What follows belongs to an exercise in optimizing a design on an open flow for small area; a production flow would make more cautious choices. RTL that was checked went through simulation tests only; none was proved equivalent to the original. The series may have gaps, and a smaller design here may also do less where the tests do not look. Function not checked in runs 2 and 3: the RTL went through the layout flow alone. Treat power and IR drop as tool artefacts here; the default activity estimate runs too high for this design.

--- design/flow/config.mk ---
export PLATFORM = sky130hd
export DESIGN_NAME = sys_mult
export DESIGN_NICKNAME = sys_mult
export VERILOG_FILES = /design/flow/design.v
export SDC_FILE = /design/flow/constraint.sdc
export NUM_CORES = 4
export LEC_CHECK = 0
export CAP_MARGIN = 20
export CORE_MARGIN = 2
export CORE_UTILIZATION = 40
export SLEW_MARGIN = 20
--- design/flow/constraint.sdc ---
create_clock -name core_clock -period 6.5 [get_ports {clk}]
set_input_delay 1.3000 -clock core_clock [delete_from_list [all_inputs] [get_ports {clk}]]
set_output_delay 1.3000 -clock core_clock [all_outputs]
set_load 0.01 [all_outputs]
--- design/flow/design.v ---
module PE (
    input  signed [7:0]  a,
    input  signed [7:0]  b,
    input                clk,
    input                rst,
    output        [15:0] cell_val,
    output reg signed [7:0] a_out,
    output reg signed [7:0] b_out);
reg signed [15:0] accum;
always @(posedge clk or posedge rst) begin
    if (rst) begin
        accum <= 16'sd0;
        a_out <= 8'sd0;
        b_out <= 8'sd0;
    end else begin
        accum <= accum + a * b;
        a_out <= a;
        b_out <= b;
    end
end
assign cell_val = accum;
endmodule
module sys_mult (
    input  [31:0]  a_in,
    input  [31:0]  b_in,
    input          clk,
    input          rst,
    output [255:0] c_out);
wire signed [7:0] C11_a, C11_b, C12_a, C12_b, C13_a, C13_b, C14_a, C14_b;
wire signed [7:0] C21_a, C21_b, C22_a, C22_b, C23_a, C23_b, C24_a, C24_b;
wire signed [7:0] C31_a, C31_b, C32_a, C32_b, C33_a, C33_b, C34_a, C34_b;
wire signed [7:0] C41_a, C42_a, C43_a, C44_a;  
wire [15:0] comp_array [0:15];
reg  [15:0] ans_memory [0:15];
reg [3:0] count;
always @(posedge clk or posedge rst) begin
    if (rst) begin
        count <= 4'd0;
    end else begin
        if (count <= 4'd10) begin
            count <= count + 4'd1;
        end
    end
end
always @(posedge clk) begin
    if (!rst && count <= 4'd10) begin
        if (count == 4'd4) begin
            ans_memory[0] <= comp_array[0];
        end else if (count == 4'd5) begin
            ans_memory[1] <= comp_array[1];
            ans_memory[4] <= comp_array[4];
        end else if (count == 4'd6) begin
            ans_memory[2] <= comp_array[2];
            ans_memory[5] <= comp_array[5];
            ans_memory[8] <= comp_array[8];
        end else if (count == 4'd7) begin
            ans_memory[3] <= comp_array[3];
            ans_memory[6] <= comp_array[6];
            ans_memory[9] <= comp_array[9];
            ans_memory[12] <= comp_array[12];
        end else if (count == 4'd8) begin
            ans_memory[7] <= comp_array[7];
            ans_memory[10] <= comp_array[10];
            ans_memory[13] <= comp_array[13];
        end else if (count == 4'd9) begin
            ans_memory[11] <= comp_array[11];
            ans_memory[14] <= comp_array[14];
        end else if (count == 4'd10) begin
            ans_memory[15] <= comp_array[15];
        end
    end
end
genvar k;
generate
    for (k = 0; k < 16; k = k + 1) begin : g_out
        assign c_out[16*k +: 16] = ans_memory[k];
    end
endgenerate
PE PE_C11 (.a(a_in[7:0]),   .b(b_in[7:0]),   .clk(clk), .rst(rst), .cell_val(comp_array[0]),  .a_out(C11_a), .b_out(C11_b));
PE PE_C12 (.a(C11_a),       .b(b_in[15:8]),  .clk(clk), .rst(rst), .cell_val(comp_array[1]),  .a_out(C12_a), .b_out(C12_b));
PE PE_C13 (.a(C12_a),       .b(b_in[23:16]), .clk(clk), .rst(rst), .cell_val(comp_array[2]),  .a_out(C13_a), .b_out(C13_b));
PE PE_C14 (.a(C13_a),       .b(b_in[31:24]), .clk(clk), .rst(rst), .cell_val(comp_array[3]),  .a_out(C14_a), .b_out(C14_b));
PE PE_C21 (.a(a_in[15:8]),  .b(C11_b),       .clk(clk), .rst(rst), .cell_val(comp_array[4]),  .a_out(C21_a), .b_out(C21_b));
PE PE_C22 (.a(C21_a),       .b(C12_b),       .clk(clk), .rst(rst), .cell_val(comp_array[5]),  .a_out(C22_a), .b_out(C22_b));
PE PE_C23 (.a(C22_a),       .b(C13_b),       .clk(clk), .rst(rst), .cell_val(comp_array[6]),  .a_out(C23_a), .b_out(C23_b));
PE PE_C24 (.a(C23_a),       .b(C14_b),       .clk(clk), .rst(rst), .cell_val(comp_array[7]),  .a_out(C24_a), .b_out(C24_b));
PE PE_C31 (.a(a_in[23:16]), .b(C21_b),       .clk(clk), .rst(rst), .cell_val(comp_array[8]),  .a_out(C31_a), .b_out(C31_b));
PE PE_C32 (.a(C31_a),       .b(C22_b),       .clk(clk), .rst(rst), .cell_val(comp_array[9]),  .a_out(C32_a), .b_out(C32_b));
PE PE_C33 (.a(C32_a),       .b(C23_b),       .clk(clk), .rst(rst), .cell_val(comp_array[10]), .a_out(C33_a), .b_out(C33_b));
PE PE_C34 (.a(C33_a),       .b(C24_b),       .clk(clk), .rst(rst), .cell_val(comp_array[11]), .a_out(C34_a), .b_out(C34_b));
PE PE_C41 (.a(a_in[31:24]), .b(C31_b),       .clk(clk), .rst(rst), .cell_val(comp_array[12]), .a_out(C41_a), .b_out());
PE PE_C42 (.a(C41_a),       .b(C32_b),       .clk(clk), .rst(rst), .cell_val(comp_array[13]), .a_out(C42_a), .b_out());
PE PE_C43 (.a(C42_a),       .b(C33_b),       .clk(clk), .rst(rst), .cell_val(comp_array[14]), .a_out(C43_a), .b_out());
PE PE_C44 (.a(C43_a),       .b(C34_b),       .clk(clk), .rst(rst), .cell_val(comp_array[15]), .a_out(C44_a), .b_out());
endmodule
--- design/flow/run.sh ---
#!/bin/bash
# synth_recipe.tcl (not shown) runs the flow's synth.tcl, then flattens the netlist and writes it again
# the make line also repeats each setting of config.mk as NAME=value (left out here)
make -C /OpenROAD-flow-scripts/flow DESIGN_CONFIG=/design/flow/config.mk WORK_HOME=/design/flow/orfs CLKGATE_MAP_FILE= SYNTH_SCRIPT=/design/flow/synth_recipe.tcl finish
==> results.txt, run 1 <==
Cells and area:
- The number of multi-input combinational cells is between 3000 and 4000.
- The total of clock buffers placed in the layout is 115.
- The repair_antennas step left the layout with diodes totalling 0.
- After layout, the buffer instance count without clock buffers stands at 387.
- For this run, the share of the core covered by cells in the final layout is 46.24%.
- The finished cells cover 74330 sq um.
- By area, multi-input combinational cells come first.
- The area growth from synthesis to layout is 14.55%.
- The share of final-layout standard cells stronger than drive strength 1 is around 3.9%.
- The total number of nets in the final design is 7750.
- The sequential cell count is between 700 and 800.
- The filler cells instantiated in the layout total 14710.
- The non-clock inverters instantiated in the layout total ~1200.

Timing:
- Hold timing on the final database bottoms out at a slack of ~0.45 ns.
- The clock period minus final worst setup slack is 5.665 ns.
- The total count of hold-check failures in the final report came to 0.
- The maximum clock frequency is 0.1765 GHz.
- The ratio of final minimum period to clock period is approximately 87%.
- Measured against its own limit, the worst slew margin works out to 33.94%.
- The final number of max-transition violations is 0.
- After routing, the total negative slack on setup checks comes to 0 ns.

CTS:
- The H-tree generated during clock tree synthesis spans 3 levels.
- The number of hold buffers added after CTS was 0.
- The number of gates resized after CTS was 0.
- TritonCTS built the clock tree.

Worst setup path:
- The data required time at the worst endpoint is 7.07 ns.
- The slowest cell on the critical path is clkdlybuf4s50_1.
- The delay of the slowest critical-path stage is 0.68 ns.
- The gate family responsible for the most delay along the worst path is adder cells.
- Walking the worst path, the cells encountered are clkdlybuf4s50_1 -> and2_1 -> fa_1 -> fa_1 -> fa_1 -> fa_1 -> ha_1 -> ha_1 -> a211o_1 -> o21ai_0 -> o21ai_0 -> a31oi_1 -> xnor2_1.
- Tracing the worst setup path back leads to its startpoint at b_in[1].
- The worst setup path is of the input pin to flop kind.

Placement:
- Summing all placed instances gives a cell area of approximately 71000 sq um.

Global route:
- The met2 capacity usage during global routing is 31.45%.
- The wire length of the first global-routing pass is 241.1 mm.
- The met3 track demand over resource is under 10%.
- For met1 alone, demand over resource in global routing was 24.94%.
- The via count of the first global-routing pass is 43920.

Yosys:
- Summed over all instances, the cell type with the most area after synthesis is fa_1.
- Ranked by total cell area, the synthesized netlist is headed by fa_1, dfrtp_1, edfxtp_1, ha_1, inv_1.
- The number of cells produced by synthesis is 5485.
- The async set-or-reset flop fraction in the synthesized netlist is 63.84%.
- Counting flops with a built-in enable in the synthesized netlist gives 256.
- The synthesized netlist contains 56 unique library cells.

Floorplanning:
- The initial utilization of the core area, before any placement, comes to about two fifths.

Routing:
- The number of design rule violations left after detail routing is 0.
- The detail route stage leaves a number of antenna-violating nets equal to 0.
- Dividing the detail-routed wire length by the instance count gives 17.65 um.
- Dividing the detail-routed via count by the number of cells gives approximately 4.7.

Worst hold path:
- The start point of the worst hold path is PE_C13.accum[5].

Run status:
- The flow ran to the end and the layout has no timing, DRC or antenna violations.
run 1: routing by layer:
metal,part of all wire [%],wire length [um],vias up
li1,-,-,17820
met1,43,62820,20190
met2,50,72110,561
met3,4.3,6204,186
met4,2.3,3325,12
met5,0.046,67,-
run 1: state kept, by name, indices dropped and copies added (netlist names), 16 cells and up:
signal	count
PE_C33.accum	16
PE_C21.accum	16
PE_C43.accum	16
PE_C31.accum	16
PE_C22.accum	16
PE_C11.accum	16
ans_memory	256
PE_C14.accum	16
PE_C23.accum	16
PE_C41.accum	16
PE_C24.accum	16
PE_C13.accum	16
PE_C34.accum	16
PE_C32.accum	16
PE_C42.accum	16
PE_C12.accum	16
PE_C44.accum	16
run 1: final timing paths:
check	cells past startpoint	end	slack, ns
min in group asynchronous	3	count[0]	1.27
max in group asynchronous	4	PE_C42.accum[9]	3.97
min reg2reg	0	ans_memory[2][5]	0.45
max	13	PE_C11.accum[15]	0.84
max reg2reg	15	PE_C33.accum[15]	1.15
min	0	ans_memory[2][5]	0.45
run 1: logic make-up (layout without fill, tap and decap cells):
logic type	Yosys count	count (layout)	synth area share, %
buffers and inverters	1160	1703	6.711
flip-flops	708	708	29.28
multiplexers	7	7	0.1118
adder cells (fa/ha/maj)	1732	1732	46.54
XOR/XNOR	319	319	4.306
AO/OA/AOI/OAI	343	343	3.539
AND/OR/NAND/NOR	1216	1216	9.509
run 1: per-stage QoR:
step	std cells	setup slack (ns)
3_3_place_gp	8022	0.2324
3_5_place_dp	8022	0.1636
6_report	8188	0.8352
4_1_cts	8188	0.9364
5_1_grt	8188	0.6151
2_1_floorplan	5485	-3.088
run 1: cell usage in the layout (no fill, tap or decap), types with 22 or more instances in the layout:
cell type and n:
nand2_1 426, fa_1 1136, xnor2_1 269, edfxtp_1 256, and2_1 512, a211oi_1 22
o21ai_0 62, dfrtp_1 452, o21a_1 28, a21oi_1 80, a21o_1 53, clkdlybuf4s50_1 321
buf_4 63, xor2_1 50, ha_1 596, o21bai_1 26, clkbuf_16 90, nor2_1 164
nand2b_1 29, inv_1 1135
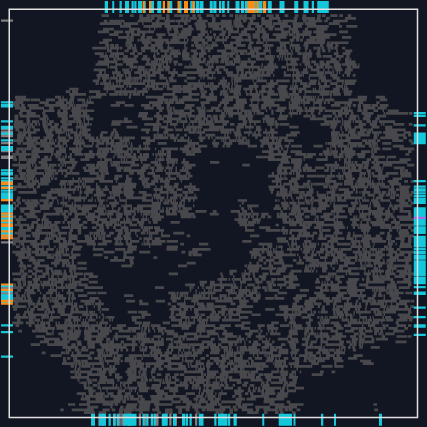
Run 1: I/O pins on the die edge
(1 px per um) Pins as bars across the die edge, other pins in grey.
rst -> purple  # pins 1, direction input, edge right
a_in -> orange  # pins 32, direction input, edge 16 left, 16 top
c_out -> cyan  # pins 256, direction output, edge 76 right, 67 top, 66 bottom, 47 left
Die Y-Extent: 406.8 um
width of the die: 406.8 um

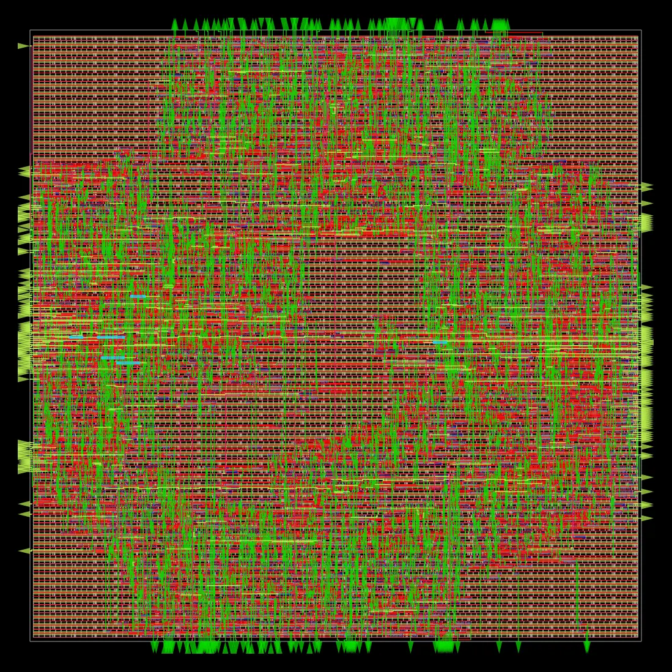
Run 1: signal routing as the flow saved it
highest routed layer: met5
via count of the routed design: 38780
global router's overall resource usage: 18.63%

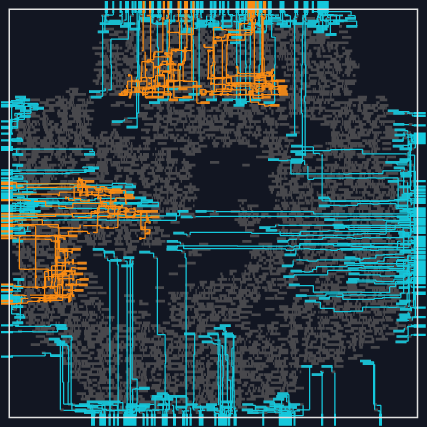
Run 1: port wiring
(1 px per um)
a_in -> orange  # bits 32, direction input, edge 16 left, 16 top, end cells 288, buffers 56, wire 5780 um
c_out -> cyan  # bits 256, direction output, edge 76 right, 67 top, 66 bottom, 47 left, end cells 256, buffers 256, wire 14600 um
IO buf count: 321
number of placed I/O pins: 322

==> run 2: a larger rewrite; changed files in full <==
==> design/flow/design.v <==
module PE (
    input      [7:0]  a,
    input      [7:0]  b,
    input             clk,
    input             rst,
    output reg [15:0] acc);
    wire p1 = a[0] & b[0];
    wire p2 = a[0] & b[1];
    wire p3 = a[0] & b[2];
    wire p4 = a[0] & b[3];
    wire p5 = a[0] & b[4];
    wire p6 = a[0] & b[5];
    wire p7 = a[0] & b[6];
    wire p8 = ~(a[0] & b[7]);
    wire p9 = a[1] & b[0];
    wire p10 = a[1] & b[1];
    wire p11 = a[1] & b[2];
    wire p12 = a[1] & b[3];
    wire p13 = a[1] & b[4];
    wire p14 = a[1] & b[5];
    wire p15 = a[1] & b[6];
    wire p16 = ~(a[1] & b[7]);
    wire p17 = a[2] & b[0];
    wire p18 = a[2] & b[1];
    wire p19 = a[2] & b[2];
    wire p20 = a[2] & b[3];
    wire p21 = a[2] & b[4];
    wire p22 = a[2] & b[5];
    wire p23 = a[2] & b[6];
    wire p24 = ~(a[2] & b[7]);
    wire p25 = a[3] & b[0];
    wire p26 = a[3] & b[1];
    wire p27 = a[3] & b[2];
    wire p28 = a[3] & b[3];
    wire p29 = a[3] & b[4];
    wire p30 = a[3] & b[5];
    wire p31 = a[3] & b[6];
    wire p32 = ~(a[3] & b[7]);
    wire p33 = a[4] & b[0];
    wire p34 = a[4] & b[1];
    wire p35 = a[4] & b[2];
    wire p36 = a[4] & b[3];
    wire p37 = a[4] & b[4];
    wire p38 = a[4] & b[5];
    wire p39 = a[4] & b[6];
    wire p40 = ~(a[4] & b[7]);
    wire p41 = a[5] & b[0];
    wire p42 = a[5] & b[1];
    wire p43 = a[5] & b[2];
    wire p44 = a[5] & b[3];
    wire p45 = a[5] & b[4];
    wire p46 = a[5] & b[5];
    wire p47 = a[5] & b[6];
    wire p48 = ~(a[5] & b[7]);
    wire p49 = a[6] & b[0];
    wire p50 = a[6] & b[1];
    wire p51 = a[6] & b[2];
    wire p52 = a[6] & b[3];
    wire p53 = a[6] & b[4];
    wire p54 = a[6] & b[5];
    wire p55 = a[6] & b[6];
    wire p56 = ~(a[6] & b[7]);
    wire p57 = ~(a[7] & b[0]);
    wire p58 = ~(a[7] & b[1]);
    wire p59 = ~(a[7] & b[2]);
    wire p60 = ~(a[7] & b[3]);
    wire p61 = ~(a[7] & b[4]);
    wire p62 = ~(a[7] & b[5]);
    wire p63 = ~(a[7] & b[6]);
    wire p64 = a[7] & b[7];
    wire s65 = acc[0] ^ p1;
    wire c66 = acc[0] & p1;
    wire s67 = acc[1] ^ p2 ^ p9;
    wire c68 = (acc[1] & p2) | (p9 & (acc[1] ^ p2));
    wire s69 = c66 ^ s67;
    wire c70 = c66 & s67;
    wire s71 = acc[2] ^ p10 ^ p17;
    wire c72 = (acc[2] & p10) | (p17 & (acc[2] ^ p10));
    wire s73 = p3 ^ c68 ^ s71;
    wire c74 = (p3 & c68) | (s71 & (p3 ^ c68));
    wire s75 = c70 ^ s73;
    wire c76 = c70 & s73;
    wire s77 = acc[3] ^ p11 ^ p18;
    wire c78 = (acc[3] & p11) | (p18 & (acc[3] ^ p11));
    wire s79 = p25 ^ p4 ^ c72;
    wire c80 = (p25 & p4) | (c72 & (p25 ^ p4));
    wire s81 = s77 ^ c74 ^ s79;
    wire c82 = (s77 & c74) | (s79 & (s77 ^ c74));
    wire s83 = c76 ^ s81;
    wire c84 = c76 & s81;
    wire s85 = acc[4] ^ p12 ^ p19;
    wire c86 = (acc[4] & p12) | (p19 & (acc[4] ^ p12));
    wire s87 = p26 ^ p33 ^ p5;
    wire c88 = (p26 & p33) | (p5 & (p26 ^ p33));
    wire s89 = c78 ^ s85 ^ s87;
    wire c90 = (c78 & s85) | (s87 & (c78 ^ s85));
    wire s91 = c80 ^ s89 ^ c82;
    wire c92 = (c80 & s89) | (c82 & (c80 ^ s89));
    wire s93 = c84 ^ s91;
    wire c94 = c84 & s91;
    wire s95 = acc[5] ^ p13 ^ p20;
    wire c96 = (acc[5] & p13) | (p20 & (acc[5] ^ p13));
    wire s97 = p27 ^ p34 ^ p41;
    wire c98 = (p27 & p34) | (p41 & (p27 ^ p34));
    wire s99 = p6 ^ c86 ^ c88;
    wire c100 = (p6 & c86) | (c88 & (p6 ^ c86));
    wire s101 = s95 ^ s97 ^ c90;
    wire c102 = (s95 & s97) | (c90 & (s95 ^ s97));
    wire s103 = s99 ^ s101 ^ c92;
    wire c104 = (s99 & s101) | (c92 & (s99 ^ s101));
    wire s105 = c94 ^ s103;
    wire c106 = c94 & s103;
    wire s107 = acc[6] ^ p14 ^ p21;
    wire c108 = (acc[6] & p14) | (p21 & (acc[6] ^ p14));
    wire s109 = p28 ^ p35 ^ p42;
    wire c110 = (p28 & p35) | (p42 & (p28 ^ p35));
    wire s111 = p49 ^ p7 ^ c96;
    wire c112 = (p49 & p7) | (c96 & (p49 ^ p7));
    wire s113 = c98 ^ s107 ^ s109;
    wire c114 = (c98 & s107) | (s109 & (c98 ^ s107));
    wire s115 = c100 ^ s111 ^ s113;
    wire c116 = (c100 & s111) | (s113 & (c100 ^ s111));
    wire s117 = c102 ^ s115 ^ c104;
    wire c118 = (c102 & s115) | (c104 & (c102 ^ s115));
    wire s119 = c106 ^ s117;
    wire c120 = c106 & s117;
    wire s121 = acc[7] ^ p15 ^ p22;
    wire c122 = (acc[7] & p15) | (p22 & (acc[7] ^ p15));
    wire s123 = p29 ^ p36 ^ p43;
    wire c124 = (p29 & p36) | (p43 & (p29 ^ p36));
    wire s125 = p50 ^ p57 ^ p8;
    wire c126 = (p50 & p57) | (p8 & (p50 ^ p57));
    wire s127 = c108 ^ c110 ^ s121;
    wire c128 = (c108 & c110) | (s121 & (c108 ^ c110));
    wire s129 = s123 ^ s125 ^ c112;
    wire c130 = (s123 & s125) | (c112 & (s123 ^ s125));
    wire s131 = c114 ^ s127 ^ s129;
    wire c132 = (c114 & s127) | (s129 & (c114 ^ s127));
    wire s133 = c116 ^ s131 ^ c118;
    wire c134 = (c116 & s131) | (c118 & (c116 ^ s131));
    wire s135 = c120 ^ s133;
    wire c136 = c120 & s133;
    wire s137 = 1'b1 ^ acc[8] ^ p16;
    wire c138 = (1'b1 & acc[8]) | (p16 & (1'b1 ^ acc[8]));
    wire s139 = p23 ^ p30 ^ p37;
    wire c140 = (p23 & p30) | (p37 & (p23 ^ p30));
    wire s141 = p44 ^ p51 ^ p58;
    wire c142 = (p44 & p51) | (p58 & (p44 ^ p51));
    wire s143 = c122 ^ c124 ^ c126;
    wire c144 = (c122 & c124) | (c126 & (c122 ^ c124));
    wire s145 = s137 ^ s139 ^ s141;
    wire c146 = (s137 & s139) | (s141 & (s137 ^ s139));
    wire s147 = c128 ^ s143 ^ s145;
    wire c148 = (c128 & s143) | (s145 & (c128 ^ s143));
    wire s149 = c130 ^ s147 ^ c132;
    wire c150 = (c130 & s147) | (c132 & (c130 ^ s147));
    wire s151 = s149 ^ c134 ^ c136;
    wire c152 = (s149 & c134) | (c136 & (s149 ^ c134));
    wire s153 = acc[9] ^ p24 ^ p31;
    wire c154 = (acc[9] & p24) | (p31 & (acc[9] ^ p24));
    wire s155 = p38 ^ p45 ^ p52;
    wire c156 = (p38 & p45) | (p52 & (p38 ^ p45));
    wire s157 = p59 ^ c138 ^ c140;
    wire c158 = (p59 & c138) | (c140 & (p59 ^ c138));
    wire s159 = c142 ^ s153 ^ s155;
    wire c160 = (c142 & s153) | (s155 & (c142 ^ s153));
    wire s161 = c144 ^ c146 ^ s157;
    wire c162 = (c144 & c146) | (s157 & (c144 ^ c146));
    wire s163 = s159 ^ c148 ^ s161;
    wire c164 = (s159 & c148) | (s161 & (s159 ^ c148));
    wire s165 = s163 ^ c150 ^ c152;
    wire c166 = (s163 & c150) | (c152 & (s163 ^ c150));
    wire s167 = acc[10] ^ p32 ^ p39;
    wire c168 = (acc[10] & p32) | (p39 & (acc[10] ^ p32));
    wire s169 = p46 ^ p53 ^ p60;
    wire c170 = (p46 & p53) | (p60 & (p46 ^ p53));
    wire s171 = c154 ^ c156 ^ s167;
    wire c172 = (c154 & c156) | (s167 & (c154 ^ c156));
    wire s173 = s169 ^ c158 ^ c160;
    wire c174 = (s169 & c158) | (c160 & (s169 ^ c158));
    wire s175 = s171 ^ c162 ^ s173;
    wire c176 = (s171 & c162) | (s173 & (s171 ^ c162));
    wire s177 = c164 ^ s175 ^ c166;
    wire c178 = (c164 & s175) | (c166 & (c164 ^ s175));
    wire s179 = acc[11] ^ p40 ^ p47;
    wire c180 = (acc[11] & p40) | (p47 & (acc[11] ^ p40));
    wire s181 = p54 ^ p61 ^ c168;
    wire c182 = (p54 & p61) | (c168 & (p54 ^ p61));
    wire s183 = c170 ^ s179 ^ c172;
    wire c184 = (c170 & s179) | (c172 & (c170 ^ s179));
    wire s185 = s181 ^ c174 ^ s183;
    wire c186 = (s181 & c174) | (s183 & (s181 ^ c174));
    wire s187 = c176 ^ s185 ^ c178;
    wire c188 = (c176 & s185) | (c178 & (c176 ^ s185));
    wire s189 = acc[12] ^ p48 ^ p55;
    wire c190 = (acc[12] & p48) | (p55 & (acc[12] ^ p48));
    wire s191 = p62 ^ c180 ^ s189;
    wire c192 = (p62 & c180) | (s189 & (p62 ^ c180));
    wire s193 = c182 ^ s191 ^ c184;
    wire c194 = (c182 & s191) | (c184 & (c182 ^ s191));
    wire s195 = c186 ^ s193 ^ c188;
    wire c196 = (c186 & s193) | (c188 & (c186 ^ s193));
    wire s197 = acc[13] ^ p56 ^ p63;
    wire c198 = (acc[13] & p56) | (p63 & (acc[13] ^ p56));
    wire s199 = c190 ^ s197 ^ c192;
    wire c200 = (c190 & s197) | (c192 & (c190 ^ s197));
    wire s201 = s199 ^ c194 ^ c196;
    wire c202 = (s199 & c194) | (c196 & (s199 ^ c194));
    wire s203 = acc[14] ^ p64 ^ c198;
    wire c204 = (acc[14] & p64) | (c198 & (acc[14] ^ p64));
    wire s205 = s203 ^ c200 ^ c202;
    wire c206 = (s203 & c200) | (c202 & (s203 ^ c200));
    wire x207 = 1'b1 ^ acc[15];
    wire x208 = x207 ^ c204;
    wire x209 = x208 ^ c206;
    wire [15:0] nxt = {x209, s205, s201, s195, s187, s177, s165, s151, s135, s119, s105, s93, s83, s75, s69, s65};
always @(posedge clk or posedge rst) begin
    if (rst)
        acc <= 16'd0;
    else
        acc <= nxt;
end
endmodule
module sys_mult (
    input  [31:0]  a_in,
    input  [31:0]  b_in,
    input          clk,
    input          rst,
    output [255:0] c_out);
reg [2:0] cnt;
always @(posedge clk or posedge rst) begin
    if (rst)
        cnt <= 3'd0;
    else if (cnt != 3'd7)
        cnt <= cnt + 3'd1;
end
wire [7:0] ga0 = (cnt < 3'd4) ? a_in[7:0]   : 8'd0;
wire [7:0] ga1 = (cnt < 3'd5) ? a_in[15:8]  : 8'd0;
wire [7:0] ga2 = (cnt < 3'd6) ? a_in[23:16] : 8'd0;
wire [7:0] ga3 = (cnt < 3'd7) ? a_in[31:24] : 8'd0;
reg [7:0] a0_1, a0_2, a0_3, a1_1, a1_2, a2_1;
reg [7:0] b0_1, b0_2, b0_3, b1_1, b1_2, b2_1;
always @(posedge clk) begin
    a0_1 <= ga0; a0_2 <= a0_1; a0_3 <= a0_2;
    a1_1 <= ga1; a1_2 <= a1_1;
    a2_1 <= ga2;
    b0_1 <= b_in[7:0];   b0_2 <= b0_1; b0_3 <= b0_2;
    b1_1 <= b_in[15:8];  b1_2 <= b1_1;
    b2_1 <= b_in[23:16];
end
wire [7:0] b0 = b_in[7:0], b1 = b_in[15:8], b2 = b_in[23:16], b3 = b_in[31:24];
PE PE_C11 (.a(ga0),  .b(b0),   .clk(clk), .rst(rst), .acc(c_out[16*0  +: 16]));
PE PE_C12 (.a(a0_1), .b(b1),   .clk(clk), .rst(rst), .acc(c_out[16*1  +: 16]));
PE PE_C13 (.a(a0_2), .b(b2),   .clk(clk), .rst(rst), .acc(c_out[16*2  +: 16]));
PE PE_C14 (.a(a0_3), .b(b3),   .clk(clk), .rst(rst), .acc(c_out[16*3  +: 16]));
PE PE_C21 (.a(ga1),  .b(b0_1), .clk(clk), .rst(rst), .acc(c_out[16*4  +: 16]));
PE PE_C22 (.a(ga1),  .b(b1),   .clk(clk), .rst(rst), .acc(c_out[16*5  +: 16]));
PE PE_C23 (.a(a1_1), .b(b2),   .clk(clk), .rst(rst), .acc(c_out[16*6  +: 16]));
PE PE_C24 (.a(a1_2), .b(b3),   .clk(clk), .rst(rst), .acc(c_out[16*7  +: 16]));
PE PE_C31 (.a(ga2),  .b(b0_2), .clk(clk), .rst(rst), .acc(c_out[16*8  +: 16]));
PE PE_C32 (.a(ga2),  .b(b1_1), .clk(clk), .rst(rst), .acc(c_out[16*9  +: 16]));
PE PE_C33 (.a(ga2),  .b(b2),   .clk(clk), .rst(rst), .acc(c_out[16*10 +: 16]));
PE PE_C34 (.a(a2_1), .b(b3),   .clk(clk), .rst(rst), .acc(c_out[16*11 +: 16]));
PE PE_C41 (.a(ga3),  .b(b0_3), .clk(clk), .rst(rst), .acc(c_out[16*12 +: 16]));
PE PE_C42 (.a(ga3),  .b(b1_2), .clk(clk), .rst(rst), .acc(c_out[16*13 +: 16]));
PE PE_C43 (.a(ga3),  .b(b2_1), .clk(clk), .rst(rst), .acc(c_out[16*14 +: 16]));
PE PE_C44 (.a(ga3),  .b(b3),   .clk(clk), .rst(rst), .acc(c_out[16*15 +: 16]));
endmodule
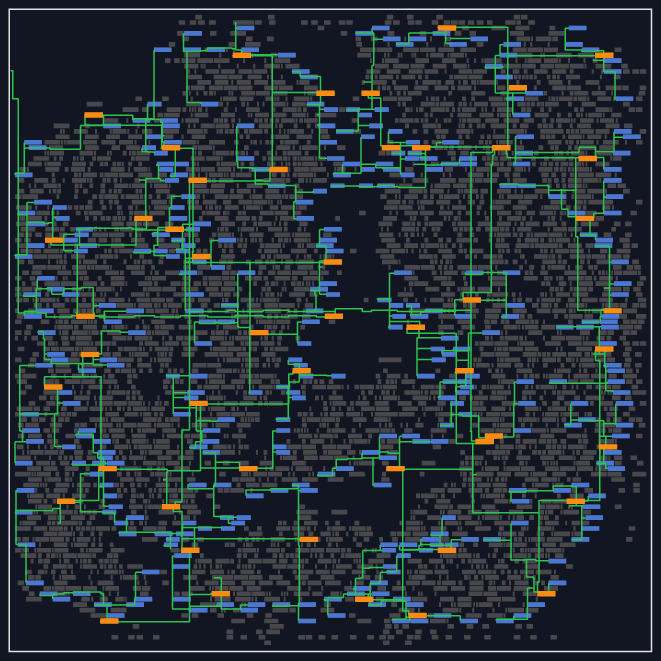
Run 2: clock network drawn from the DEF
(2 px per um)
flip-flops -> blue  # count 355
clock wires -> green  # length 7010 um
clock-net drivers -> orange  # count 49
flops lie = all over the die
routed clock nets = 50
skew final: 0.01552 ns
latest clock arrival within the worst-skew pair: 0.64 ns

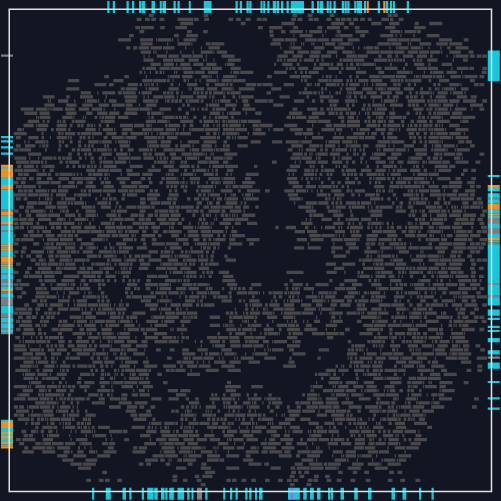
Run 2: I/O pins on the die edge
(1.5 px per um) Pins as bars across the die edge, other pins in grey.
c_out -> cyan  # pins 256, direction output, edge 74 right, 61 bottom, 61 top, 60 left
a_in -> orange  # pins 32, direction input, edge 24 left, 6 right, 2 top
rst -> purple  # pins 1, direction input, edge bottom
all pins by edge = 102 left, 91 right, 66 bottom, 63 top
Die Y-Extent: 320.4 um
width of the die: 320.4 um

==> run 2 against run 1 <==
  * Register-to-register slack got worse by 1.6 ns
  * Synthesized cell count fell by 35%
  * Clock skew fell by 0.0075 ns
  * The layout now fails its checks (setup timing)
  * Via count is 32% lower
  * Global-route usage up 4.0 points
  * Critical path depth grew 11
==> results.txt, run 2 <==
Cells and area:
- Leaving out fill and tap cells, the most frequent cells in the layout are inv_1, fa_1, and2_1.
- The share of final-layout standard cells stronger than drive strength 1 is 20.56% (+17 points).
- The total number of nets in the final design is 5379 (-31%).
- The area growth from synthesis to final layout is 27.16%.
- The most common library cell in the layout ignoring fill and taps is inv_1.
- The number of antenna cells inserted is 0 (unchanged).

Worst setup path:
- The slowest cell on the critical path is fa_2.
- The arrival time reported for the critical path endpoint is 7.67 ns.
- The setup slack of the worst register-to-register path is -0.48 ns (-1.63 ns).
- The critical path in this run is classified as input pin to flop.
- The delay of the slowest critical-path stage is 0.53 ns (-0.15 ns).
- STA classifies the critical path endpoint as a flop.
- Walking the worst path, the cells encountered are buf_8 -> a21boi_4 -> buf_6 -> buf_6 -> and2_4 -> fa_2 -> inv_2 -> fa_2 -> fa_2 -> fa_2 -> fa_2 -> fa_2 -> fa_1 -> inv_1 -> ha_2 -> fa_2 -> fa_2 -> fa_2 -> fa_2 -> fa_2 -> fa_2 -> fa_2 -> xor2_1 -> xnor2_1.
- The data required time at the worst endpoint is 7.02 ns (-0.05 ns).
- The critical path starts at a_in[17].

Worst hold path:
- The startpoint identified for the worst hold timing path is a0_1[0].

Timing:
- The ratio of final minimum period to clock period is 110.0% (+23 points).
- Setup violations remaining at the end of the flow were counted as 36.
- The maximum clock frequency was 0.1398 GHz (-21%).
- The final number of max-transition violations came to 0 (unchanged).
- The total count of hold-check failures in the final report is 0 (unchanged).
- The clock period minus final worst setup slack is 7.151 ns (+1.486 ns).
- The headroom to the max-slew limit is 35.94% (+2.0 points).
- The worst-case setup margin in the final layout is -0.6508 ns (-1.486 ns).
- The sum of negative setup slack was -11.70 ns (-11.70 ns).
- The transition time of the tightest slew-check pin is 0.9609 ns.

Yosys:
- After synthesis, the mean cell area works out to 11.28 sq um.
- The number of cells produced by synthesis was 3550 (-35%).
- The number of nets in the synthesized netlist is 4754.
- The count of unique library cells instantiated by Yosys is 22 (-61%).
- The number of enable-type register cells in the synthesized netlist is 0 (-100%).
- The async set-or-reset flop fraction in the synthesized netlist was 72.96% (+9.1 points).
- Ranked by total cell area, the synthesized netlist is headed by fa_1, dfrtp_1, inv_1, and2_1, dfxtp_1.
- The largest area contributor in the synthesized netlist is fa_1.

Routing:
- The number of nets with antenna violations after routing came to 0 (unchanged).
- The number of design rule violations left after detail routing is 0 (unchanged).
- The total vias in the final route is 26510 (-32%).
- The via count normalized by instance count is 4.807 (+1.5%).
- The wire length per cell came to 19.81 um (+12%).

Floorplanning:
- The starting density of the core was 40.17% (-0.19 points).
- The number of I/O pins is 322 (unchanged).

Global route:
- The wire length of the first global-routing pass is 177.1 mm (-27%).
- The via count of the first global-routing pass came to 30730 (-30%).
- The global-route usage over all layers came to 22.61% (+4.0 points).

CTS:
- TritonCTS built the clock tree.
- CTS placed an instance of clkbuf_16 at the clock tree root.
- The H-tree depth is 2 (-1).

Placement:
- The post-placement setup slack came to -1.849 ns (-2.012 ns).
- The number of port buffers came to 321 (unchanged).

Run status:
- The checks that failed: setup timing.
- The run finished, with violations left.

Pwr:
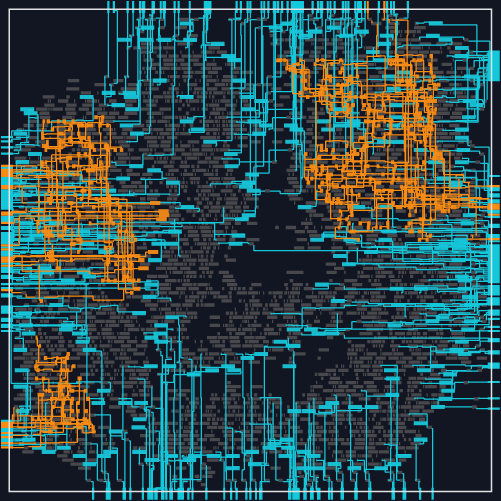
Run 2: port wiring
(1.5 px per um)
a_in -> orange  # bits 32, direction input, edge 24 left, 6 right, 2 top, end cells 464, buffers 123, wire 9550 um
c_out -> cyan  # bits 256, direction output, edge 74 right, 61 bottom, 61 top, 60 left, end cells 256, buffers 258, wire 18500 um

-- run 2: cell count changes after synthesis, moves of 238 or more --
cell      before  now
and3_1         3  256
ha_1         596  146
inv_1       1136  813
edfxtp_1     256    0
xnor2_1      269   17
nand2_1      426  188
-- run 2: final timing paths --
path | end | depth (start not counted)
worst max register to register | PE_C31.acc[15] | 25
max in group asynchronous | PE_C31.acc[8] | 3
min in group asynchronous | PE_C13.acc[1] | 2
worst min-delay path | a0_2[0] | 0
worst min register to register | a0_2[0] | 0
worst max-delay path | PE_C31.acc[15] | 24
-- run 2: layer usage --
layer	track usage, %	wire length [um]
met1	30.64	46240
met2	37.20	53260
met3	4.199	6504
met4	6.635	3234
met5	0	13
-- run 2: cell type report --
type                    instances  area, sq um
repair buffers                725         7022
clock inverters                22        351.6
clock buffers                  70         1491
multi-input cells            2231        28980
inverters                     813         3055
fillers                      8940        48780
well taps                    1298         1624
flip-flops and latches        355         8406
-- run 2: cell families (layout without fill, tap and decap cells) --
logic type	Yosys count	in the layout	share of synthesized area, %
AOI/OAI and AO/OA	9	9	0.1812
buffers and inverters	964	1630	9.094
muxes	2	2	0.05623
and+or+nand+nor	1049	1049	14.82
xor gates and xnor gates	33	33	0.7216
DFF	355	355	20.98
adders and majority gates	1138	1138	54.14
-- run 2: repair_timing --
action                     CTS  global route
hold buffers                 0             0
pin swaps                   98            76
resized for setup          263            74
setup endpoints to repair   51            47
setup buffers               72            18
gates cloned                 4             1
-- run 2: metrics by stage --
stage               utilization [%]  area (sq um)  cells  hold slack [ns]
CTS                           50.90         50750   5505           0.4250
global placement              48.02         47880   5338           0.4133
finish                        51.08         50930   5514           0.4280
detailed placement            48.02         47880   5338           0.4132
global route                  51.08         50930   5514           0.4474
floorplan                         -         40890   3550           0.3290
-- run 2: critical path: cells and delay by family --
| kind | cells | cell delay, ns |
|---|---|---|
| adders and majority gates | 15 | 5.37 |
| buffers and inverters | 5 | 0.41 |
| xor gates and xnor gates | 2 | 0.28 |
| AOI/OAI and AO/OA | 1 | 0.15 |
| and+or+nand+nor | 1 | 0.15 |
## Run 3: files that changed since run 2, shown whole
==> design/flow/design.v <==
module PE (
    input  [7:0]  a,
    input         one0, two0, neg0,
    input         one1, two1, neg1,
    input         sh,
    input         clk,
    input         rst,
    output [15:0] c);
reg [15:0] acc;
reg cr8;
    wire tp1 = acc[0] & ~sh;
    wire tp2 = acc[1] & ~sh;
    wire tp3 = acc[2] & ~sh;
    wire tp4 = acc[3] & ~sh;
    wire tp5 = sh ? acc[0] : acc[4];
    wire tp6 = sh ? acc[1] : acc[5];
    wire tp7 = sh ? acc[2] : acc[6];
    wire tp8 = sh ? acc[3] : acc[7];
    wire tp9 = sh ? acc[4] : acc[8];
    wire tp10 = sh ? acc[5] : acc[9];
    wire tp11 = sh ? acc[6] : acc[10];
    wire tp12 = sh ? acc[7] : acc[11];
    wire tp13 = sh ? acc[8] : acc[12];
    wire tp14 = sh ? acc[9] : acc[13];
    wire tp15 = sh ? acc[10] : acc[14];
    wire tp16 = sh ? acc[11] : acc[15];
    wire tp17 = cr8 & ~sh;
    wire tp18 = cr8 & sh;
    wire tp19 = (one0 & a[0]) ^ neg0;
    wire tp20 = ((one0 & a[1]) | (two0 & a[0])) ^ neg0;
    wire tp21 = ((one0 & a[2]) | (two0 & a[1])) ^ neg0;
    wire tp22 = ((one0 & a[3]) | (two0 & a[2])) ^ neg0;
    wire tp23 = ((one0 & a[4]) | (two0 & a[3])) ^ neg0;
    wire tp24 = ((one0 & a[5]) | (two0 & a[4])) ^ neg0;
    wire tp25 = ((one0 & a[6]) | (two0 & a[5])) ^ neg0;
    wire tp26 = ((one0 & a[7]) | (two0 & a[6])) ^ neg0;
    wire tp27 = ~(((one0 | two0) & a[7]) ^ neg0);
    wire tp28 = (one1 & a[0]) ^ neg1;
    wire tp29 = ((one1 & a[1]) | (two1 & a[0])) ^ neg1;
    wire tp30 = ((one1 & a[2]) | (two1 & a[1])) ^ neg1;
    wire tp31 = ((one1 & a[3]) | (two1 & a[2])) ^ neg1;
    wire tp32 = ((one1 & a[4]) | (two1 & a[3])) ^ neg1;
    wire tp33 = ((one1 & a[5]) | (two1 & a[4])) ^ neg1;
    wire tp34 = ((one1 & a[6]) | (two1 & a[5])) ^ neg1;
    wire tp35 = ((one1 & a[7]) | (two1 & a[6])) ^ neg1;
    wire tp36 = ~(((one1 | two1) & a[7]) ^ neg1);
    wire ts37 = 1'b1 ^ tp17;
    wire tc38 = 1'b1 & tp17;
    wire ts39 = tp3 ^ neg1;
    wire tc40 = tp3 & neg1;
    wire ts41 = tp4 ^ tp22;
    wire tc42 = tp4 & tp22;
    wire ts43 = tp5 ^ tp23;
    wire tc44 = tp5 & tp23;
    wire ts45 = tp6 ^ tp24;
    wire tc46 = tp6 & tp24;
    wire ts47 = tp7 ^ tp25;
    wire tc48 = tp7 & tp25;
    wire ts49 = tp8 ^ tp26;
    wire tc50 = tp8 & tp26;
    wire ts51 = tp9 ^ ts37 ^ tp27;
    wire tc52 = (tp9 & ts37) | (tp27 & (tp9 ^ ts37));
    wire ts53 = 1'b1 ^ tp10 ^ tc38;
    wire tc54 = (1'b1 & tp10) | (tc38 & (1'b1 ^ tp10));
    wire ts55 = tp1 ^ neg0;
    wire tc56 = tp1 & neg0;
    wire ts57 = tp2 ^ tp20;
    wire tc58 = tp2 & tp20;
    wire ts59 = ts39 ^ tp21 ^ tp28;
    wire tc60 = (ts39 & tp21) | (tp28 & (ts39 ^ tp21));
    wire ts61 = tc40 ^ tp29 ^ ts41;
    wire tc62 = (tc40 & tp29) | (ts41 & (tc40 ^ tp29));
    wire ts63 = tp30 ^ tc42 ^ ts43;
    wire tc64 = (tp30 & tc42) | (ts43 & (tp30 ^ tc42));
    wire ts65 = tp31 ^ tc44 ^ ts45;
    wire tc66 = (tp31 & tc44) | (ts45 & (tp31 ^ tc44));
    wire ts67 = tp32 ^ tc46 ^ ts47;
    wire tc68 = (tp32 & tc46) | (ts47 & (tp32 ^ tc46));
    wire ts69 = tp33 ^ tc48 ^ ts49;
    wire tc70 = (tp33 & tc48) | (ts49 & (tp33 ^ tc48));
    wire ts71 = tp34 ^ tc50 ^ ts51;
    wire tc72 = (tp34 & tc50) | (ts51 & (tp34 ^ tc50));
    wire ts73 = ts53 ^ tp35 ^ tc52;
    wire tc74 = (ts53 & tp35) | (tc52 & (ts53 ^ tp35));
    wire ts75 = tp11 ^ tc54 ^ tp36;
    wire tc76 = (tp11 & tc54) | (tp36 & (tp11 ^ tc54));
    wire ts77 = 1'b1 ^ tp12;
    wire tc78 = 1'b1 & tp12;
    wire ts79 = 1'b1 ^ tp13 ^ tp18;
    wire tc80 = (1'b1 & tp13) | (tp18 & (1'b1 ^ tp13));
    wire ts81 = 1'b1 ^ tp14;
    wire tc82 = 1'b1 & tp14;
    wire ts83 = 1'b1 ^ tp15;
    wire tc84 = 1'b1 & tp15;
    wire tx85 = 1'b1 ^ tp16;
    wire ts86 = ts55 ^ tp19;
    wire tc87 = ts55 & tp19;
    wire ts88 = tc56 ^ tc87 ^ ts57;
    wire tc89 = (tc56 & tc87) | (ts57 & (tc56 ^ tc87));
    wire ts90 = tc58 ^ ts59 ^ tc89;
    wire tc91 = (tc58 & ts59) | (tc89 & (tc58 ^ ts59));
    wire ts92 = tc60 ^ ts61 ^ tc91;
    wire tc93 = (tc60 & ts61) | (tc91 & (tc60 ^ ts61));
    wire ts94 = tc62 ^ ts63 ^ tc93;
    wire tc95 = (tc62 & ts63) | (tc93 & (tc62 ^ ts63));
    wire ts96 = tc64 ^ ts65 ^ tc95;
    wire tc97 = (tc64 & ts65) | (tc95 & (tc64 ^ ts65));
    wire ts98 = tc66 ^ ts67 ^ tc97;
    wire tc99 = (tc66 & ts67) | (tc97 & (tc66 ^ ts67));
    wire ts100 = tc68 ^ ts69 ^ tc99;
    wire tc101 = (tc68 & ts69) | (tc99 & (tc68 ^ ts69));
    wire ts102 = tc70 ^ ts71;
    wire tc103 = tc70 & ts71;
    wire ts104 = tc72 ^ ts73 ^ tc103;
    wire tc105 = (tc72 & ts73) | (tc103 & (tc72 ^ ts73));
    wire ts106 = ts75 ^ tc74 ^ tc105;
    wire tc107 = (ts75 & tc74) | (tc105 & (ts75 ^ tc74));
    wire ts108 = ts77 ^ tc76 ^ tc107;
    wire tc109 = (ts77 & tc76) | (tc107 & (ts77 ^ tc76));
    wire ts110 = tc78 ^ ts79 ^ tc109;
    wire tc111 = (tc78 & ts79) | (tc109 & (tc78 ^ ts79));
    wire ts112 = ts81 ^ tc80 ^ tc111;
    wire tc113 = (ts81 & tc80) | (tc111 & (ts81 ^ tc80));
    wire ts114 = tc82 ^ ts83 ^ tc113;
    wire tc115 = (tc82 & ts83) | (tc113 & (tc82 ^ ts83));
    wire tx116 = tc84 ^ tx85;
    wire tx117 = tx116 ^ tc115;
wire [15:0] nxt = {tx117, ts114, ts112, ts110, ts108, ts106, ts104, ts102, ts100, ts98, ts96, ts94, ts92, ts90, ts88, ts86};
always @(posedge clk or posedge rst) begin
    if (rst) begin
        acc <= 16'd0;
        cr8 <= 1'b0;
    end else begin
        acc <= nxt;
        cr8 <= tc101;
    end
end
wire [15:0] k;    
assign c[0] = acc[0];
assign k[0] = 1'b0;
assign c[1] = acc[1];
assign k[1] = 1'b0;
assign c[2] = acc[2];
assign k[2] = 1'b0;
assign c[3] = acc[3];
assign k[3] = 1'b0;
assign c[4] = acc[4];
assign k[4] = 1'b0;
assign c[5] = acc[5];
assign k[5] = 1'b0;
assign c[6] = acc[6];
assign k[6] = 1'b0;
assign c[7] = acc[7];
assign k[7] = 1'b0;
wire ci8 = cr8;
assign c[8] = acc[8] ^ ci8;
assign k[8] = acc[8] & ci8;
wire ci9 = k[8];
assign c[9] = acc[9] ^ ci9;
assign k[9] = acc[9] & ci9;
wire ci10 = k[9];
assign c[10] = acc[10] ^ ci10;
assign k[10] = acc[10] & ci10;
wire ci11 = k[10];
assign c[11] = acc[11] ^ ci11;
assign k[11] = acc[11] & ci11;
wire ci12 = k[11];
assign c[12] = acc[12] ^ ci12;
assign k[12] = acc[12] & ci12;
wire ci13 = k[12];
assign c[13] = acc[13] ^ ci13;
assign k[13] = acc[13] & ci13;
wire ci14 = k[13];
assign c[14] = acc[14] ^ ci14;
assign k[14] = acc[14] & ci14;
wire ci15 = k[14];
assign c[15] = acc[15] ^ ci15;
assign k[15] = acc[15] & ci15;
endmodule
module sys_mult (
    input  [31:0]  a_in,
    input  [31:0]  b_in,
    input          clk,
    input          rst,
    output [255:0] c_out);
reg [3:0] cnt;
always @(posedge clk or posedge rst) begin
    if (rst)
        cnt <= 4'd0;
    else if (cnt != 4'd11)
        cnt <= cnt + 4'd1;
end
wire hi_pass = (cnt >= 4'd3) && (cnt <= 4'd6);
wire lo_pass = (cnt >= 4'd7) && (cnt <= 4'd10);
wire sh      = (cnt == 4'd7);
wire ld0     = (cnt <= 4'd3);
wire ld1     = (cnt <= 4'd4);
wire ld2     = (cnt <= 4'd5);
reg [7:0] ra0_1, ra0_2, ra0_3, ra0_4;
reg [7:0] ra1_1, ra1_2, ra1_3, ra1_4;
reg [7:0] ra2_1, ra2_2, ra2_3, ra2_4;
reg [7:0] ra3_1, ra3_2, ra3_3, ra3_4;
always @(posedge clk) begin
    ra0_1 <= ld0 ? a_in[7:0]   : ra0_4; ra0_2 <= ra0_1; ra0_3 <= ra0_2; ra0_4 <= ra0_3;
    ra1_1 <= ld1 ? a_in[15:8]  : ra1_4; ra1_2 <= ra1_1; ra1_3 <= ra1_2; ra1_4 <= ra1_3;
    ra2_1 <= ld2 ? a_in[23:16] : ra2_4; ra2_2 <= ra2_1; ra2_3 <= ra2_2; ra2_4 <= ra2_3;
    ra3_1 <= a_in[31:24];               ra3_2 <= ra3_1; ra3_3 <= ra3_2; ra3_4 <= ra3_3;
end
wire [7:0] ar0 = ra0_3;
wire [7:0] ar1 = ra1_2;
wire [7:0] ar2 = ra2_1;
wire [7:0] ar3 = lo_pass ? ra3_4 : a_in[31:24];
reg [3:0] rl0_1, rl0_2, rl0_3, rl0_4;
reg [3:0] rl1_1, rl1_2, rl1_3, rl1_4;
reg [3:0] rl2_1, rl2_2, rl2_3, rl2_4;
reg [3:0] rl3_1, rl3_2, rl3_3, rl3_4;
reg [3:0] rh0_1, rh0_2, rh0_3;
reg [3:0] rh1_1, rh1_2;
reg [3:0] rh2_1;
always @(posedge clk) begin
    rl0_1 <= ld0 ? b_in[3:0]   : rl0_4; rl0_2 <= rl0_1; rl0_3 <= rl0_2; rl0_4 <= rl0_3;
    rl1_1 <= ld1 ? b_in[11:8]  : rl1_4; rl1_2 <= rl1_1; rl1_3 <= rl1_2; rl1_4 <= rl1_3;
    rl2_1 <= ld2 ? b_in[19:16] : rl2_4; rl2_2 <= rl2_1; rl2_3 <= rl2_2; rl2_4 <= rl2_3;
    rl3_1 <= b_in[27:24];               rl3_2 <= rl3_1; rl3_3 <= rl3_2; rl3_4 <= rl3_3;
    rh0_1 <= b_in[7:4];   rh0_2 <= rh0_1; rh0_3 <= rh0_2;
    rh1_1 <= b_in[15:12]; rh1_2 <= rh1_1;
    rh2_1 <= b_in[23:20];
end
wire [3:0] lo0 = rl0_3, lo1 = rl1_2, lo2 = rl2_1;
wire [3:0] hi0 = rh0_3, hi1 = rh1_2, hi2 = rh2_1, hi3 = b_in[31:28];
wire [4:0] w0 = ({5{hi_pass}} & {hi0, lo0[3]}) | ({5{lo_pass}} & {lo0, 1'b0});
wire [4:0] w1 = ({5{hi_pass}} & {hi1, lo1[3]}) | ({5{lo_pass}} & {lo1, 1'b0});
wire [4:0] w2 = ({5{hi_pass}} & {hi2, lo2[3]}) | ({5{lo_pass}} & {lo2, 1'b0});
wire [4:0] w3 = ({5{hi_pass}} & {hi3, b_in[27]}) | ({5{lo_pass}} & {rl3_4, 1'b0});
    wire one0_0 = (w0[1]) ^ (w0[0]); 
    wire two0_0 = (w0[2]) ? (~(w0[1]) & ~(w0[0])) : ((w0[1]) & (w0[0])); 
    wire neg0_0 = (w0[2]) & ~((w0[1]) & (w0[0]));
    wire one0_1 = (w0[3]) ^ (w0[2]); 
    wire two0_1 = (w0[4]) ? (~(w0[3]) & ~(w0[2])) : ((w0[3]) & (w0[2])); 
    wire neg0_1 = (w0[4]) & ~((w0[3]) & (w0[2]));
    wire one1_0 = (w1[1]) ^ (w1[0]); 
    wire two1_0 = (w1[2]) ? (~(w1[1]) & ~(w1[0])) : ((w1[1]) & (w1[0])); 
    wire neg1_0 = (w1[2]) & ~((w1[1]) & (w1[0]));
    wire one1_1 = (w1[3]) ^ (w1[2]); 
    wire two1_1 = (w1[4]) ? (~(w1[3]) & ~(w1[2])) : ((w1[3]) & (w1[2])); 
    wire neg1_1 = (w1[4]) & ~((w1[3]) & (w1[2]));
    wire one2_0 = (w2[1]) ^ (w2[0]); 
    wire two2_0 = (w2[2]) ? (~(w2[1]) & ~(w2[0])) : ((w2[1]) & (w2[0])); 
    wire neg2_0 = (w2[2]) & ~((w2[1]) & (w2[0]));
    wire one2_1 = (w2[3]) ^ (w2[2]); 
    wire two2_1 = (w2[4]) ? (~(w2[3]) & ~(w2[2])) : ((w2[3]) & (w2[2])); 
    wire neg2_1 = (w2[4]) & ~((w2[3]) & (w2[2]));
    wire one3_0 = (w3[1]) ^ (w3[0]); 
    wire two3_0 = (w3[2]) ? (~(w3[1]) & ~(w3[0])) : ((w3[1]) & (w3[0])); 
    wire neg3_0 = (w3[2]) & ~((w3[1]) & (w3[0]));
    wire one3_1 = (w3[3]) ^ (w3[2]); 
    wire two3_1 = (w3[4]) ? (~(w3[3]) & ~(w3[2])) : ((w3[3]) & (w3[2])); 
    wire neg3_1 = (w3[4]) & ~((w3[3]) & (w3[2]));
PE PE_C11 (.a(ar0), .one0(one0_0), .two0(two0_0), .neg0(neg0_0), .one1(one0_1), .two1(two0_1), .neg1(neg0_1), .sh(sh), .clk(clk), .rst(rst), .c(c_out[16*0 +: 16]));
PE PE_C12 (.a(ar0), .one0(one1_0), .two0(two1_0), .neg0(neg1_0), .one1(one1_1), .two1(two1_1), .neg1(neg1_1), .sh(sh), .clk(clk), .rst(rst), .c(c_out[16*1 +: 16]));
PE PE_C13 (.a(ar0), .one0(one2_0), .two0(two2_0), .neg0(neg2_0), .one1(one2_1), .two1(two2_1), .neg1(neg2_1), .sh(sh), .clk(clk), .rst(rst), .c(c_out[16*2 +: 16]));
PE PE_C14 (.a(ar0), .one0(one3_0), .two0(two3_0), .neg0(neg3_0), .one1(one3_1), .two1(two3_1), .neg1(neg3_1), .sh(sh), .clk(clk), .rst(rst), .c(c_out[16*3 +: 16]));
PE PE_C21 (.a(ar1), .one0(one0_0), .two0(two0_0), .neg0(neg0_0), .one1(one0_1), .two1(two0_1), .neg1(neg0_1), .sh(sh), .clk(clk), .rst(rst), .c(c_out[16*4 +: 16]));
PE PE_C22 (.a(ar1), .one0(one1_0), .two0(two1_0), .neg0(neg1_0), .one1(one1_1), .two1(two1_1), .neg1(neg1_1), .sh(sh), .clk(clk), .rst(rst), .c(c_out[16*5 +: 16]));
PE PE_C23 (.a(ar1), .one0(one2_0), .two0(two2_0), .neg0(neg2_0), .one1(one2_1), .two1(two2_1), .neg1(neg2_1), .sh(sh), .clk(clk), .rst(rst), .c(c_out[16*6 +: 16]));
PE PE_C24 (.a(ar1), .one0(one3_0), .two0(two3_0), .neg0(neg3_0), .one1(one3_1), .two1(two3_1), .neg1(neg3_1), .sh(sh), .clk(clk), .rst(rst), .c(c_out[16*7 +: 16]));
PE PE_C31 (.a(ar2), .one0(one0_0), .two0(two0_0), .neg0(neg0_0), .one1(one0_1), .two1(two0_1), .neg1(neg0_1), .sh(sh), .clk(clk), .rst(rst), .c(c_out[16*8 +: 16]));
PE PE_C32 (.a(ar2), .one0(one1_0), .two0(two1_0), .neg0(neg1_0), .one1(one1_1), .two1(two1_1), .neg1(neg1_1), .sh(sh), .clk(clk), .rst(rst), .c(c_out[16*9 +: 16]));
PE PE_C33 (.a(ar2), .one0(one2_0), .two0(two2_0), .neg0(neg2_0), .one1(one2_1), .two1(two2_1), .neg1(neg2_1), .sh(sh), .clk(clk), .rst(rst), .c(c_out[16*10 +: 16]));
PE PE_C34 (.a(ar2), .one0(one3_0), .two0(two3_0), .neg0(neg3_0), .one1(one3_1), .two1(two3_1), .neg1(neg3_1), .sh(sh), .clk(clk), .rst(rst), .c(c_out[16*11 +: 16]));
PE PE_C41 (.a(ar3), .one0(one0_0), .two0(two0_0), .neg0(neg0_0), .one1(one0_1), .two1(two0_1), .neg1(neg0_1), .sh(sh), .clk(clk), .rst(rst), .c(c_out[16*12 +: 16]));
PE PE_C42 (.a(ar3), .one0(one1_0), .two0(two1_0), .neg0(neg1_0), .one1(one1_1), .two1(two1_1), .neg1(neg1_1), .sh(sh), .clk(clk), .rst(rst), .c(c_out[16*13 +: 16]));
PE PE_C43 (.a(ar3), .one0(one2_0), .two0(two2_0), .neg0(neg2_0), .one1(one2_1), .two1(two2_1), .neg1(neg2_1), .sh(sh), .clk(clk), .rst(rst), .c(c_out[16*14 +: 16]));
PE PE_C44 (.a(ar3), .one0(one3_0), .two0(two3_0), .neg0(neg3_0), .one1(one3_1), .two1(two3_1), .neg1(neg3_1), .sh(sh), .clk(clk), .rst(rst), .c(c_out[16*15 +: 16]));
endmodule
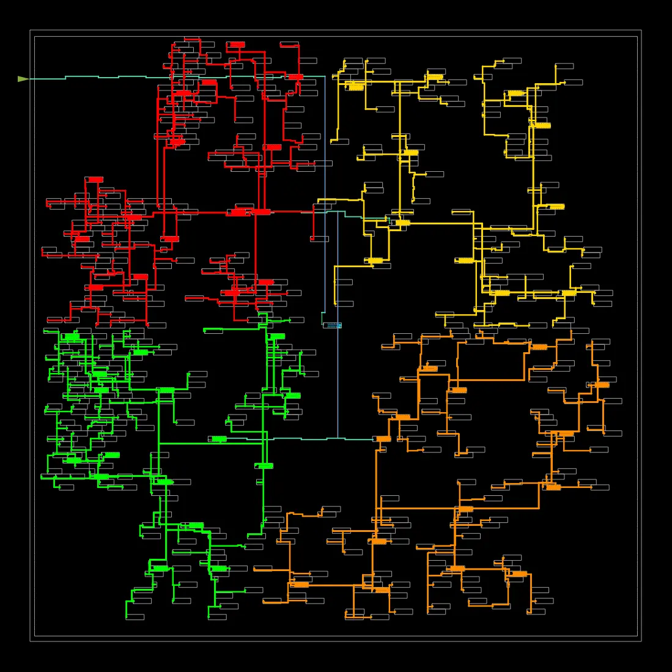
Run 3: clock tree branches
number of buffers created by CTS: 58
Clock H-tree levels: 2
final sequential cell count: 492
number of clock sinks: 492
Root Driver: clkbuf_16

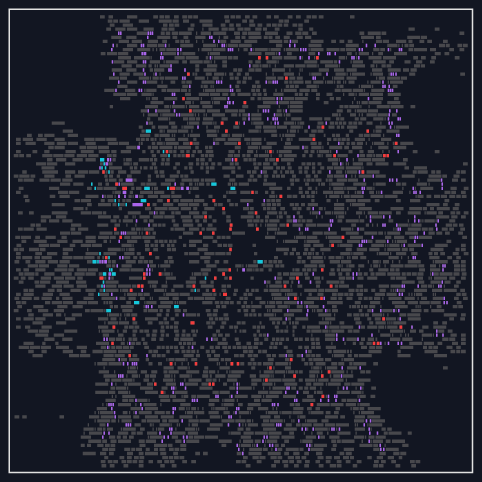
Run 3: gate families picked out
(1.5 px per um)
nor cells -> cyan  # cells 36, most used nor2_1, where middle left
and/or cells -> red  # cells 97, most used and2_1
nand cells -> purple  # cells 450, most used nand2_1
leading cell type in the layout, fill and taps excluded: inv_1
post-layout instance count excluding filler cells: 4908

==> run 3 against run 2 <==
  * Global-route usage decreased by 0.86 points
  * Cell area decreased by 16%
  * Synthesized area decreased by 7.8%
  * Synthesized cell count decreased by 0.20%
  * Critical endpoint is now PE_C32.acc[15]
  * The run now finishes clean
  * Maximum frequency increased by 15%
  * Sequential share of layout area increased by 9.7 points
  * Register-to-register slack improved by 0.74 ns
  * Worst setup slack improved by 0.91 ns
  * First-iteration DRC count increased by 100%
==> results.txt, run 3 <==
Routing:
- The number of nets with antenna violations after routing is 0 (unchanged).
- The via count normalized by instance count is 5.208 (+8.3%).
- The total vias in the final route is 25560 (-3.6%).
- The wire length per cell is 20.95 um (+5.7%).

Worst setup path:
- The arrival time reported for the critical path endpoint is 6.76 ns (-0.91 ns).
- The data required time at the worst endpoint is 7.01 ns (about the same).
- The setup path with the least slack is of type flop to flop.

Cells and area:
- The total number of nets in the final design is 4436 (-18%).
- The number of antenna cells inserted is 1 (+1).
- The count of non-CTS buffers in the layout came to 462 (-36%).
- The final standard cell area without fillers is 42800 sq um (-16%).
- The share of final-layout standard cells stronger than drive strength 1 is 9.594% (-11 points).
- The register share of the cell area was 26.24% (+9.7 points).
- The area growth from synthesis to layout is 15.85%.
- The number of multi-input combinational cells is 2126 (-4.7%).
- The final design utilization is 46.69% (-4.4 points).

Yosys:
- The total nets after synthesis is 4301 (-9.5%).
- The largest area contributor in the synthesized netlist is fa_1.
- The number of cells produced by synthesis came to 3543 (-0.20%).
- The post-synthesis mux area share was 4.013% (+4.0 points).
- The post-synthesis share of cell area spent on and, or, nand and nor gates was 6.868% (-8.0 points).
- The async set-or-reset flop fraction in the synthesized netlist is 56.10% (-17 points).
- The post-synthesis average cell area is 10.43 sq um (-7.6%).
- The synthesized-area fraction occupied by xor and xnor cells was 5.500% (+4.8 points).

Timing:
- The total count of hold-check failures in the final report is 0 (unchanged).
- The clock period minus final worst setup slack came to 6.244 ns (-0.9071 ns).
- The sum of negative setup slack was 0 ns (+11.70 ns).
- The number of setup violations in the final report is 0 (-100%).
- The maximum clock frequency is 0.1602 GHz (+15%).
- The final number of max-transition violations is 0 (unchanged).

Global route:
- The via count of the first global-routing pass is 25680 (-16%).

Floorplanning:
- The number of I/O pins is 322 (unchanged).

Run status:
- The run finished with no timing, DRC or antenna violations.

Placement:
- The instance area at placement came to 40760 sq um (-15%).
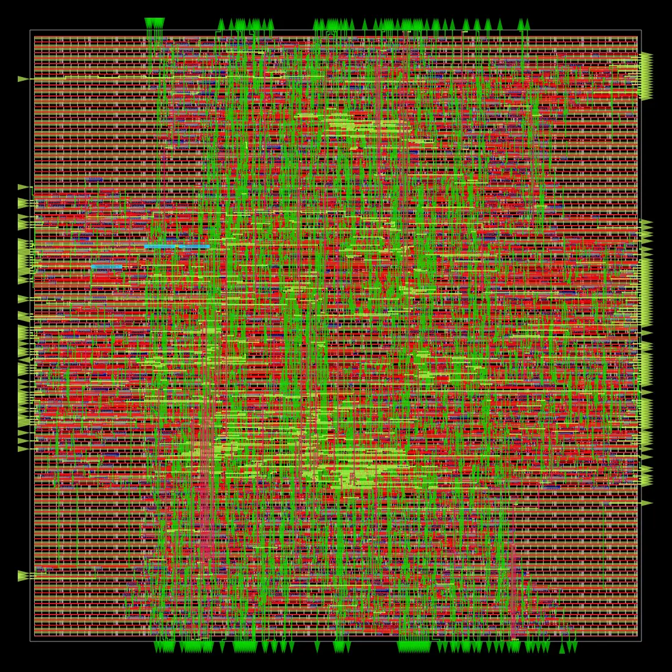
Run 3: signal routing as the flow saved it
sum of met3 wire segment lengths after detailed routing: 7.125 mm
global router's overall resource usage: 21.75%

## run 3: cell count changes after synthesis, moves of 63 or more
| cell | delta |
|---|---|
| nand2_1 | +246 |
| buf_4 | +135 |
| a221oi_1 | +77 |
| a222oi_1 | +63 |
| dfxtp_1 | +120 |
| fa_1 | -640 |
| ha_1 | +194 |
| xnor2_1 | +167 |
| mux2i_1 | +81 |
| and3_1 | -233 |
| and2_1 | -392 |
| inv_1 | -283 |
| nand3_1 | -125 |
## run 3: layer usage
layer	vias up	global-route usage, %	share of wire (%)
met5	-	0	0.040
met2	939	34.18	45
met3	184	3.415	6.9
li1	11770	-	-
met4	6	6.818	3.4
met1	12660	30.77	45
## run 3: worst max-delay path, delay by kind of cell, from the launching register on
kind	cells	cell delay [ns]
and+or+nand+nor	2	0.35
xor gates and xnor gates	1	0.13
adders and majority gates	11	3.55
AOI/OAI and AO/OA	3	1.09
buffers and inverters	8	0.59
DFF	1	0.41
## run 3: kinds of logic after synthesis
| group | count (synthesis) |
|---|---|
| AOI/OAI and AO/OA | 480 |
| adders and majority gates | 692 |
| muxes | 139 |
| and+or+nand+nor | 583 |
| xor gates and xnor gates | 232 |
| DFF | 492 |
| buffers and inverters | 925 |
## run 3: per-stage QoR
stage	hold WS, ns	setup slack, ns
finish	0.3194	0.2564
global route	0.3257	0.01778
CTS	0.3222	0.04139
detailed placement	0.3121	-0.1280
global placement	0.3099	-0.03170
floorplan	0.3096	0.04838
## run 3: repair_timing
item                                    4_1_cts  5_1_grt
resized for setup                             0        6
endpoints found under the setup margin        0       18
buffers inserted                              0        3
## run 3: worst paths after layout
path,startpoint,end,slack (ns),depth (start not counted)
setup reg to reg,cnt[0],PE_C32.acc[15],0.26,25
hold reg to reg,rl3_3[2],rl3_4[2],0.32,0
max in group asynchronous,rst,PE_C14.acc[13],4.09,4
setup / recovery,cnt[0],PE_C32.acc[15],0.26,25
min in group asynchronous,rst,PE_C23.acc[13],1.02,2
hold / removal,rl3_3[2],rl3_4[2],0.32,0
## Run 4: files that changed since run 3, shown whole
==> design/flow/design.v <==
module PE (
    input  [7:0]  a,
    input         one0, two0, neg0,
    input         one1, two1, neg1,
    input         sh,
    input         clk,
    input         rst,
    output [15:0] c);
reg [15:0] acc;
reg cr5;
reg cr10;
    wire tp1 = acc[0] & ~sh;
    wire tp2 = acc[1] & ~sh;
    wire tp3 = acc[2] & ~sh;
    wire tp4 = acc[3] & ~sh;
    wire tp5 = sh ? acc[0] : acc[4];
    wire tp6 = sh ? acc[1] : acc[5];
    wire tp7 = sh ? acc[2] : acc[6];
    wire tp8 = sh ? acc[3] : acc[7];
    wire tp9 = sh ? acc[4] : acc[8];
    wire tp10 = sh ? acc[5] : acc[9];
    wire tp11 = sh ? acc[6] : acc[10];
    wire tp12 = sh ? acc[7] : acc[11];
    wire tp13 = sh ? acc[8] : acc[12];
    wire tp14 = sh ? acc[9] : acc[13];
    wire tp15 = sh ? acc[10] : acc[14];
    wire tp16 = sh ? acc[11] : acc[15];
    wire tp17 = cr5 & ~sh;
    wire tp18 = cr5 & sh;
    wire tp19 = cr10 & ~sh;
    wire tp20 = cr10 & sh;
    wire tp21 = (one0 & a[0]) ^ neg0;
    wire tp22 = ((one0 & a[1]) | (two0 & a[0])) ^ neg0;
    wire tp23 = ((one0 & a[2]) | (two0 & a[1])) ^ neg0;
    wire tp24 = ((one0 & a[3]) | (two0 & a[2])) ^ neg0;
    wire tp25 = ((one0 & a[4]) | (two0 & a[3])) ^ neg0;
    wire tp26 = ((one0 & a[5]) | (two0 & a[4])) ^ neg0;
    wire tp27 = ((one0 & a[6]) | (two0 & a[5])) ^ neg0;
    wire tp28 = ((one0 & a[7]) | (two0 & a[6])) ^ neg0;
    wire tp29 = ~(((one0 | two0) & a[7]) ^ neg0);
    wire tp30 = (one1 & a[0]) ^ neg1;
    wire tp31 = ((one1 & a[1]) | (two1 & a[0])) ^ neg1;
    wire tp32 = ((one1 & a[2]) | (two1 & a[1])) ^ neg1;
    wire tp33 = ((one1 & a[3]) | (two1 & a[2])) ^ neg1;
    wire tp34 = ((one1 & a[4]) | (two1 & a[3])) ^ neg1;
    wire tp35 = ((one1 & a[5]) | (two1 & a[4])) ^ neg1;
    wire tp36 = ((one1 & a[6]) | (two1 & a[5])) ^ neg1;
    wire tp37 = ((one1 & a[7]) | (two1 & a[6])) ^ neg1;
    wire tp38 = ~(((one1 | two1) & a[7]) ^ neg1);
    wire ts39 = tp3 ^ neg1;
    wire tc40 = tp3 & neg1;
    wire ts41 = tp4 ^ tp24;
    wire tc42 = tp4 & tp24;
    wire ts43 = tp5 ^ tp25;
    wire tc44 = tp5 & tp25;
    wire ts45 = tp17 ^ tp6 ^ tp26;
    wire tc46 = (tp17 & tp6) | (tp26 & (tp17 ^ tp6));
    wire ts47 = tp7 ^ tp27;
    wire tc48 = tp7 & tp27;
    wire ts49 = tp8 ^ tp28;
    wire tc50 = tp8 & tp28;
    wire ts51 = 1'b1 ^ tp9 ^ tp29;
    wire tc52 = (1'b1 & tp9) | (tp29 & (1'b1 ^ tp9));
    wire ts53 = 1'b1 ^ tp10 ^ tp18;
    wire tc54 = (1'b1 & tp10) | (tp18 & (1'b1 ^ tp10));
    wire ts55 = tp11 ^ tp19;
    wire tc56 = tp11 & tp19;
    wire ts57 = tp1 ^ neg0;
    wire tc58 = tp1 & neg0;
    wire ts59 = tp2 ^ tp22;
    wire tc60 = tp2 & tp22;
    wire ts61 = ts39 ^ tp23 ^ tp30;
    wire tc62 = (ts39 & tp23) | (tp30 & (ts39 ^ tp23));
    wire ts63 = tc40 ^ tp31 ^ ts41;
    wire tc64 = (tc40 & tp31) | (ts41 & (tc40 ^ tp31));
    wire ts65 = tp32 ^ tc42 ^ ts43;
    wire tc66 = (tp32 & tc42) | (ts43 & (tp32 ^ tc42));
    wire ts67 = tp33 ^ tc44 ^ ts45;
    wire tc68 = (tp33 & tc44) | (ts45 & (tp33 ^ tc44));
    wire ts69 = tp34 ^ ts47 ^ tc46;
    wire tc70 = (tp34 & ts47) | (tc46 & (tp34 ^ ts47));
    wire ts71 = tp35 ^ tc48 ^ ts49;
    wire tc72 = (tp35 & tc48) | (ts49 & (tp35 ^ tc48));
    wire ts73 = tp36 ^ tc50 ^ ts51;
    wire tc74 = (tp36 & tc50) | (ts51 & (tp36 ^ tc50));
    wire ts75 = ts53 ^ tp37 ^ tc52;
    wire tc76 = (ts53 & tp37) | (tc52 & (ts53 ^ tp37));
    wire ts77 = ts55 ^ tc54 ^ tp38;
    wire tc78 = (ts55 & tc54) | (tp38 & (ts55 ^ tc54));
    wire ts79 = 1'b1 ^ tp12 ^ tc56;
    wire tc80 = (1'b1 & tp12) | (tc56 & (1'b1 ^ tp12));
    wire ts81 = 1'b1 ^ tp13;
    wire tc82 = 1'b1 & tp13;
    wire ts83 = 1'b1 ^ tp14;
    wire tc84 = 1'b1 & tp14;
    wire ts85 = 1'b1 ^ tp15 ^ tp20;
    wire tc86 = (1'b1 & tp15) | (tp20 & (1'b1 ^ tp15));
    wire tx87 = 1'b1 ^ tp16;
    wire ts88 = ts57 ^ tp21;
    wire tc89 = ts57 & tp21;
    wire ts90 = tc58 ^ tc89 ^ ts59;
    wire tc91 = (tc58 & tc89) | (ts59 & (tc58 ^ tc89));
    wire ts92 = tc60 ^ ts61 ^ tc91;
    wire tc93 = (tc60 & ts61) | (tc91 & (tc60 ^ ts61));
    wire ts94 = tc62 ^ ts63 ^ tc93;
    wire tc95 = (tc62 & ts63) | (tc93 & (tc62 ^ ts63));
    wire ts96 = tc64 ^ ts65 ^ tc95;
    wire tc97 = (tc64 & ts65) | (tc95 & (tc64 ^ ts65));
    wire ts98 = tc66 ^ ts67;
    wire tc99 = tc66 & ts67;
    wire ts100 = tc68 ^ ts69 ^ tc99;
    wire tc101 = (tc68 & ts69) | (tc99 & (tc68 ^ ts69));
    wire ts102 = ts71 ^ tc70 ^ tc101;
    wire tc103 = (ts71 & tc70) | (tc101 & (ts71 ^ tc70));
    wire ts104 = tc72 ^ ts73 ^ tc103;
    wire tc105 = (tc72 & ts73) | (tc103 & (tc72 ^ ts73));
    wire ts106 = tc74 ^ ts75 ^ tc105;
    wire tc107 = (tc74 & ts75) | (tc105 & (tc74 ^ ts75));
    wire ts108 = ts77 ^ tc76;
    wire tc109 = ts77 & tc76;
    wire ts110 = ts79 ^ tc78 ^ tc109;
    wire tc111 = (ts79 & tc78) | (tc109 & (ts79 ^ tc78));
    wire ts112 = ts81 ^ tc80 ^ tc111;
    wire tc113 = (ts81 & tc80) | (tc111 & (ts81 ^ tc80));
    wire ts114 = tc82 ^ ts83 ^ tc113;
    wire tc115 = (tc82 & ts83) | (tc113 & (tc82 ^ ts83));
    wire ts116 = tc84 ^ ts85 ^ tc115;
    wire tc117 = (tc84 & ts85) | (tc115 & (tc84 ^ ts85));
    wire tx118 = tx87 ^ tc86;
    wire tx119 = tx118 ^ tc117;
wire [15:0] nxt = {tx119, ts116, ts114, ts112, ts110, ts108, ts106, ts104, ts102, ts100, ts98, ts96, ts94, ts92, ts90, ts88};
always @(posedge clk or posedge rst) begin
    if (rst) begin
        acc <= 16'd0;
        cr5 <= 1'b0;
        cr10 <= 1'b0;
    end else begin
        acc <= nxt;
        cr5 <= tc97;
        cr10 <= tc107;
    end
end
wire [15:0] k;    
assign c[0] = acc[0];
assign k[0] = 1'b0;
assign c[1] = acc[1];
assign k[1] = 1'b0;
assign c[2] = acc[2];
assign k[2] = 1'b0;
assign c[3] = acc[3];
assign k[3] = 1'b0;
assign c[4] = acc[4];
assign k[4] = 1'b0;
wire ci5 = cr5;
assign c[5] = acc[5] ^ ci5;
assign k[5] = acc[5] & ci5;
wire ci6 = k[5];
assign c[6] = acc[6] ^ ci6;
assign k[6] = acc[6] & ci6;
wire ci7 = k[6];
assign c[7] = acc[7] ^ ci7;
assign k[7] = acc[7] & ci7;
wire ci8 = k[7];
assign c[8] = acc[8] ^ ci8;
assign k[8] = acc[8] & ci8;
wire ci9 = k[8];
assign c[9] = acc[9] ^ ci9;
assign k[9] = acc[9] & ci9;
assign c[10] = acc[10] ^ cr10 ^ k[9];
assign k[10] = (acc[10] & cr10) | (acc[10] & k[9]) | (cr10 & k[9]);
wire ci11 = k[10];
assign c[11] = acc[11] ^ ci11;
assign k[11] = acc[11] & ci11;
wire ci12 = k[11];
assign c[12] = acc[12] ^ ci12;
assign k[12] = acc[12] & ci12;
wire ci13 = k[12];
assign c[13] = acc[13] ^ ci13;
assign k[13] = acc[13] & ci13;
wire ci14 = k[13];
assign c[14] = acc[14] ^ ci14;
assign k[14] = acc[14] & ci14;
wire ci15 = k[14];
assign c[15] = acc[15] ^ ci15;
assign k[15] = acc[15] & ci15;
endmodule
module sys_mult (
    input  [31:0]  a_in,
    input  [31:0]  b_in,
    input          clk,
    input          rst,
    output [255:0] c_out);
reg [3:0] cnt;
always @(posedge clk or posedge rst) begin
    if (rst)
        cnt <= 4'd0;
    else if (cnt != 4'd11)
        cnt <= cnt + 4'd1;
end
wire hi_pass = (cnt >= 4'd3) && (cnt <= 4'd6);
wire lo_pass = (cnt >= 4'd7) && (cnt <= 4'd10);
wire sh      = (cnt == 4'd7);
wire ld0     = (cnt <= 4'd3);
wire ld1     = (cnt <= 4'd4);
wire ld2     = (cnt <= 4'd5);
reg [7:0] ra0_1, ra0_2, ra0_3, ra0_4;
reg [7:0] ra1_1, ra1_2, ra1_3, ra1_4;
reg [7:0] ra2_1, ra2_2, ra2_3, ra2_4;
reg [7:0] ra3_1, ra3_2, ra3_3, ra3_4;
always @(posedge clk) begin
    ra0_1 <= ld0 ? a_in[7:0]   : ra0_4; ra0_2 <= ra0_1; ra0_3 <= ra0_2; ra0_4 <= ra0_3;
    ra1_1 <= ld1 ? a_in[15:8]  : ra1_4; ra1_2 <= ra1_1; ra1_3 <= ra1_2; ra1_4 <= ra1_3;
    ra2_1 <= ld2 ? a_in[23:16] : ra2_4; ra2_2 <= ra2_1; ra2_3 <= ra2_2; ra2_4 <= ra2_3;
    ra3_1 <= a_in[31:24];               ra3_2 <= ra3_1; ra3_3 <= ra3_2; ra3_4 <= ra3_3;
end
wire [7:0] ar0 = ra0_3;
wire [7:0] ar1 = ra1_2;
wire [7:0] ar2 = ra2_1;
wire [7:0] ar3 = lo_pass ? ra3_4 : a_in[31:24];
reg [3:0] rl0_1, rl0_2, rl0_3, rl0_4;
reg [3:0] rl1_1, rl1_2, rl1_3, rl1_4;
reg [3:0] rl2_1, rl2_2, rl2_3, rl2_4;
reg [3:0] rl3_1, rl3_2, rl3_3, rl3_4;
reg [3:0] rh0_1, rh0_2, rh0_3;
reg [3:0] rh1_1, rh1_2;
reg [3:0] rh2_1;
always @(posedge clk) begin
    rl0_1 <= ld0 ? b_in[3:0]   : rl0_4; rl0_2 <= rl0_1; rl0_3 <= rl0_2; rl0_4 <= rl0_3;
    rl1_1 <= ld1 ? b_in[11:8]  : rl1_4; rl1_2 <= rl1_1; rl1_3 <= rl1_2; rl1_4 <= rl1_3;
    rl2_1 <= ld2 ? b_in[19:16] : rl2_4; rl2_2 <= rl2_1; rl2_3 <= rl2_2; rl2_4 <= rl2_3;
    rl3_1 <= b_in[27:24];               rl3_2 <= rl3_1; rl3_3 <= rl3_2; rl3_4 <= rl3_3;
    rh0_1 <= b_in[7:4];   rh0_2 <= rh0_1; rh0_3 <= rh0_2;
    rh1_1 <= b_in[15:12]; rh1_2 <= rh1_1;
    rh2_1 <= b_in[23:20];
end
wire [3:0] lo0 = rl0_3, lo1 = rl1_2, lo2 = rl2_1;
wire [3:0] hi0 = rh0_3, hi1 = rh1_2, hi2 = rh2_1, hi3 = b_in[31:28];
wire [4:0] w0 = ({5{hi_pass}} & {hi0, lo0[3]}) | ({5{lo_pass}} & {lo0, 1'b0});
wire [4:0] w1 = ({5{hi_pass}} & {hi1, lo1[3]}) | ({5{lo_pass}} & {lo1, 1'b0});
wire [4:0] w2 = ({5{hi_pass}} & {hi2, lo2[3]}) | ({5{lo_pass}} & {lo2, 1'b0});
wire [4:0] w3 = ({5{hi_pass}} & {hi3, b_in[27]}) | ({5{lo_pass}} & {rl3_4, 1'b0});
    wire one0_0 = (w0[1]) ^ (w0[0]); 
    wire two0_0 = (w0[2]) ? (~(w0[1]) & ~(w0[0])) : ((w0[1]) & (w0[0])); 
    wire neg0_0 = (w0[2]) & ~((w0[1]) & (w0[0]));
    wire one0_1 = (w0[3]) ^ (w0[2]); 
    wire two0_1 = (w0[4]) ? (~(w0[3]) & ~(w0[2])) : ((w0[3]) & (w0[2])); 
    wire neg0_1 = (w0[4]) & ~((w0[3]) & (w0[2]));
    wire one1_0 = (w1[1]) ^ (w1[0]); 
    wire two1_0 = (w1[2]) ? (~(w1[1]) & ~(w1[0])) : ((w1[1]) & (w1[0])); 
    wire neg1_0 = (w1[2]) & ~((w1[1]) & (w1[0]));
    wire one1_1 = (w1[3]) ^ (w1[2]); 
    wire two1_1 = (w1[4]) ? (~(w1[3]) & ~(w1[2])) : ((w1[3]) & (w1[2])); 
    wire neg1_1 = (w1[4]) & ~((w1[3]) & (w1[2]));
    wire one2_0 = (w2[1]) ^ (w2[0]); 
    wire two2_0 = (w2[2]) ? (~(w2[1]) & ~(w2[0])) : ((w2[1]) & (w2[0])); 
    wire neg2_0 = (w2[2]) & ~((w2[1]) & (w2[0]));
    wire one2_1 = (w2[3]) ^ (w2[2]); 
    wire two2_1 = (w2[4]) ? (~(w2[3]) & ~(w2[2])) : ((w2[3]) & (w2[2])); 
    wire neg2_1 = (w2[4]) & ~((w2[3]) & (w2[2]));
    wire one3_0 = (w3[1]) ^ (w3[0]); 
    wire two3_0 = (w3[2]) ? (~(w3[1]) & ~(w3[0])) : ((w3[1]) & (w3[0])); 
    wire neg3_0 = (w3[2]) & ~((w3[1]) & (w3[0]));
    wire one3_1 = (w3[3]) ^ (w3[2]); 
    wire two3_1 = (w3[4]) ? (~(w3[3]) & ~(w3[2])) : ((w3[3]) & (w3[2])); 
    wire neg3_1 = (w3[4]) & ~((w3[3]) & (w3[2]));
PE PE_C11 (.a(ar0), .one0(one0_0), .two0(two0_0), .neg0(neg0_0), .one1(one0_1), .two1(two0_1), .neg1(neg0_1), .sh(sh), .clk(clk), .rst(rst), .c(c_out[16*0 +: 16]));
PE PE_C12 (.a(ar0), .one0(one1_0), .two0(two1_0), .neg0(neg1_0), .one1(one1_1), .two1(two1_1), .neg1(neg1_1), .sh(sh), .clk(clk), .rst(rst), .c(c_out[16*1 +: 16]));
PE PE_C13 (.a(ar0), .one0(one2_0), .two0(two2_0), .neg0(neg2_0), .one1(one2_1), .two1(two2_1), .neg1(neg2_1), .sh(sh), .clk(clk), .rst(rst), .c(c_out[16*2 +: 16]));
PE PE_C14 (.a(ar0), .one0(one3_0), .two0(two3_0), .neg0(neg3_0), .one1(one3_1), .two1(two3_1), .neg1(neg3_1), .sh(sh), .clk(clk), .rst(rst), .c(c_out[16*3 +: 16]));
PE PE_C21 (.a(ar1), .one0(one0_0), .two0(two0_0), .neg0(neg0_0), .one1(one0_1), .two1(two0_1), .neg1(neg0_1), .sh(sh), .clk(clk), .rst(rst), .c(c_out[16*4 +: 16]));
PE PE_C22 (.a(ar1), .one0(one1_0), .two0(two1_0), .neg0(neg1_0), .one1(one1_1), .two1(two1_1), .neg1(neg1_1), .sh(sh), .clk(clk), .rst(rst), .c(c_out[16*5 +: 16]));
PE PE_C23 (.a(ar1), .one0(one2_0), .two0(two2_0), .neg0(neg2_0), .one1(one2_1), .two1(two2_1), .neg1(neg2_1), .sh(sh), .clk(clk), .rst(rst), .c(c_out[16*6 +: 16]));
PE PE_C24 (.a(ar1), .one0(one3_0), .two0(two3_0), .neg0(neg3_0), .one1(one3_1), .two1(two3_1), .neg1(neg3_1), .sh(sh), .clk(clk), .rst(rst), .c(c_out[16*7 +: 16]));
PE PE_C31 (.a(ar2), .one0(one0_0), .two0(two0_0), .neg0(neg0_0), .one1(one0_1), .two1(two0_1), .neg1(neg0_1), .sh(sh), .clk(clk), .rst(rst), .c(c_out[16*8 +: 16]));
PE PE_C32 (.a(ar2), .one0(one1_0), .two0(two1_0), .neg0(neg1_0), .one1(one1_1), .two1(two1_1), .neg1(neg1_1), .sh(sh), .clk(clk), .rst(rst), .c(c_out[16*9 +: 16]));
PE PE_C33 (.a(ar2), .one0(one2_0), .two0(two2_0), .neg0(neg2_0), .one1(one2_1), .two1(two2_1), .neg1(neg2_1), .sh(sh), .clk(clk), .rst(rst), .c(c_out[16*10 +: 16]));
PE PE_C34 (.a(ar2), .one0(one3_0), .two0(two3_0), .neg0(neg3_0), .one1(one3_1), .two1(two3_1), .neg1(neg3_1), .sh(sh), .clk(clk), .rst(rst), .c(c_out[16*11 +: 16]));
PE PE_C41 (.a(ar3), .one0(one0_0), .two0(two0_0), .neg0(neg0_0), .one1(one0_1), .two1(two0_1), .neg1(neg0_1), .sh(sh), .clk(clk), .rst(rst), .c(c_out[16*12 +: 16]));
PE PE_C42 (.a(ar3), .one0(one1_0), .two0(two1_0), .neg0(neg1_0), .one1(one1_1), .two1(two1_1), .neg1(neg1_1), .sh(sh), .clk(clk), .rst(rst), .c(c_out[16*13 +: 16]));
PE PE_C43 (.a(ar3), .one0(one2_0), .two0(two2_0), .neg0(neg2_0), .one1(one2_1), .two1(two2_1), .neg1(neg2_1), .sh(sh), .clk(clk), .rst(rst), .c(c_out[16*14 +: 16]));
PE PE_C44 (.a(ar3), .one0(one3_0), .two0(two3_0), .neg0(neg3_0), .one1(one3_1), .two1(two3_1), .neg1(neg3_1), .sh(sh), .clk(clk), .rst(rst), .c(c_out[16*15 +: 16]));
endmodule
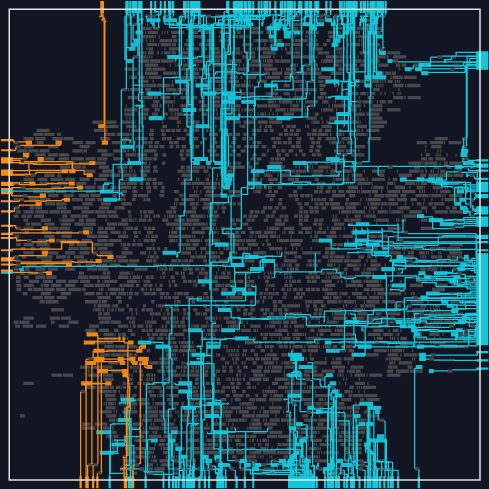
Run 4: port wiring
(1.5 px per um)
a_in -> orange  # bits 32, direction input, edge 22 left, 8 bottom, 2 top, end cells 46, buffers 32, wire 1780 um
c_out -> cyan  # bits 256, direction output, edge 92 top, 82 right, 80 bottom, 2 left, end cells 256, buffers 256, wire 15100 um

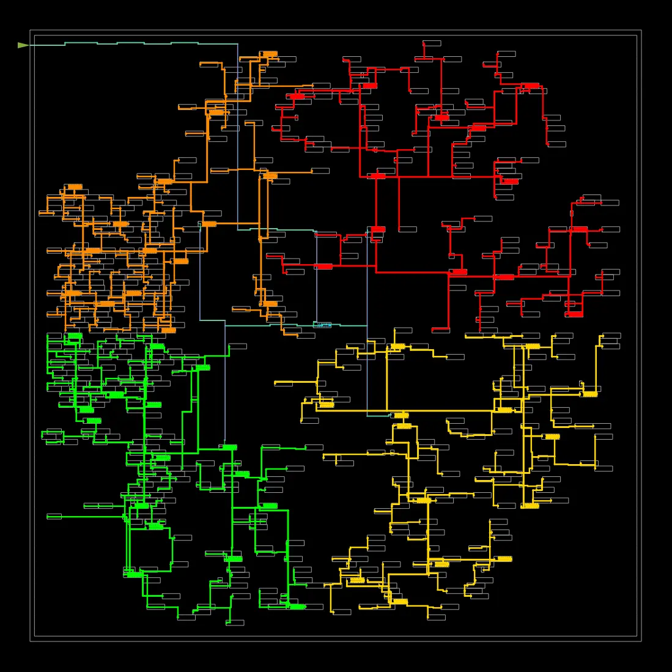
Run 4: clock tree branches
number of buffers created by CTS: 59
final sequential cell count: 508

==> run 4 against run 3 <==
  * Sequential share of layout area grew 0.18 points
  * Hold slack gained 0.0038 ns
  * Register-to-register slack gained 0.30 ns
==> results.txt, run 4 <==
Cells and area:
- The share of final-layout standard cells stronger than drive strength 1 was 7.157% (-2.4 points).
- The total number of nets in the final design is 4715 (+6.3%).
- The area growth from synthesis to final layout is 15.42%.
- The sequential cells in the finished layout cover a total of 11630 sq um.
- The library cell used most frequently in the layout, excluding fill and tap cells, is inv_1.

Routing:
- The total vias in the final route is 26620 (+4.1%).
- The via count normalized by instance count was 5.123 (-1.6%).
- The number of nets with antenna violations after routing is 0 (unchanged).
- The wire length per cell was 20.59 um (-1.7%).
- For this block, the initial DRC count from the detailed router was 2317.

Worst setup path:
- The kind of end point of the critical path is a flop.
- The critical path start-end classification is flop to flop.
- The number of cells on the worst reg-to-reg path is 18 (-28%).
- The gate family responsible for the most delay along the worst path is adder cells.
- The number of buffers and inverters on the critical path is 4 (-4).
- The number of cells on the critical path is 18 (-28%).
- The arrival time reported for the critical path endpoint is 6.45 ns (-0.31 ns).
- The slowest cell on the critical path is o21ai_4.
- The cell repeated most along the worst path is fa_1.
- The data required time at the worst endpoint is 7.01 ns (about the same).

Flow run:
- The reported max-cap violation count is 0.

CTS:
- The total number of clock tree sinks is 508 (+3.3%).
- The number of gates resized after CTS was 0 (unchanged).
- The root buffer cell is clkbuf_16.
- The buffer count from post-CTS setup fixing was 0 (unchanged).
- The H-tree depth is 2 (unchanged).
- The clock reaches the later pin of the worst-skew pair after 0.64 ns.

Global route:
- For this run the aggregate overflow at the end of global routing stands at 0.
- The via count of the first global-routing pass is 26390 (+2.8%).
- The global-route usage over all layers came to 21.81% (+0.060 points).

Timing:
- The final number of max-transition violations is 0 (unchanged).
- The maximum clock frequency came to 0.1682 GHz (+5.0%).
- The worst-case setup margin in the final layout is 0.5561 ns (+0.2997 ns).
- The total count of hold-check failures in the final report is 0 (unchanged).
- The number of setup violations in the final report is 0 (unchanged).
- The sum of negative setup slack is 0 ns (unchanged).
- The clock period minus final worst setup slack was 5.944 ns (-0.2997 ns).

Worst hold path:
- The number of instances on the worst hold path came to 0 (unchanged).

Placement:
- The half-perimeter wire length after detailed placement is 81.90 mm.
- The post-placement setup slack is 0.4675 ns (+0.5955 ns).

Yosys:
- The post-synthesis average cell area was 10.21 sq um (-2.1%).
- The async set-or-reset flop fraction in the synthesized netlist is 57.48% (+1.4 points).
- The number of cells produced by synthesis was 3736 (+5.4%).
- Summed over all instances, the cell type with the most area after synthesis is dfrtp_1.
- inv_1 is the most common cell in the netlist.
- The total nets after synthesis is 4574 (+6.3%).

Floorplanning:
- In this run the core area contains 113 standard-cell rows.
- The number of I/O pins came to 322 (unchanged).
- The die area is 97850 sq um.
- In this run the standard cell core region covers 94730 sq um.

Run status:
- The run finished with no timing, DRC or antenna violations.
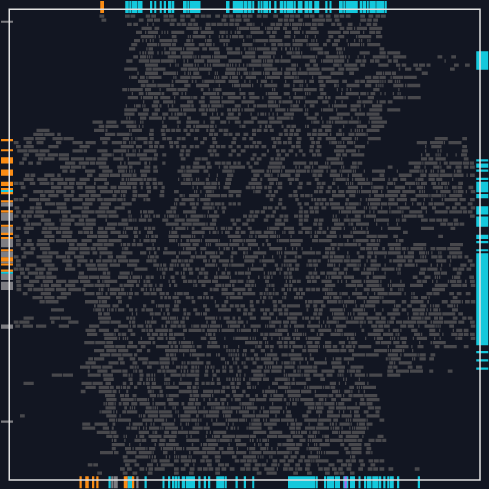
Run 4: I/O pins on the die edge
(1.5 px per um) Pins as bars across the die edge, other pins in grey.
a_in -> orange  # pins 32, direction input, edge 22 left, 8 bottom, 2 top
c_out -> cyan  # pins 256, direction output, edge 92 top, 82 right, 80 bottom, 2 left
rst -> purple  # pins 1, direction input, edge bottom
all pins by edge = 94 top, 94 bottom, 82 right, 52 left
width of the die: 312.8 um
Die Y-Extent: 312.8 um

[run 4: changes by cell type after synthesis, moves of 41 or more]
cell / before / now
ha_1: 340 / 420
a21o_1: 44 / 0
inv_1: 530 / 678
a221o_1: 48 / 111
o21ai_0: 13 / 97
buf_4: 136 / 95
a211oi_1: 42 / 0
a222oi_1: 63 / 0
a221oi_1: 77 / 183
[run 4: cells by family (layout without fill, tap and decap cells)]
| family | Yosys count | after routing | share of synthesized area [%] |
|---|---|---|---|
| buf+inv | 1011 | 1201 | 11.07 |
| mux | 158 | 158 | 4.359 |
| xor+xnor | 190 | 190 | 4.363 |
| other cells | 0 | 5 | 0 |
| compound gates | 503 | 503 | 10.66 |
| fa+ha+maj | 772 | 772 | 32.25 |
| flops | 508 | 508 | 30.49 |
| simple gates | 594 | 594 | 6.806 |
[run 4: stage by stage]
step / hold WS, ns / cells / area (sq um) / util, %
after floorplan: 0.3096 / 3736 / 38150 / -
after global placement: 0.3096 / 5081 / 42020 / 44.36
after detailed placement: 0.3121 / 5081 / 42020 / 44.36
after CTS: 0.3226 / 5191 / 44010 / 46.46
after global routing: 0.3286 / 5194 / 44020 / 46.47
final: 0.3232 / 5196 / 44030 / 46.48
[run 4: layer usage]
metal	GRT usage [%]	wire (um)	up-vias
li1	-	-	12390
met1	31.20	48780	13130
met4	8.362	4221	2
met2	33.41	47410	920
met3	3.149	6575	178
met5	0	11	-
[run 4: worst paths after layout]
check,from,end,slack (ns)
max,cnt[2],PE_C32.acc[9],0.56
min,rl1_3[0],rl1_4[0],0.32
min in group asynchronous,rst,PE_C42.acc[15],0.91
min reg2reg,rl1_3[0],rl1_4[0],0.32
max in group asynchronous,rst,PE_C22.acc[5],4.39
max reg2reg,cnt[2],PE_C32.acc[9],0.56
[run 4: area by class of cell]
cell class | instances | area share (%)
clock inverter | 28 | 0.6337
clock buffer | 82 | 3.896
tap | 1265 | 3.595
sequential | 508 | 26.42
multi-input combinational | 2217 | 50.68
timing repair buffer | 407 | 8.906
antenna | 5 | 0.02842
inverter | 684 | 5.840
--- run 5 (changed files replaced; the others as in run 4) ---
==> design/flow/design.v <==
module PE (
    input  [7:0]  a,
    input         one0, two0, neg0,
    input         one1, two1, neg1,
    input         sh,
    input         act,
    input         clk,
    input         rst,
    output [15:0] c);
reg [15:0] acc;
reg cr8;
    wire tp1 = acc[0] & ~sh;
    wire tp2 = acc[1] & ~sh;
    wire tp3 = acc[2] & ~sh;
    wire tp4 = acc[3] & ~sh;
    wire tp5 = sh ? acc[0] : acc[4];
    wire tp6 = sh ? acc[1] : acc[5];
    wire tp7 = sh ? acc[2] : acc[6];
    wire tp8 = sh ? acc[3] : acc[7];
    wire tp9 = sh ? acc[4] : acc[8];
    wire tp10 = sh ? acc[5] : acc[9];
    wire tp11 = sh ? acc[6] : acc[10];
    wire tp12 = sh ? acc[7] : acc[11];
    wire tp13 = sh ? acc[8] : acc[12];
    wire tp14 = sh ? acc[9] : acc[13];
    wire tp15 = sh ? acc[10] : acc[14];
    wire tp16 = sh ? acc[11] : acc[15];
    wire tp17 = cr8 & ~sh;
    wire tp18 = cr8 & sh;
    wire tp19 = (one0 & a[0]) ^ neg0;
    wire tp20 = ((one0 & a[1]) | (two0 & a[0])) ^ neg0;
    wire tp21 = ((one0 & a[2]) | (two0 & a[1])) ^ neg0;
    wire tp22 = ((one0 & a[3]) | (two0 & a[2])) ^ neg0;
    wire tp23 = ((one0 & a[4]) | (two0 & a[3])) ^ neg0;
    wire tp24 = ((one0 & a[5]) | (two0 & a[4])) ^ neg0;
    wire tp25 = ((one0 & a[6]) | (two0 & a[5])) ^ neg0;
    wire tp26 = ((one0 & a[7]) | (two0 & a[6])) ^ neg0;
    wire tp27 = act & ~(((one0 | two0) & a[7]) ^ neg0);
    wire tp28 = (one1 & a[0]) ^ neg1;
    wire tp29 = ((one1 & a[1]) | (two1 & a[0])) ^ neg1;
    wire tp30 = ((one1 & a[2]) | (two1 & a[1])) ^ neg1;
    wire tp31 = ((one1 & a[3]) | (two1 & a[2])) ^ neg1;
    wire tp32 = ((one1 & a[4]) | (two1 & a[3])) ^ neg1;
    wire tp33 = ((one1 & a[5]) | (two1 & a[4])) ^ neg1;
    wire tp34 = ((one1 & a[6]) | (two1 & a[5])) ^ neg1;
    wire tp35 = ((one1 & a[7]) | (two1 & a[6])) ^ neg1;
    wire tp36 = act & ~(((one1 | two1) & a[7]) ^ neg1);
    wire ts37 = tp1 ^ neg0 ^ tp19;
    wire tc38 = (tp1 & neg0) | (tp19 & (tp1 ^ neg0));
    wire ts39 = tp2 ^ tp20 ^ tc38;
    wire tc40 = (tp2 & tp20) | (tc38 & (tp2 ^ tp20));
    wire ts41 = tp3 ^ neg1 ^ tp21;
    wire tc42 = (tp3 & neg1) | (tp21 & (tp3 ^ neg1));
    wire ts43 = tp28 ^ ts41 ^ tc40;
    wire tc44 = (tp28 & ts41) | (tc40 & (tp28 ^ ts41));
    wire ts45 = tp4 ^ tp22 ^ tp29;
    wire tc46 = (tp4 & tp22) | (tp29 & (tp4 ^ tp22));
    wire ts47 = tc42 ^ ts45 ^ tc44;
    wire tc48 = (tc42 & ts45) | (tc44 & (tc42 ^ ts45));
    wire ts49 = tp5 ^ tp23 ^ tp30;
    wire tc50 = (tp5 & tp23) | (tp30 & (tp5 ^ tp23));
    wire ts51 = tc46 ^ ts49 ^ tc48;
    wire tc52 = (tc46 & ts49) | (tc48 & (tc46 ^ ts49));
    wire ts53 = tp6 ^ tp24 ^ tp31;
    wire tc54 = (tp6 & tp24) | (tp31 & (tp6 ^ tp24));
    wire ts55 = tc50 ^ ts53 ^ tc52;
    wire tc56 = (tc50 & ts53) | (tc52 & (tc50 ^ ts53));
    wire ts57 = tp7 ^ tp25 ^ tp32;
    wire tc58 = (tp7 & tp25) | (tp32 & (tp7 ^ tp25));
    wire ts59 = tc54 ^ ts57 ^ tc56;
    wire tc60 = (tc54 & ts57) | (tc56 & (tc54 ^ ts57));
    wire ts61 = tp8 ^ tp26 ^ tp33;
    wire tc62 = (tp8 & tp26) | (tp33 & (tp8 ^ tp26));
    wire ts63 = tc58 ^ ts61 ^ tc60;
    wire tc64 = (tc58 & ts61) | (tc60 & (tc58 ^ ts61));
    wire ts65 = tp17 ^ tp9 ^ tp27;
    wire tc66 = (tp17 & tp9) | (tp27 & (tp17 ^ tp9));
    wire ts67 = tp34 ^ tc62 ^ ts65;
    wire tc68 = (tp34 & tc62) | (ts65 & (tp34 ^ tc62));
    wire ts69 = tp10 ^ tp35 ^ tc66;
    wire tc70 = (tp10 & tp35) | (tc66 & (tp10 ^ tp35));
    wire ts71 = tc68 ^ ts69;
    wire tc72 = tc68 & ts69;
    wire ts73 = tp11 ^ tp36 ^ tc70;
    wire tc74 = (tp11 & tp36) | (tc70 & (tp11 ^ tp36));
    wire ts75 = tc72 ^ ts73;
    wire tc76 = tc72 & ts73;
    wire ts77 = tp12 ^ tc74 ^ tc76;
    wire tc78 = (tp12 & tc74) | (tc76 & (tp12 ^ tc74));
    wire ts79 = tp13 ^ tp18 ^ tc78;
    wire tc80 = (tp13 & tp18) | (tc78 & (tp13 ^ tp18));
    wire ts81 = tp14 ^ tc80;
    wire tc82 = tp14 & tc80;
    wire ts83 = tp15 ^ tc82;
    wire tc84 = tp15 & tc82;
    wire tx85 = tp16 ^ tc84;
wire [15:0] nxt = {tx85, ts83, ts81, ts79, ts77, ts75, ts71, ts67, ts63, ts59, ts55, ts51, ts47, ts43, ts39, ts37};
always @(posedge clk or posedge rst) begin
    if (rst) begin
        acc <= 16'h0AC0;
        cr8 <= 1'b0;
    end else begin
        acc <= nxt;
        cr8 <= tc64;
    end
end
wire [15:0] k;    
assign c[0] = acc[0];
assign k[0] = 1'b0;
assign c[1] = acc[1];
assign k[1] = 1'b0;
assign c[2] = acc[2];
assign k[2] = 1'b0;
assign c[3] = acc[3];
assign k[3] = 1'b0;
assign c[4] = acc[4];
assign k[4] = 1'b0;
assign c[5] = acc[5];
assign k[5] = 1'b0;
assign c[6] = acc[6];
assign k[6] = 1'b0;
assign c[7] = acc[7];
assign k[7] = 1'b0;
wire ci8 = cr8;
assign c[8] = acc[8] ^ ci8;
assign k[8] = acc[8] & ci8;
wire ci9 = k[8];
assign c[9] = acc[9] ^ ci9;
assign k[9] = acc[9] & ci9;
wire ci10 = k[9];
assign c[10] = acc[10] ^ ci10;
assign k[10] = acc[10] & ci10;
wire ci11 = k[10];
assign c[11] = acc[11] ^ ci11;
assign k[11] = acc[11] & ci11;
wire ci12 = k[11];
assign c[12] = acc[12] ^ ci12;
assign k[12] = acc[12] & ci12;
wire ci13 = k[12];
assign c[13] = acc[13] ^ ci13;
assign k[13] = acc[13] & ci13;
wire ci14 = k[13];
assign c[14] = acc[14] ^ ci14;
assign k[14] = acc[14] & ci14;
wire ci15 = k[14];
assign c[15] = acc[15] ^ ci15;
assign k[15] = acc[15] & ci15;
endmodule
module sys_mult (
    input  [31:0]  a_in,
    input  [31:0]  b_in,
    input          clk,
    input          rst,
    output [255:0] c_out);
reg [3:0] cnt;
always @(posedge clk or posedge rst) begin
    if (rst)
        cnt <= 4'd0;
    else if (cnt != 4'd11)
        cnt <= cnt + 4'd1;
end
reg hi_pass, lo_pass, sh, act;
always @(posedge clk or posedge rst) begin
    if (rst) begin
        hi_pass <= 1'b0;
        lo_pass <= 1'b0;
        sh      <= 1'b0;
        act     <= 1'b0;
    end else begin
        hi_pass <= (cnt >= 4'd2) && (cnt <= 4'd5);
        lo_pass <= (cnt >= 4'd6) && (cnt <= 4'd9);
        sh      <= (cnt == 4'd6);
        act     <= (cnt >= 4'd2) && (cnt <= 4'd9);
    end
end
wire ld0     = (cnt <= 4'd3);
wire ld1     = (cnt <= 4'd4);
wire ld2     = (cnt <= 4'd5);
reg [7:0] ra0_1, ra0_2, ra0_3, ra0_4;
reg [7:0] ra1_1, ra1_2, ra1_3, ra1_4;
reg [7:0] ra2_1, ra2_2, ra2_3, ra2_4;
reg [7:0] ra3_1, ra3_2, ra3_3, ra3_4;
always @(posedge clk) begin
    ra0_1 <= ld0 ? a_in[7:0]   : ra0_4; ra0_2 <= ra0_1; ra0_3 <= ra0_2; ra0_4 <= ra0_3;
    ra1_1 <= ld1 ? a_in[15:8]  : ra1_4; ra1_2 <= ra1_1; ra1_3 <= ra1_2; ra1_4 <= ra1_3;
    ra2_1 <= ld2 ? a_in[23:16] : ra2_4; ra2_2 <= ra2_1; ra2_3 <= ra2_2; ra2_4 <= ra2_3;
    ra3_1 <= a_in[31:24];               ra3_2 <= ra3_1; ra3_3 <= ra3_2; ra3_4 <= ra3_3;
end
wire [7:0] ar0 = ra0_3;
wire [7:0] ar1 = ra1_2;
wire [7:0] ar2 = ra2_1;
wire [7:0] ar3 = lo_pass ? ra3_4 : a_in[31:24];
reg [3:0] rl0_1, rl0_2, rl0_3, rl0_4;
reg [3:0] rl1_1, rl1_2, rl1_3, rl1_4;
reg [3:0] rl2_1, rl2_2, rl2_3, rl2_4;
reg [3:0] rl3_1, rl3_2, rl3_3, rl3_4;
reg [3:0] rh0_1, rh0_2, rh0_3;
reg [3:0] rh1_1, rh1_2;
reg [3:0] rh2_1;
always @(posedge clk) begin
    rl0_1 <= ld0 ? b_in[3:0]   : rl0_4; rl0_2 <= rl0_1; rl0_3 <= rl0_2; rl0_4 <= rl0_3;
    rl1_1 <= ld1 ? b_in[11:8]  : rl1_4; rl1_2 <= rl1_1; rl1_3 <= rl1_2; rl1_4 <= rl1_3;
    rl2_1 <= ld2 ? b_in[19:16] : rl2_4; rl2_2 <= rl2_1; rl2_3 <= rl2_2; rl2_4 <= rl2_3;
    rl3_1 <= b_in[27:24];               rl3_2 <= rl3_1; rl3_3 <= rl3_2; rl3_4 <= rl3_3;
    rh0_1 <= b_in[7:4];   rh0_2 <= rh0_1; rh0_3 <= rh0_2;
    rh1_1 <= b_in[15:12]; rh1_2 <= rh1_1;
    rh2_1 <= b_in[23:20];
end
wire [3:0] lo0 = rl0_3, lo1 = rl1_2, lo2 = rl2_1;
wire [3:0] hi0 = rh0_3, hi1 = rh1_2, hi2 = rh2_1, hi3 = b_in[31:28];
wire [4:0] w0 = ({5{hi_pass}} & {hi0, lo0[3]}) | ({5{lo_pass}} & {lo0, 1'b0});
wire [4:0] w1 = ({5{hi_pass}} & {hi1, lo1[3]}) | ({5{lo_pass}} & {lo1, 1'b0});
wire [4:0] w2 = ({5{hi_pass}} & {hi2, lo2[3]}) | ({5{lo_pass}} & {lo2, 1'b0});
wire [4:0] w3 = ({5{hi_pass}} & {hi3, b_in[27]}) | ({5{lo_pass}} & {rl3_4, 1'b0});
    wire one0_0 = (w0[1]) ^ (w0[0]); 
    wire two0_0 = (w0[2]) ? (~(w0[1]) & ~(w0[0])) : ((w0[1]) & (w0[0])); 
    wire neg0_0 = (w0[2]) & ~((w0[1]) & (w0[0]));
    wire one0_1 = (w0[3]) ^ (w0[2]); 
    wire two0_1 = (w0[4]) ? (~(w0[3]) & ~(w0[2])) : ((w0[3]) & (w0[2])); 
    wire neg0_1 = (w0[4]) & ~((w0[3]) & (w0[2]));
    wire one1_0 = (w1[1]) ^ (w1[0]); 
    wire two1_0 = (w1[2]) ? (~(w1[1]) & ~(w1[0])) : ((w1[1]) & (w1[0])); 
    wire neg1_0 = (w1[2]) & ~((w1[1]) & (w1[0]));
    wire one1_1 = (w1[3]) ^ (w1[2]); 
    wire two1_1 = (w1[4]) ? (~(w1[3]) & ~(w1[2])) : ((w1[3]) & (w1[2])); 
    wire neg1_1 = (w1[4]) & ~((w1[3]) & (w1[2]));
    wire one2_0 = (w2[1]) ^ (w2[0]); 
    wire two2_0 = (w2[2]) ? (~(w2[1]) & ~(w2[0])) : ((w2[1]) & (w2[0])); 
    wire neg2_0 = (w2[2]) & ~((w2[1]) & (w2[0]));
    wire one2_1 = (w2[3]) ^ (w2[2]); 
    wire two2_1 = (w2[4]) ? (~(w2[3]) & ~(w2[2])) : ((w2[3]) & (w2[2])); 
    wire neg2_1 = (w2[4]) & ~((w2[3]) & (w2[2]));
    wire one3_0 = (w3[1]) ^ (w3[0]); 
    wire two3_0 = (w3[2]) ? (~(w3[1]) & ~(w3[0])) : ((w3[1]) & (w3[0])); 
    wire neg3_0 = (w3[2]) & ~((w3[1]) & (w3[0]));
    wire one3_1 = (w3[3]) ^ (w3[2]); 
    wire two3_1 = (w3[4]) ? (~(w3[3]) & ~(w3[2])) : ((w3[3]) & (w3[2])); 
    wire neg3_1 = (w3[4]) & ~((w3[3]) & (w3[2]));
PE PE_C11 (.a(ar0), .one0(one0_0), .two0(two0_0), .neg0(neg0_0), .one1(one0_1), .two1(two0_1), .neg1(neg0_1), .sh(sh), .act(act), .clk(clk), .rst(rst), .c(c_out[16*0 +: 16]));
PE PE_C12 (.a(ar0), .one0(one1_0), .two0(two1_0), .neg0(neg1_0), .one1(one1_1), .two1(two1_1), .neg1(neg1_1), .sh(sh), .act(act), .clk(clk), .rst(rst), .c(c_out[16*1 +: 16]));
PE PE_C13 (.a(ar0), .one0(one2_0), .two0(two2_0), .neg0(neg2_0), .one1(one2_1), .two1(two2_1), .neg1(neg2_1), .sh(sh), .act(act), .clk(clk), .rst(rst), .c(c_out[16*2 +: 16]));
PE PE_C14 (.a(ar0), .one0(one3_0), .two0(two3_0), .neg0(neg3_0), .one1(one3_1), .two1(two3_1), .neg1(neg3_1), .sh(sh), .act(act), .clk(clk), .rst(rst), .c(c_out[16*3 +: 16]));
PE PE_C21 (.a(ar1), .one0(one0_0), .two0(two0_0), .neg0(neg0_0), .one1(one0_1), .two1(two0_1), .neg1(neg0_1), .sh(sh), .act(act), .clk(clk), .rst(rst), .c(c_out[16*4 +: 16]));
PE PE_C22 (.a(ar1), .one0(one1_0), .two0(two1_0), .neg0(neg1_0), .one1(one1_1), .two1(two1_1), .neg1(neg1_1), .sh(sh), .act(act), .clk(clk), .rst(rst), .c(c_out[16*5 +: 16]));
PE PE_C23 (.a(ar1), .one0(one2_0), .two0(two2_0), .neg0(neg2_0), .one1(one2_1), .two1(two2_1), .neg1(neg2_1), .sh(sh), .act(act), .clk(clk), .rst(rst), .c(c_out[16*6 +: 16]));
PE PE_C24 (.a(ar1), .one0(one3_0), .two0(two3_0), .neg0(neg3_0), .one1(one3_1), .two1(two3_1), .neg1(neg3_1), .sh(sh), .act(act), .clk(clk), .rst(rst), .c(c_out[16*7 +: 16]));
PE PE_C31 (.a(ar2), .one0(one0_0), .two0(two0_0), .neg0(neg0_0), .one1(one0_1), .two1(two0_1), .neg1(neg0_1), .sh(sh), .act(act), .clk(clk), .rst(rst), .c(c_out[16*8 +: 16]));
PE PE_C32 (.a(ar2), .one0(one1_0), .two0(two1_0), .neg0(neg1_0), .one1(one1_1), .two1(two1_1), .neg1(neg1_1), .sh(sh), .act(act), .clk(clk), .rst(rst), .c(c_out[16*9 +: 16]));
PE PE_C33 (.a(ar2), .one0(one2_0), .two0(two2_0), .neg0(neg2_0), .one1(one2_1), .two1(two2_1), .neg1(neg2_1), .sh(sh), .act(act), .clk(clk), .rst(rst), .c(c_out[16*10 +: 16]));
PE PE_C34 (.a(ar2), .one0(one3_0), .two0(two3_0), .neg0(neg3_0), .one1(one3_1), .two1(two3_1), .neg1(neg3_1), .sh(sh), .act(act), .clk(clk), .rst(rst), .c(c_out[16*11 +: 16]));
PE PE_C41 (.a(ar3), .one0(one0_0), .two0(two0_0), .neg0(neg0_0), .one1(one0_1), .two1(two0_1), .neg1(neg0_1), .sh(sh), .act(act), .clk(clk), .rst(rst), .c(c_out[16*12 +: 16]));
PE PE_C42 (.a(ar3), .one0(one1_0), .two0(two1_0), .neg0(neg1_0), .one1(one1_1), .two1(two1_1), .neg1(neg1_1), .sh(sh), .act(act), .clk(clk), .rst(rst), .c(c_out[16*13 +: 16]));
PE PE_C43 (.a(ar3), .one0(one2_0), .two0(two2_0), .neg0(neg2_0), .one1(one2_1), .two1(two2_1), .neg1(neg2_1), .sh(sh), .act(act), .clk(clk), .rst(rst), .c(c_out[16*14 +: 16]));
PE PE_C44 (.a(ar3), .one0(one3_0), .two0(two3_0), .neg0(neg3_0), .one1(one3_1), .two1(two3_1), .neg1(neg3_1), .sh(sh), .act(act), .clk(clk), .rst(rst), .c(c_out[16*15 +: 16]));
endmodule
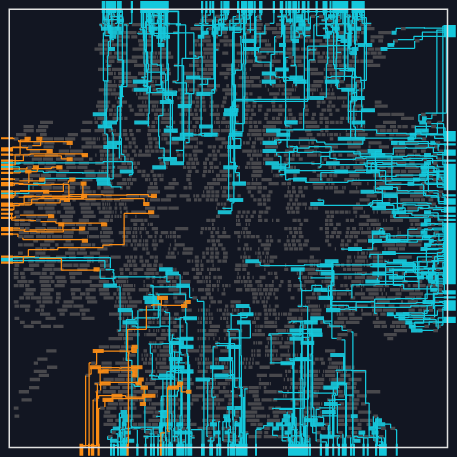
Run 5: port wiring
(1.5 px per um)
c_out -> cyan  # bits 256, direction output, edge 91 top, 81 bottom, 79 right, 5 left, end cells 256, buffers 256, wire 14800 um
a_in -> orange  # bits 32, direction input, edge 24 left, 8 bottom, end cells 48, buffers 32, wire 1820 um

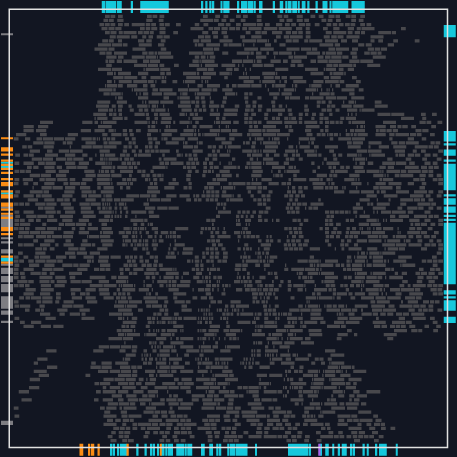
Run 5: I/O pins on the die edge
(1.5 px per um) Pins as bars across the die edge, other pins in grey.
a_in -> orange  # pins 32, direction input, edge 24 left, 8 bottom
c_out -> cyan  # pins 256, direction output, edge 91 top, 81 bottom, 79 right, 5 left
rst -> purple  # pins 1, direction input, edge bottom
all pins by edge = 91 top, 90 bottom, 79 right, 62 left
Die Y-Extent: 291.2 um
width of the die: 291.2 um

==> run 5 against run 4 <==
  * Final cell count decreased by 20%
  * Largest cell class unchanged
  * Via count decreased by 16%
  * Clock-buffer cell count shrank 5
  * Critical path depth decreased by 1
  * Highest routed layer is now met4
  * Sequential cell count decreased by 12
  * Maximum frequency increased by 2.3%
  * Global-route usage increased by 0.37 points
==> results.txt, run 5 <==
Run status:
- The flow ran to the end and the layout has no timing, DRC or antenna violations.

Worst setup path:
- The critical path is of the flop to flop type.
- The setup slack of the worst register-to-register path is 0.69 ns (+0.14 ns).
- The number of buffers and inverters on the critical path is 6 (+2).
- The kind of end point of the critical path is a flop.
- For this design, the slowest cell found on the critical path is dfrtp_1.
- The arrival time reported for the critical path endpoint is 6.33 ns (-0.12 ns).
- Among cell families on the critical path, the largest total delay comes from adder cells.
- The number of cells on the worst reg-to-reg path is 17 (-1).

Yosys:
- The post-synthesis mux area share is 9.116% (+4.8 points).
- The number of cells produced by synthesis came to 2889 (-23%).
- The async set-or-reset flop fraction in the synthesized netlist is 56.45% (-1.0 points).
- The adder and majority gate portion of the synthesized area is 26.18% (-6.1 points).
- The synthesized-area fraction occupied by xor and xnor cells was 5.388% (+1.0 points).
- The post-synthesis average cell area is 11.42 sq um (+12%).
- The post-synthesis compound-gate area fraction is 11.81% (+1.2 points).
- The total nets after synthesis is 3463 (-24%).

Timing:
- The sum of negative setup slack came to 0 ns (unchanged).
- The number of setup violations in the final report came to 0 (unchanged).
- The total count of hold-check failures in the final report is 0 (unchanged).

Routing:
- The via count normalized by instance count is 5.370 (+4.8%).
- The number of nets with antenna violations after routing is 0 (unchanged).
- The count of routing violations after the opening detailed-route iteration is 1600 (-31%).

Flow run:
- The reported max-cap violation count came to 0 (unchanged).

Cells and area:
- The total number of nets in the final design is 3605 (-24%).
- The area growth from synthesis to final layout is 16.51%.

Global route:
- The global routing met1 resource utilization is 30.00% (-1.2 points).
- The met2 capacity usage during global routing came to 36.57% (+3.2 points).
- The via count of the first global-routing pass is 23230 (-12%).
- The highest-utilization routing layer at the global route stage is met2.

CTS:
- The number of gates resized after CTS came to 0 (unchanged).
- The clock latency of the later-clocked register in the worst-skew pair was 0.63 ns (about the same).
- The buffer count from post-CTS setup fixing was 0 (unchanged).

Placement:
- The number of placed instances, taps included is 4043 (-20%).
- The half-perimeter wire length after detailed placement was 70.79 mm (-14%).
- The post-placement setup slack was 0.2695 ns (-0.1980 ns).

Worst hold path:
- The worst hold path begins at ra0_2[0].

Floorplanning:
- The number of I/O pins is 322 (unchanged).
- The row count was 105 (-7.1%).
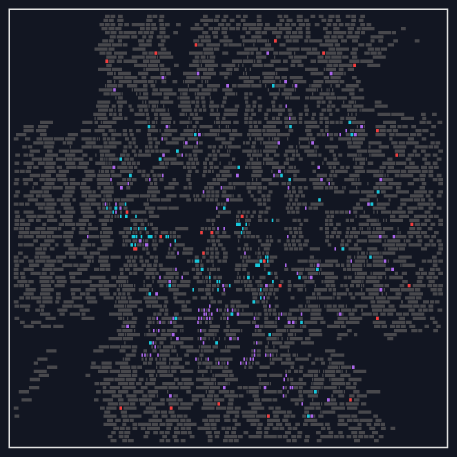
Run 5: gate families picked out
(1.5 px per um)
nor cells -> cyan  # cells 74, most used nor2b_1, where centre
nand cells -> purple  # cells 152, most used nand2_1
and/or cells -> red  # cells 25, most used and2_1
multi-input combinational area share: 48.37%
leading cell type in the layout, fill and taps excluded: clkdlybuf4s50_1
post-layout instance count excluding filler cells: 4150

run 5: worst max path at each step:
stage	from	end	slack (ns)	cells past startpoint
2_1_floorplan	b_in[28]	PE_C14.acc[7]	0.70	17
3_3_place_gp	b_in[27]	PE_C14.acc[7]	0.32	16
4_1_cts	hi_pass	PE_C13.acc[7]	0.66	17
3_5_place_dp	b_in[28]	PE_C14.acc[7]	0.27	15
6_report	hi_pass	PE_C13.acc[7]	0.69	17
5_1_grt	hi_pass	PE_C12.acc[15]	0.42	18
run 5: final cells by class:
class	count	area (sq um)
clock inverter	29	296.5
timing repair buffer	417	3984
fill	7380	43400
sequential	496	11410
antenna	1	2.502
tap	1070	1339
clock buffer	77	1634
inverter	313	1179
multi-input combinational	1747	18600
run 5: cells by family (layout without fill, tap and decap cells):
| group | Yosys count | in the layout |
|---|---|---|
| mux | 277 | 277 |
| simple gates | 251 | 251 |
| compound gates | 508 | 508 |
| other cells | 0 | 1 |
| xor+xnor | 203 | 203 |
| flops | 496 | 496 |
| buf+inv | 646 | 836 |
| fa+ha+maj | 508 | 508 |
run 5: through the flow:
step / area [sq um]
5_1_grt: 38440
3_3_place_gp: 36500
2_1_floorplan: 33000
6_report: 38440
3_5_place_dp: 36510
4_1_cts: 38440
run 5: metal layers:
metal  part of all wire, %  vias up
li1                      -     9922
met1                    43    11400
met2                    48      815
met3                   5.9      151
met4                   3.0        0
met5                     0        -
run 5: worst reg2reg max path, delay by kind of cell, from the launching register on:
kind / cells / cell delay (ns)
buffers and inverters: 6 / 0.82
AOI/OAI and AO/OA: 2 / 0.79
adders and majority gates: 8 / 3.03
DFF: 1 / 0.80
and+or+nand+nor: 1 / 0.28

==> screenshots <==
Clock network drawn from the DEF.
(a)
(1.5 px per um)
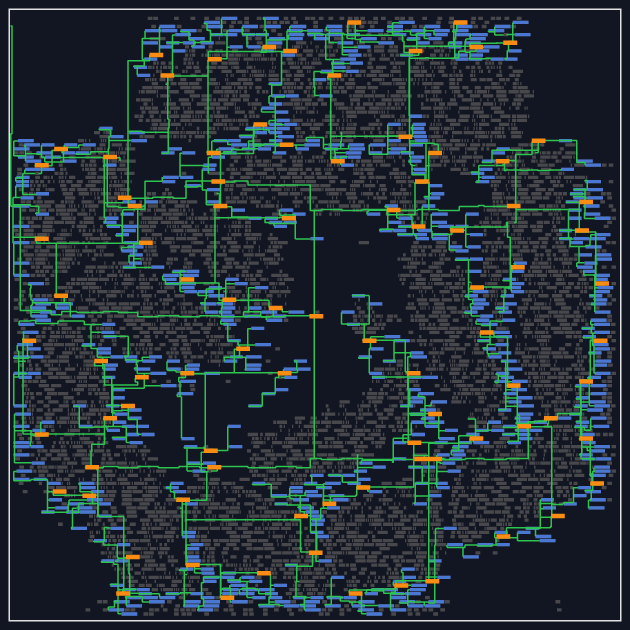
(b)
(2 px per um)
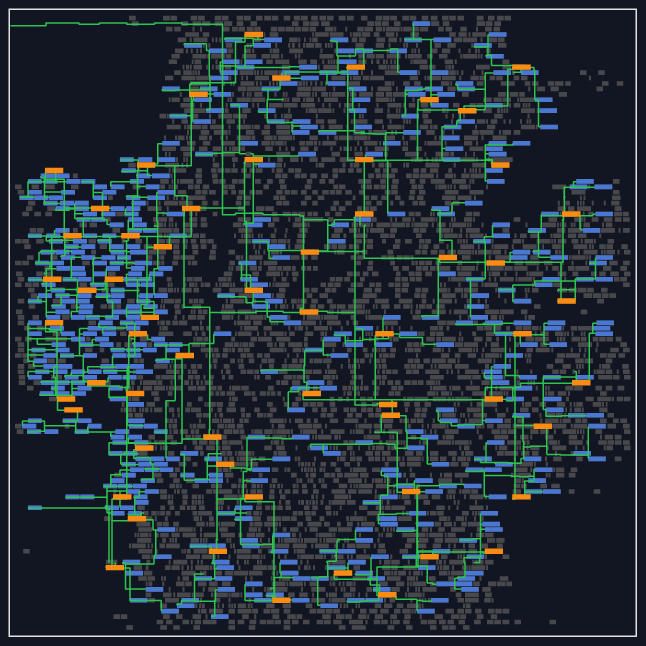
(c)
(2 px per um)
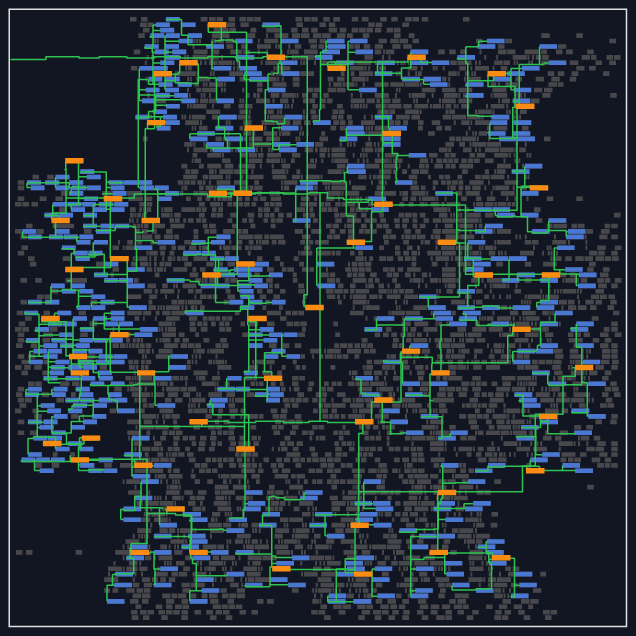
(d)
(2 px per um)
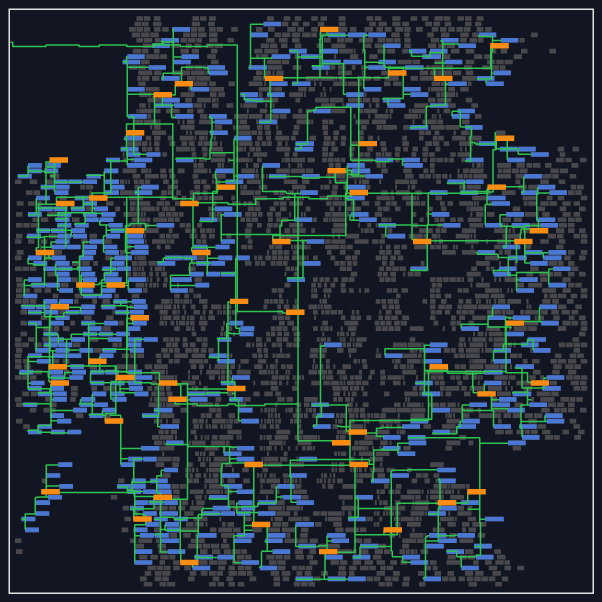
Of these, most sequential cells: (a)
Of these, largest die: (a)
| from | picture |
|---|---|
| run 3 | (c) |
| run 1 | (a) |
| run 5 | (d) |
| run 4 | (b) |

Key to (a):
clock-net drivers -> orange  # count 88
clock wires -> green  # length 11200 um
flip-flops -> blue  # count 708
flops lie = all over the die


==> gallery <==
Clock tree branches.
image #1
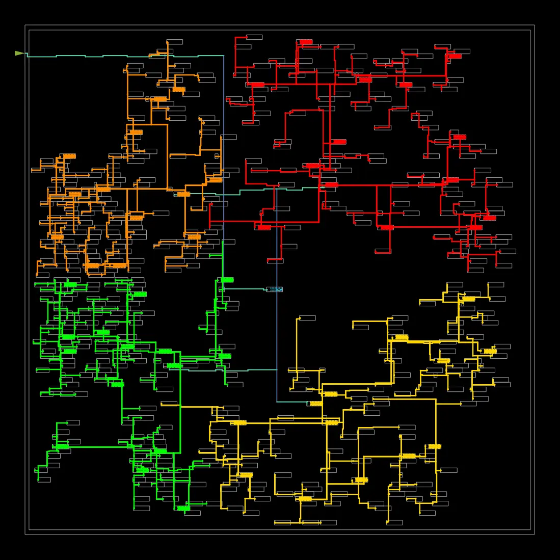
image #2
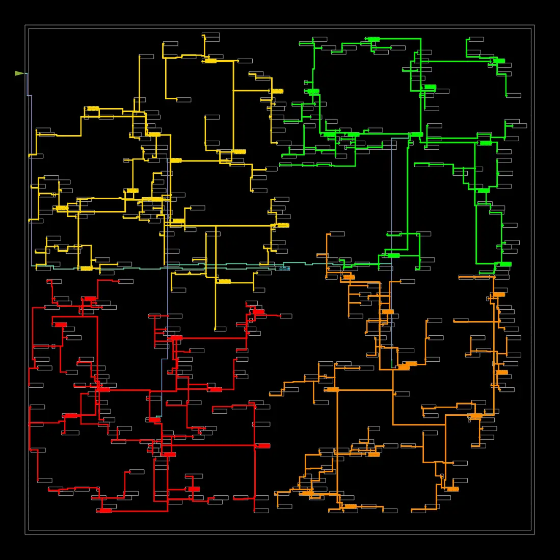
image #3
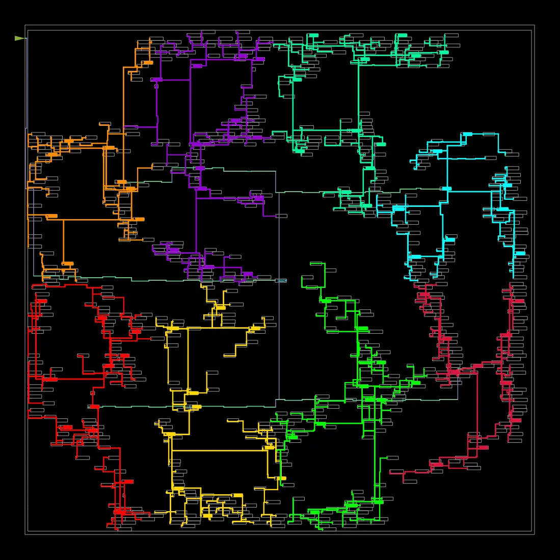
- fewest sequential cells: image #2
- most sequential cells: image #3
run 2 -> image #2
run 5 -> image #1
run 1 -> image #3

separate check: timing with driven ports:
How much do the figures lean on ideal ports? The routed layouts below were timed once more, with nothing changed but the port constraints.
Step 1 (the two cells are an assumption about what drives the block):
set clk [get_ports {clk}]
set_driving_cell -lib_cell sky130_fd_sc_hd__clkbuf_16 $clk
set_driving_cell -lib_cell sky130_fd_sc_hd__buf_2 [delete_from_list [all_inputs] $clk]
Step 2 adds t to the input delays and takes it off the output delays; t is the mean of the earliest and latest rising clock arrival at the registers after step 1. Input paths then give back, and output paths get back, about the clock's delay inside the block.
a / b / c = ideal / step 1 / step 2; a / b = the first two.
run	shift t [ns]	slack for setup (ns)	worst register clock-pin slew, ns
run 1	0.776	0.835 / 0.878 / 0.103	0.07 / 0.07
run 2	0.698	-0.651 / -0.625 / -1.323	0.06 / 0.06
run 3	0.684	0.256 / 0.256 / -0.224	0.07 / 0.07
run 4	0.704	0.556 / 0.556 / 0.377	0.07 / 0.07
run 5	0.679	0.691 / 0.691 / 0.152	0.07 / 0.07
With both steps, setup timing fails in run 3, where it was met with ideal ports. For run 1, which loses most, drivers alone change the setup slack by +0.043 ns; drivers and shift together by -0.732 ns.
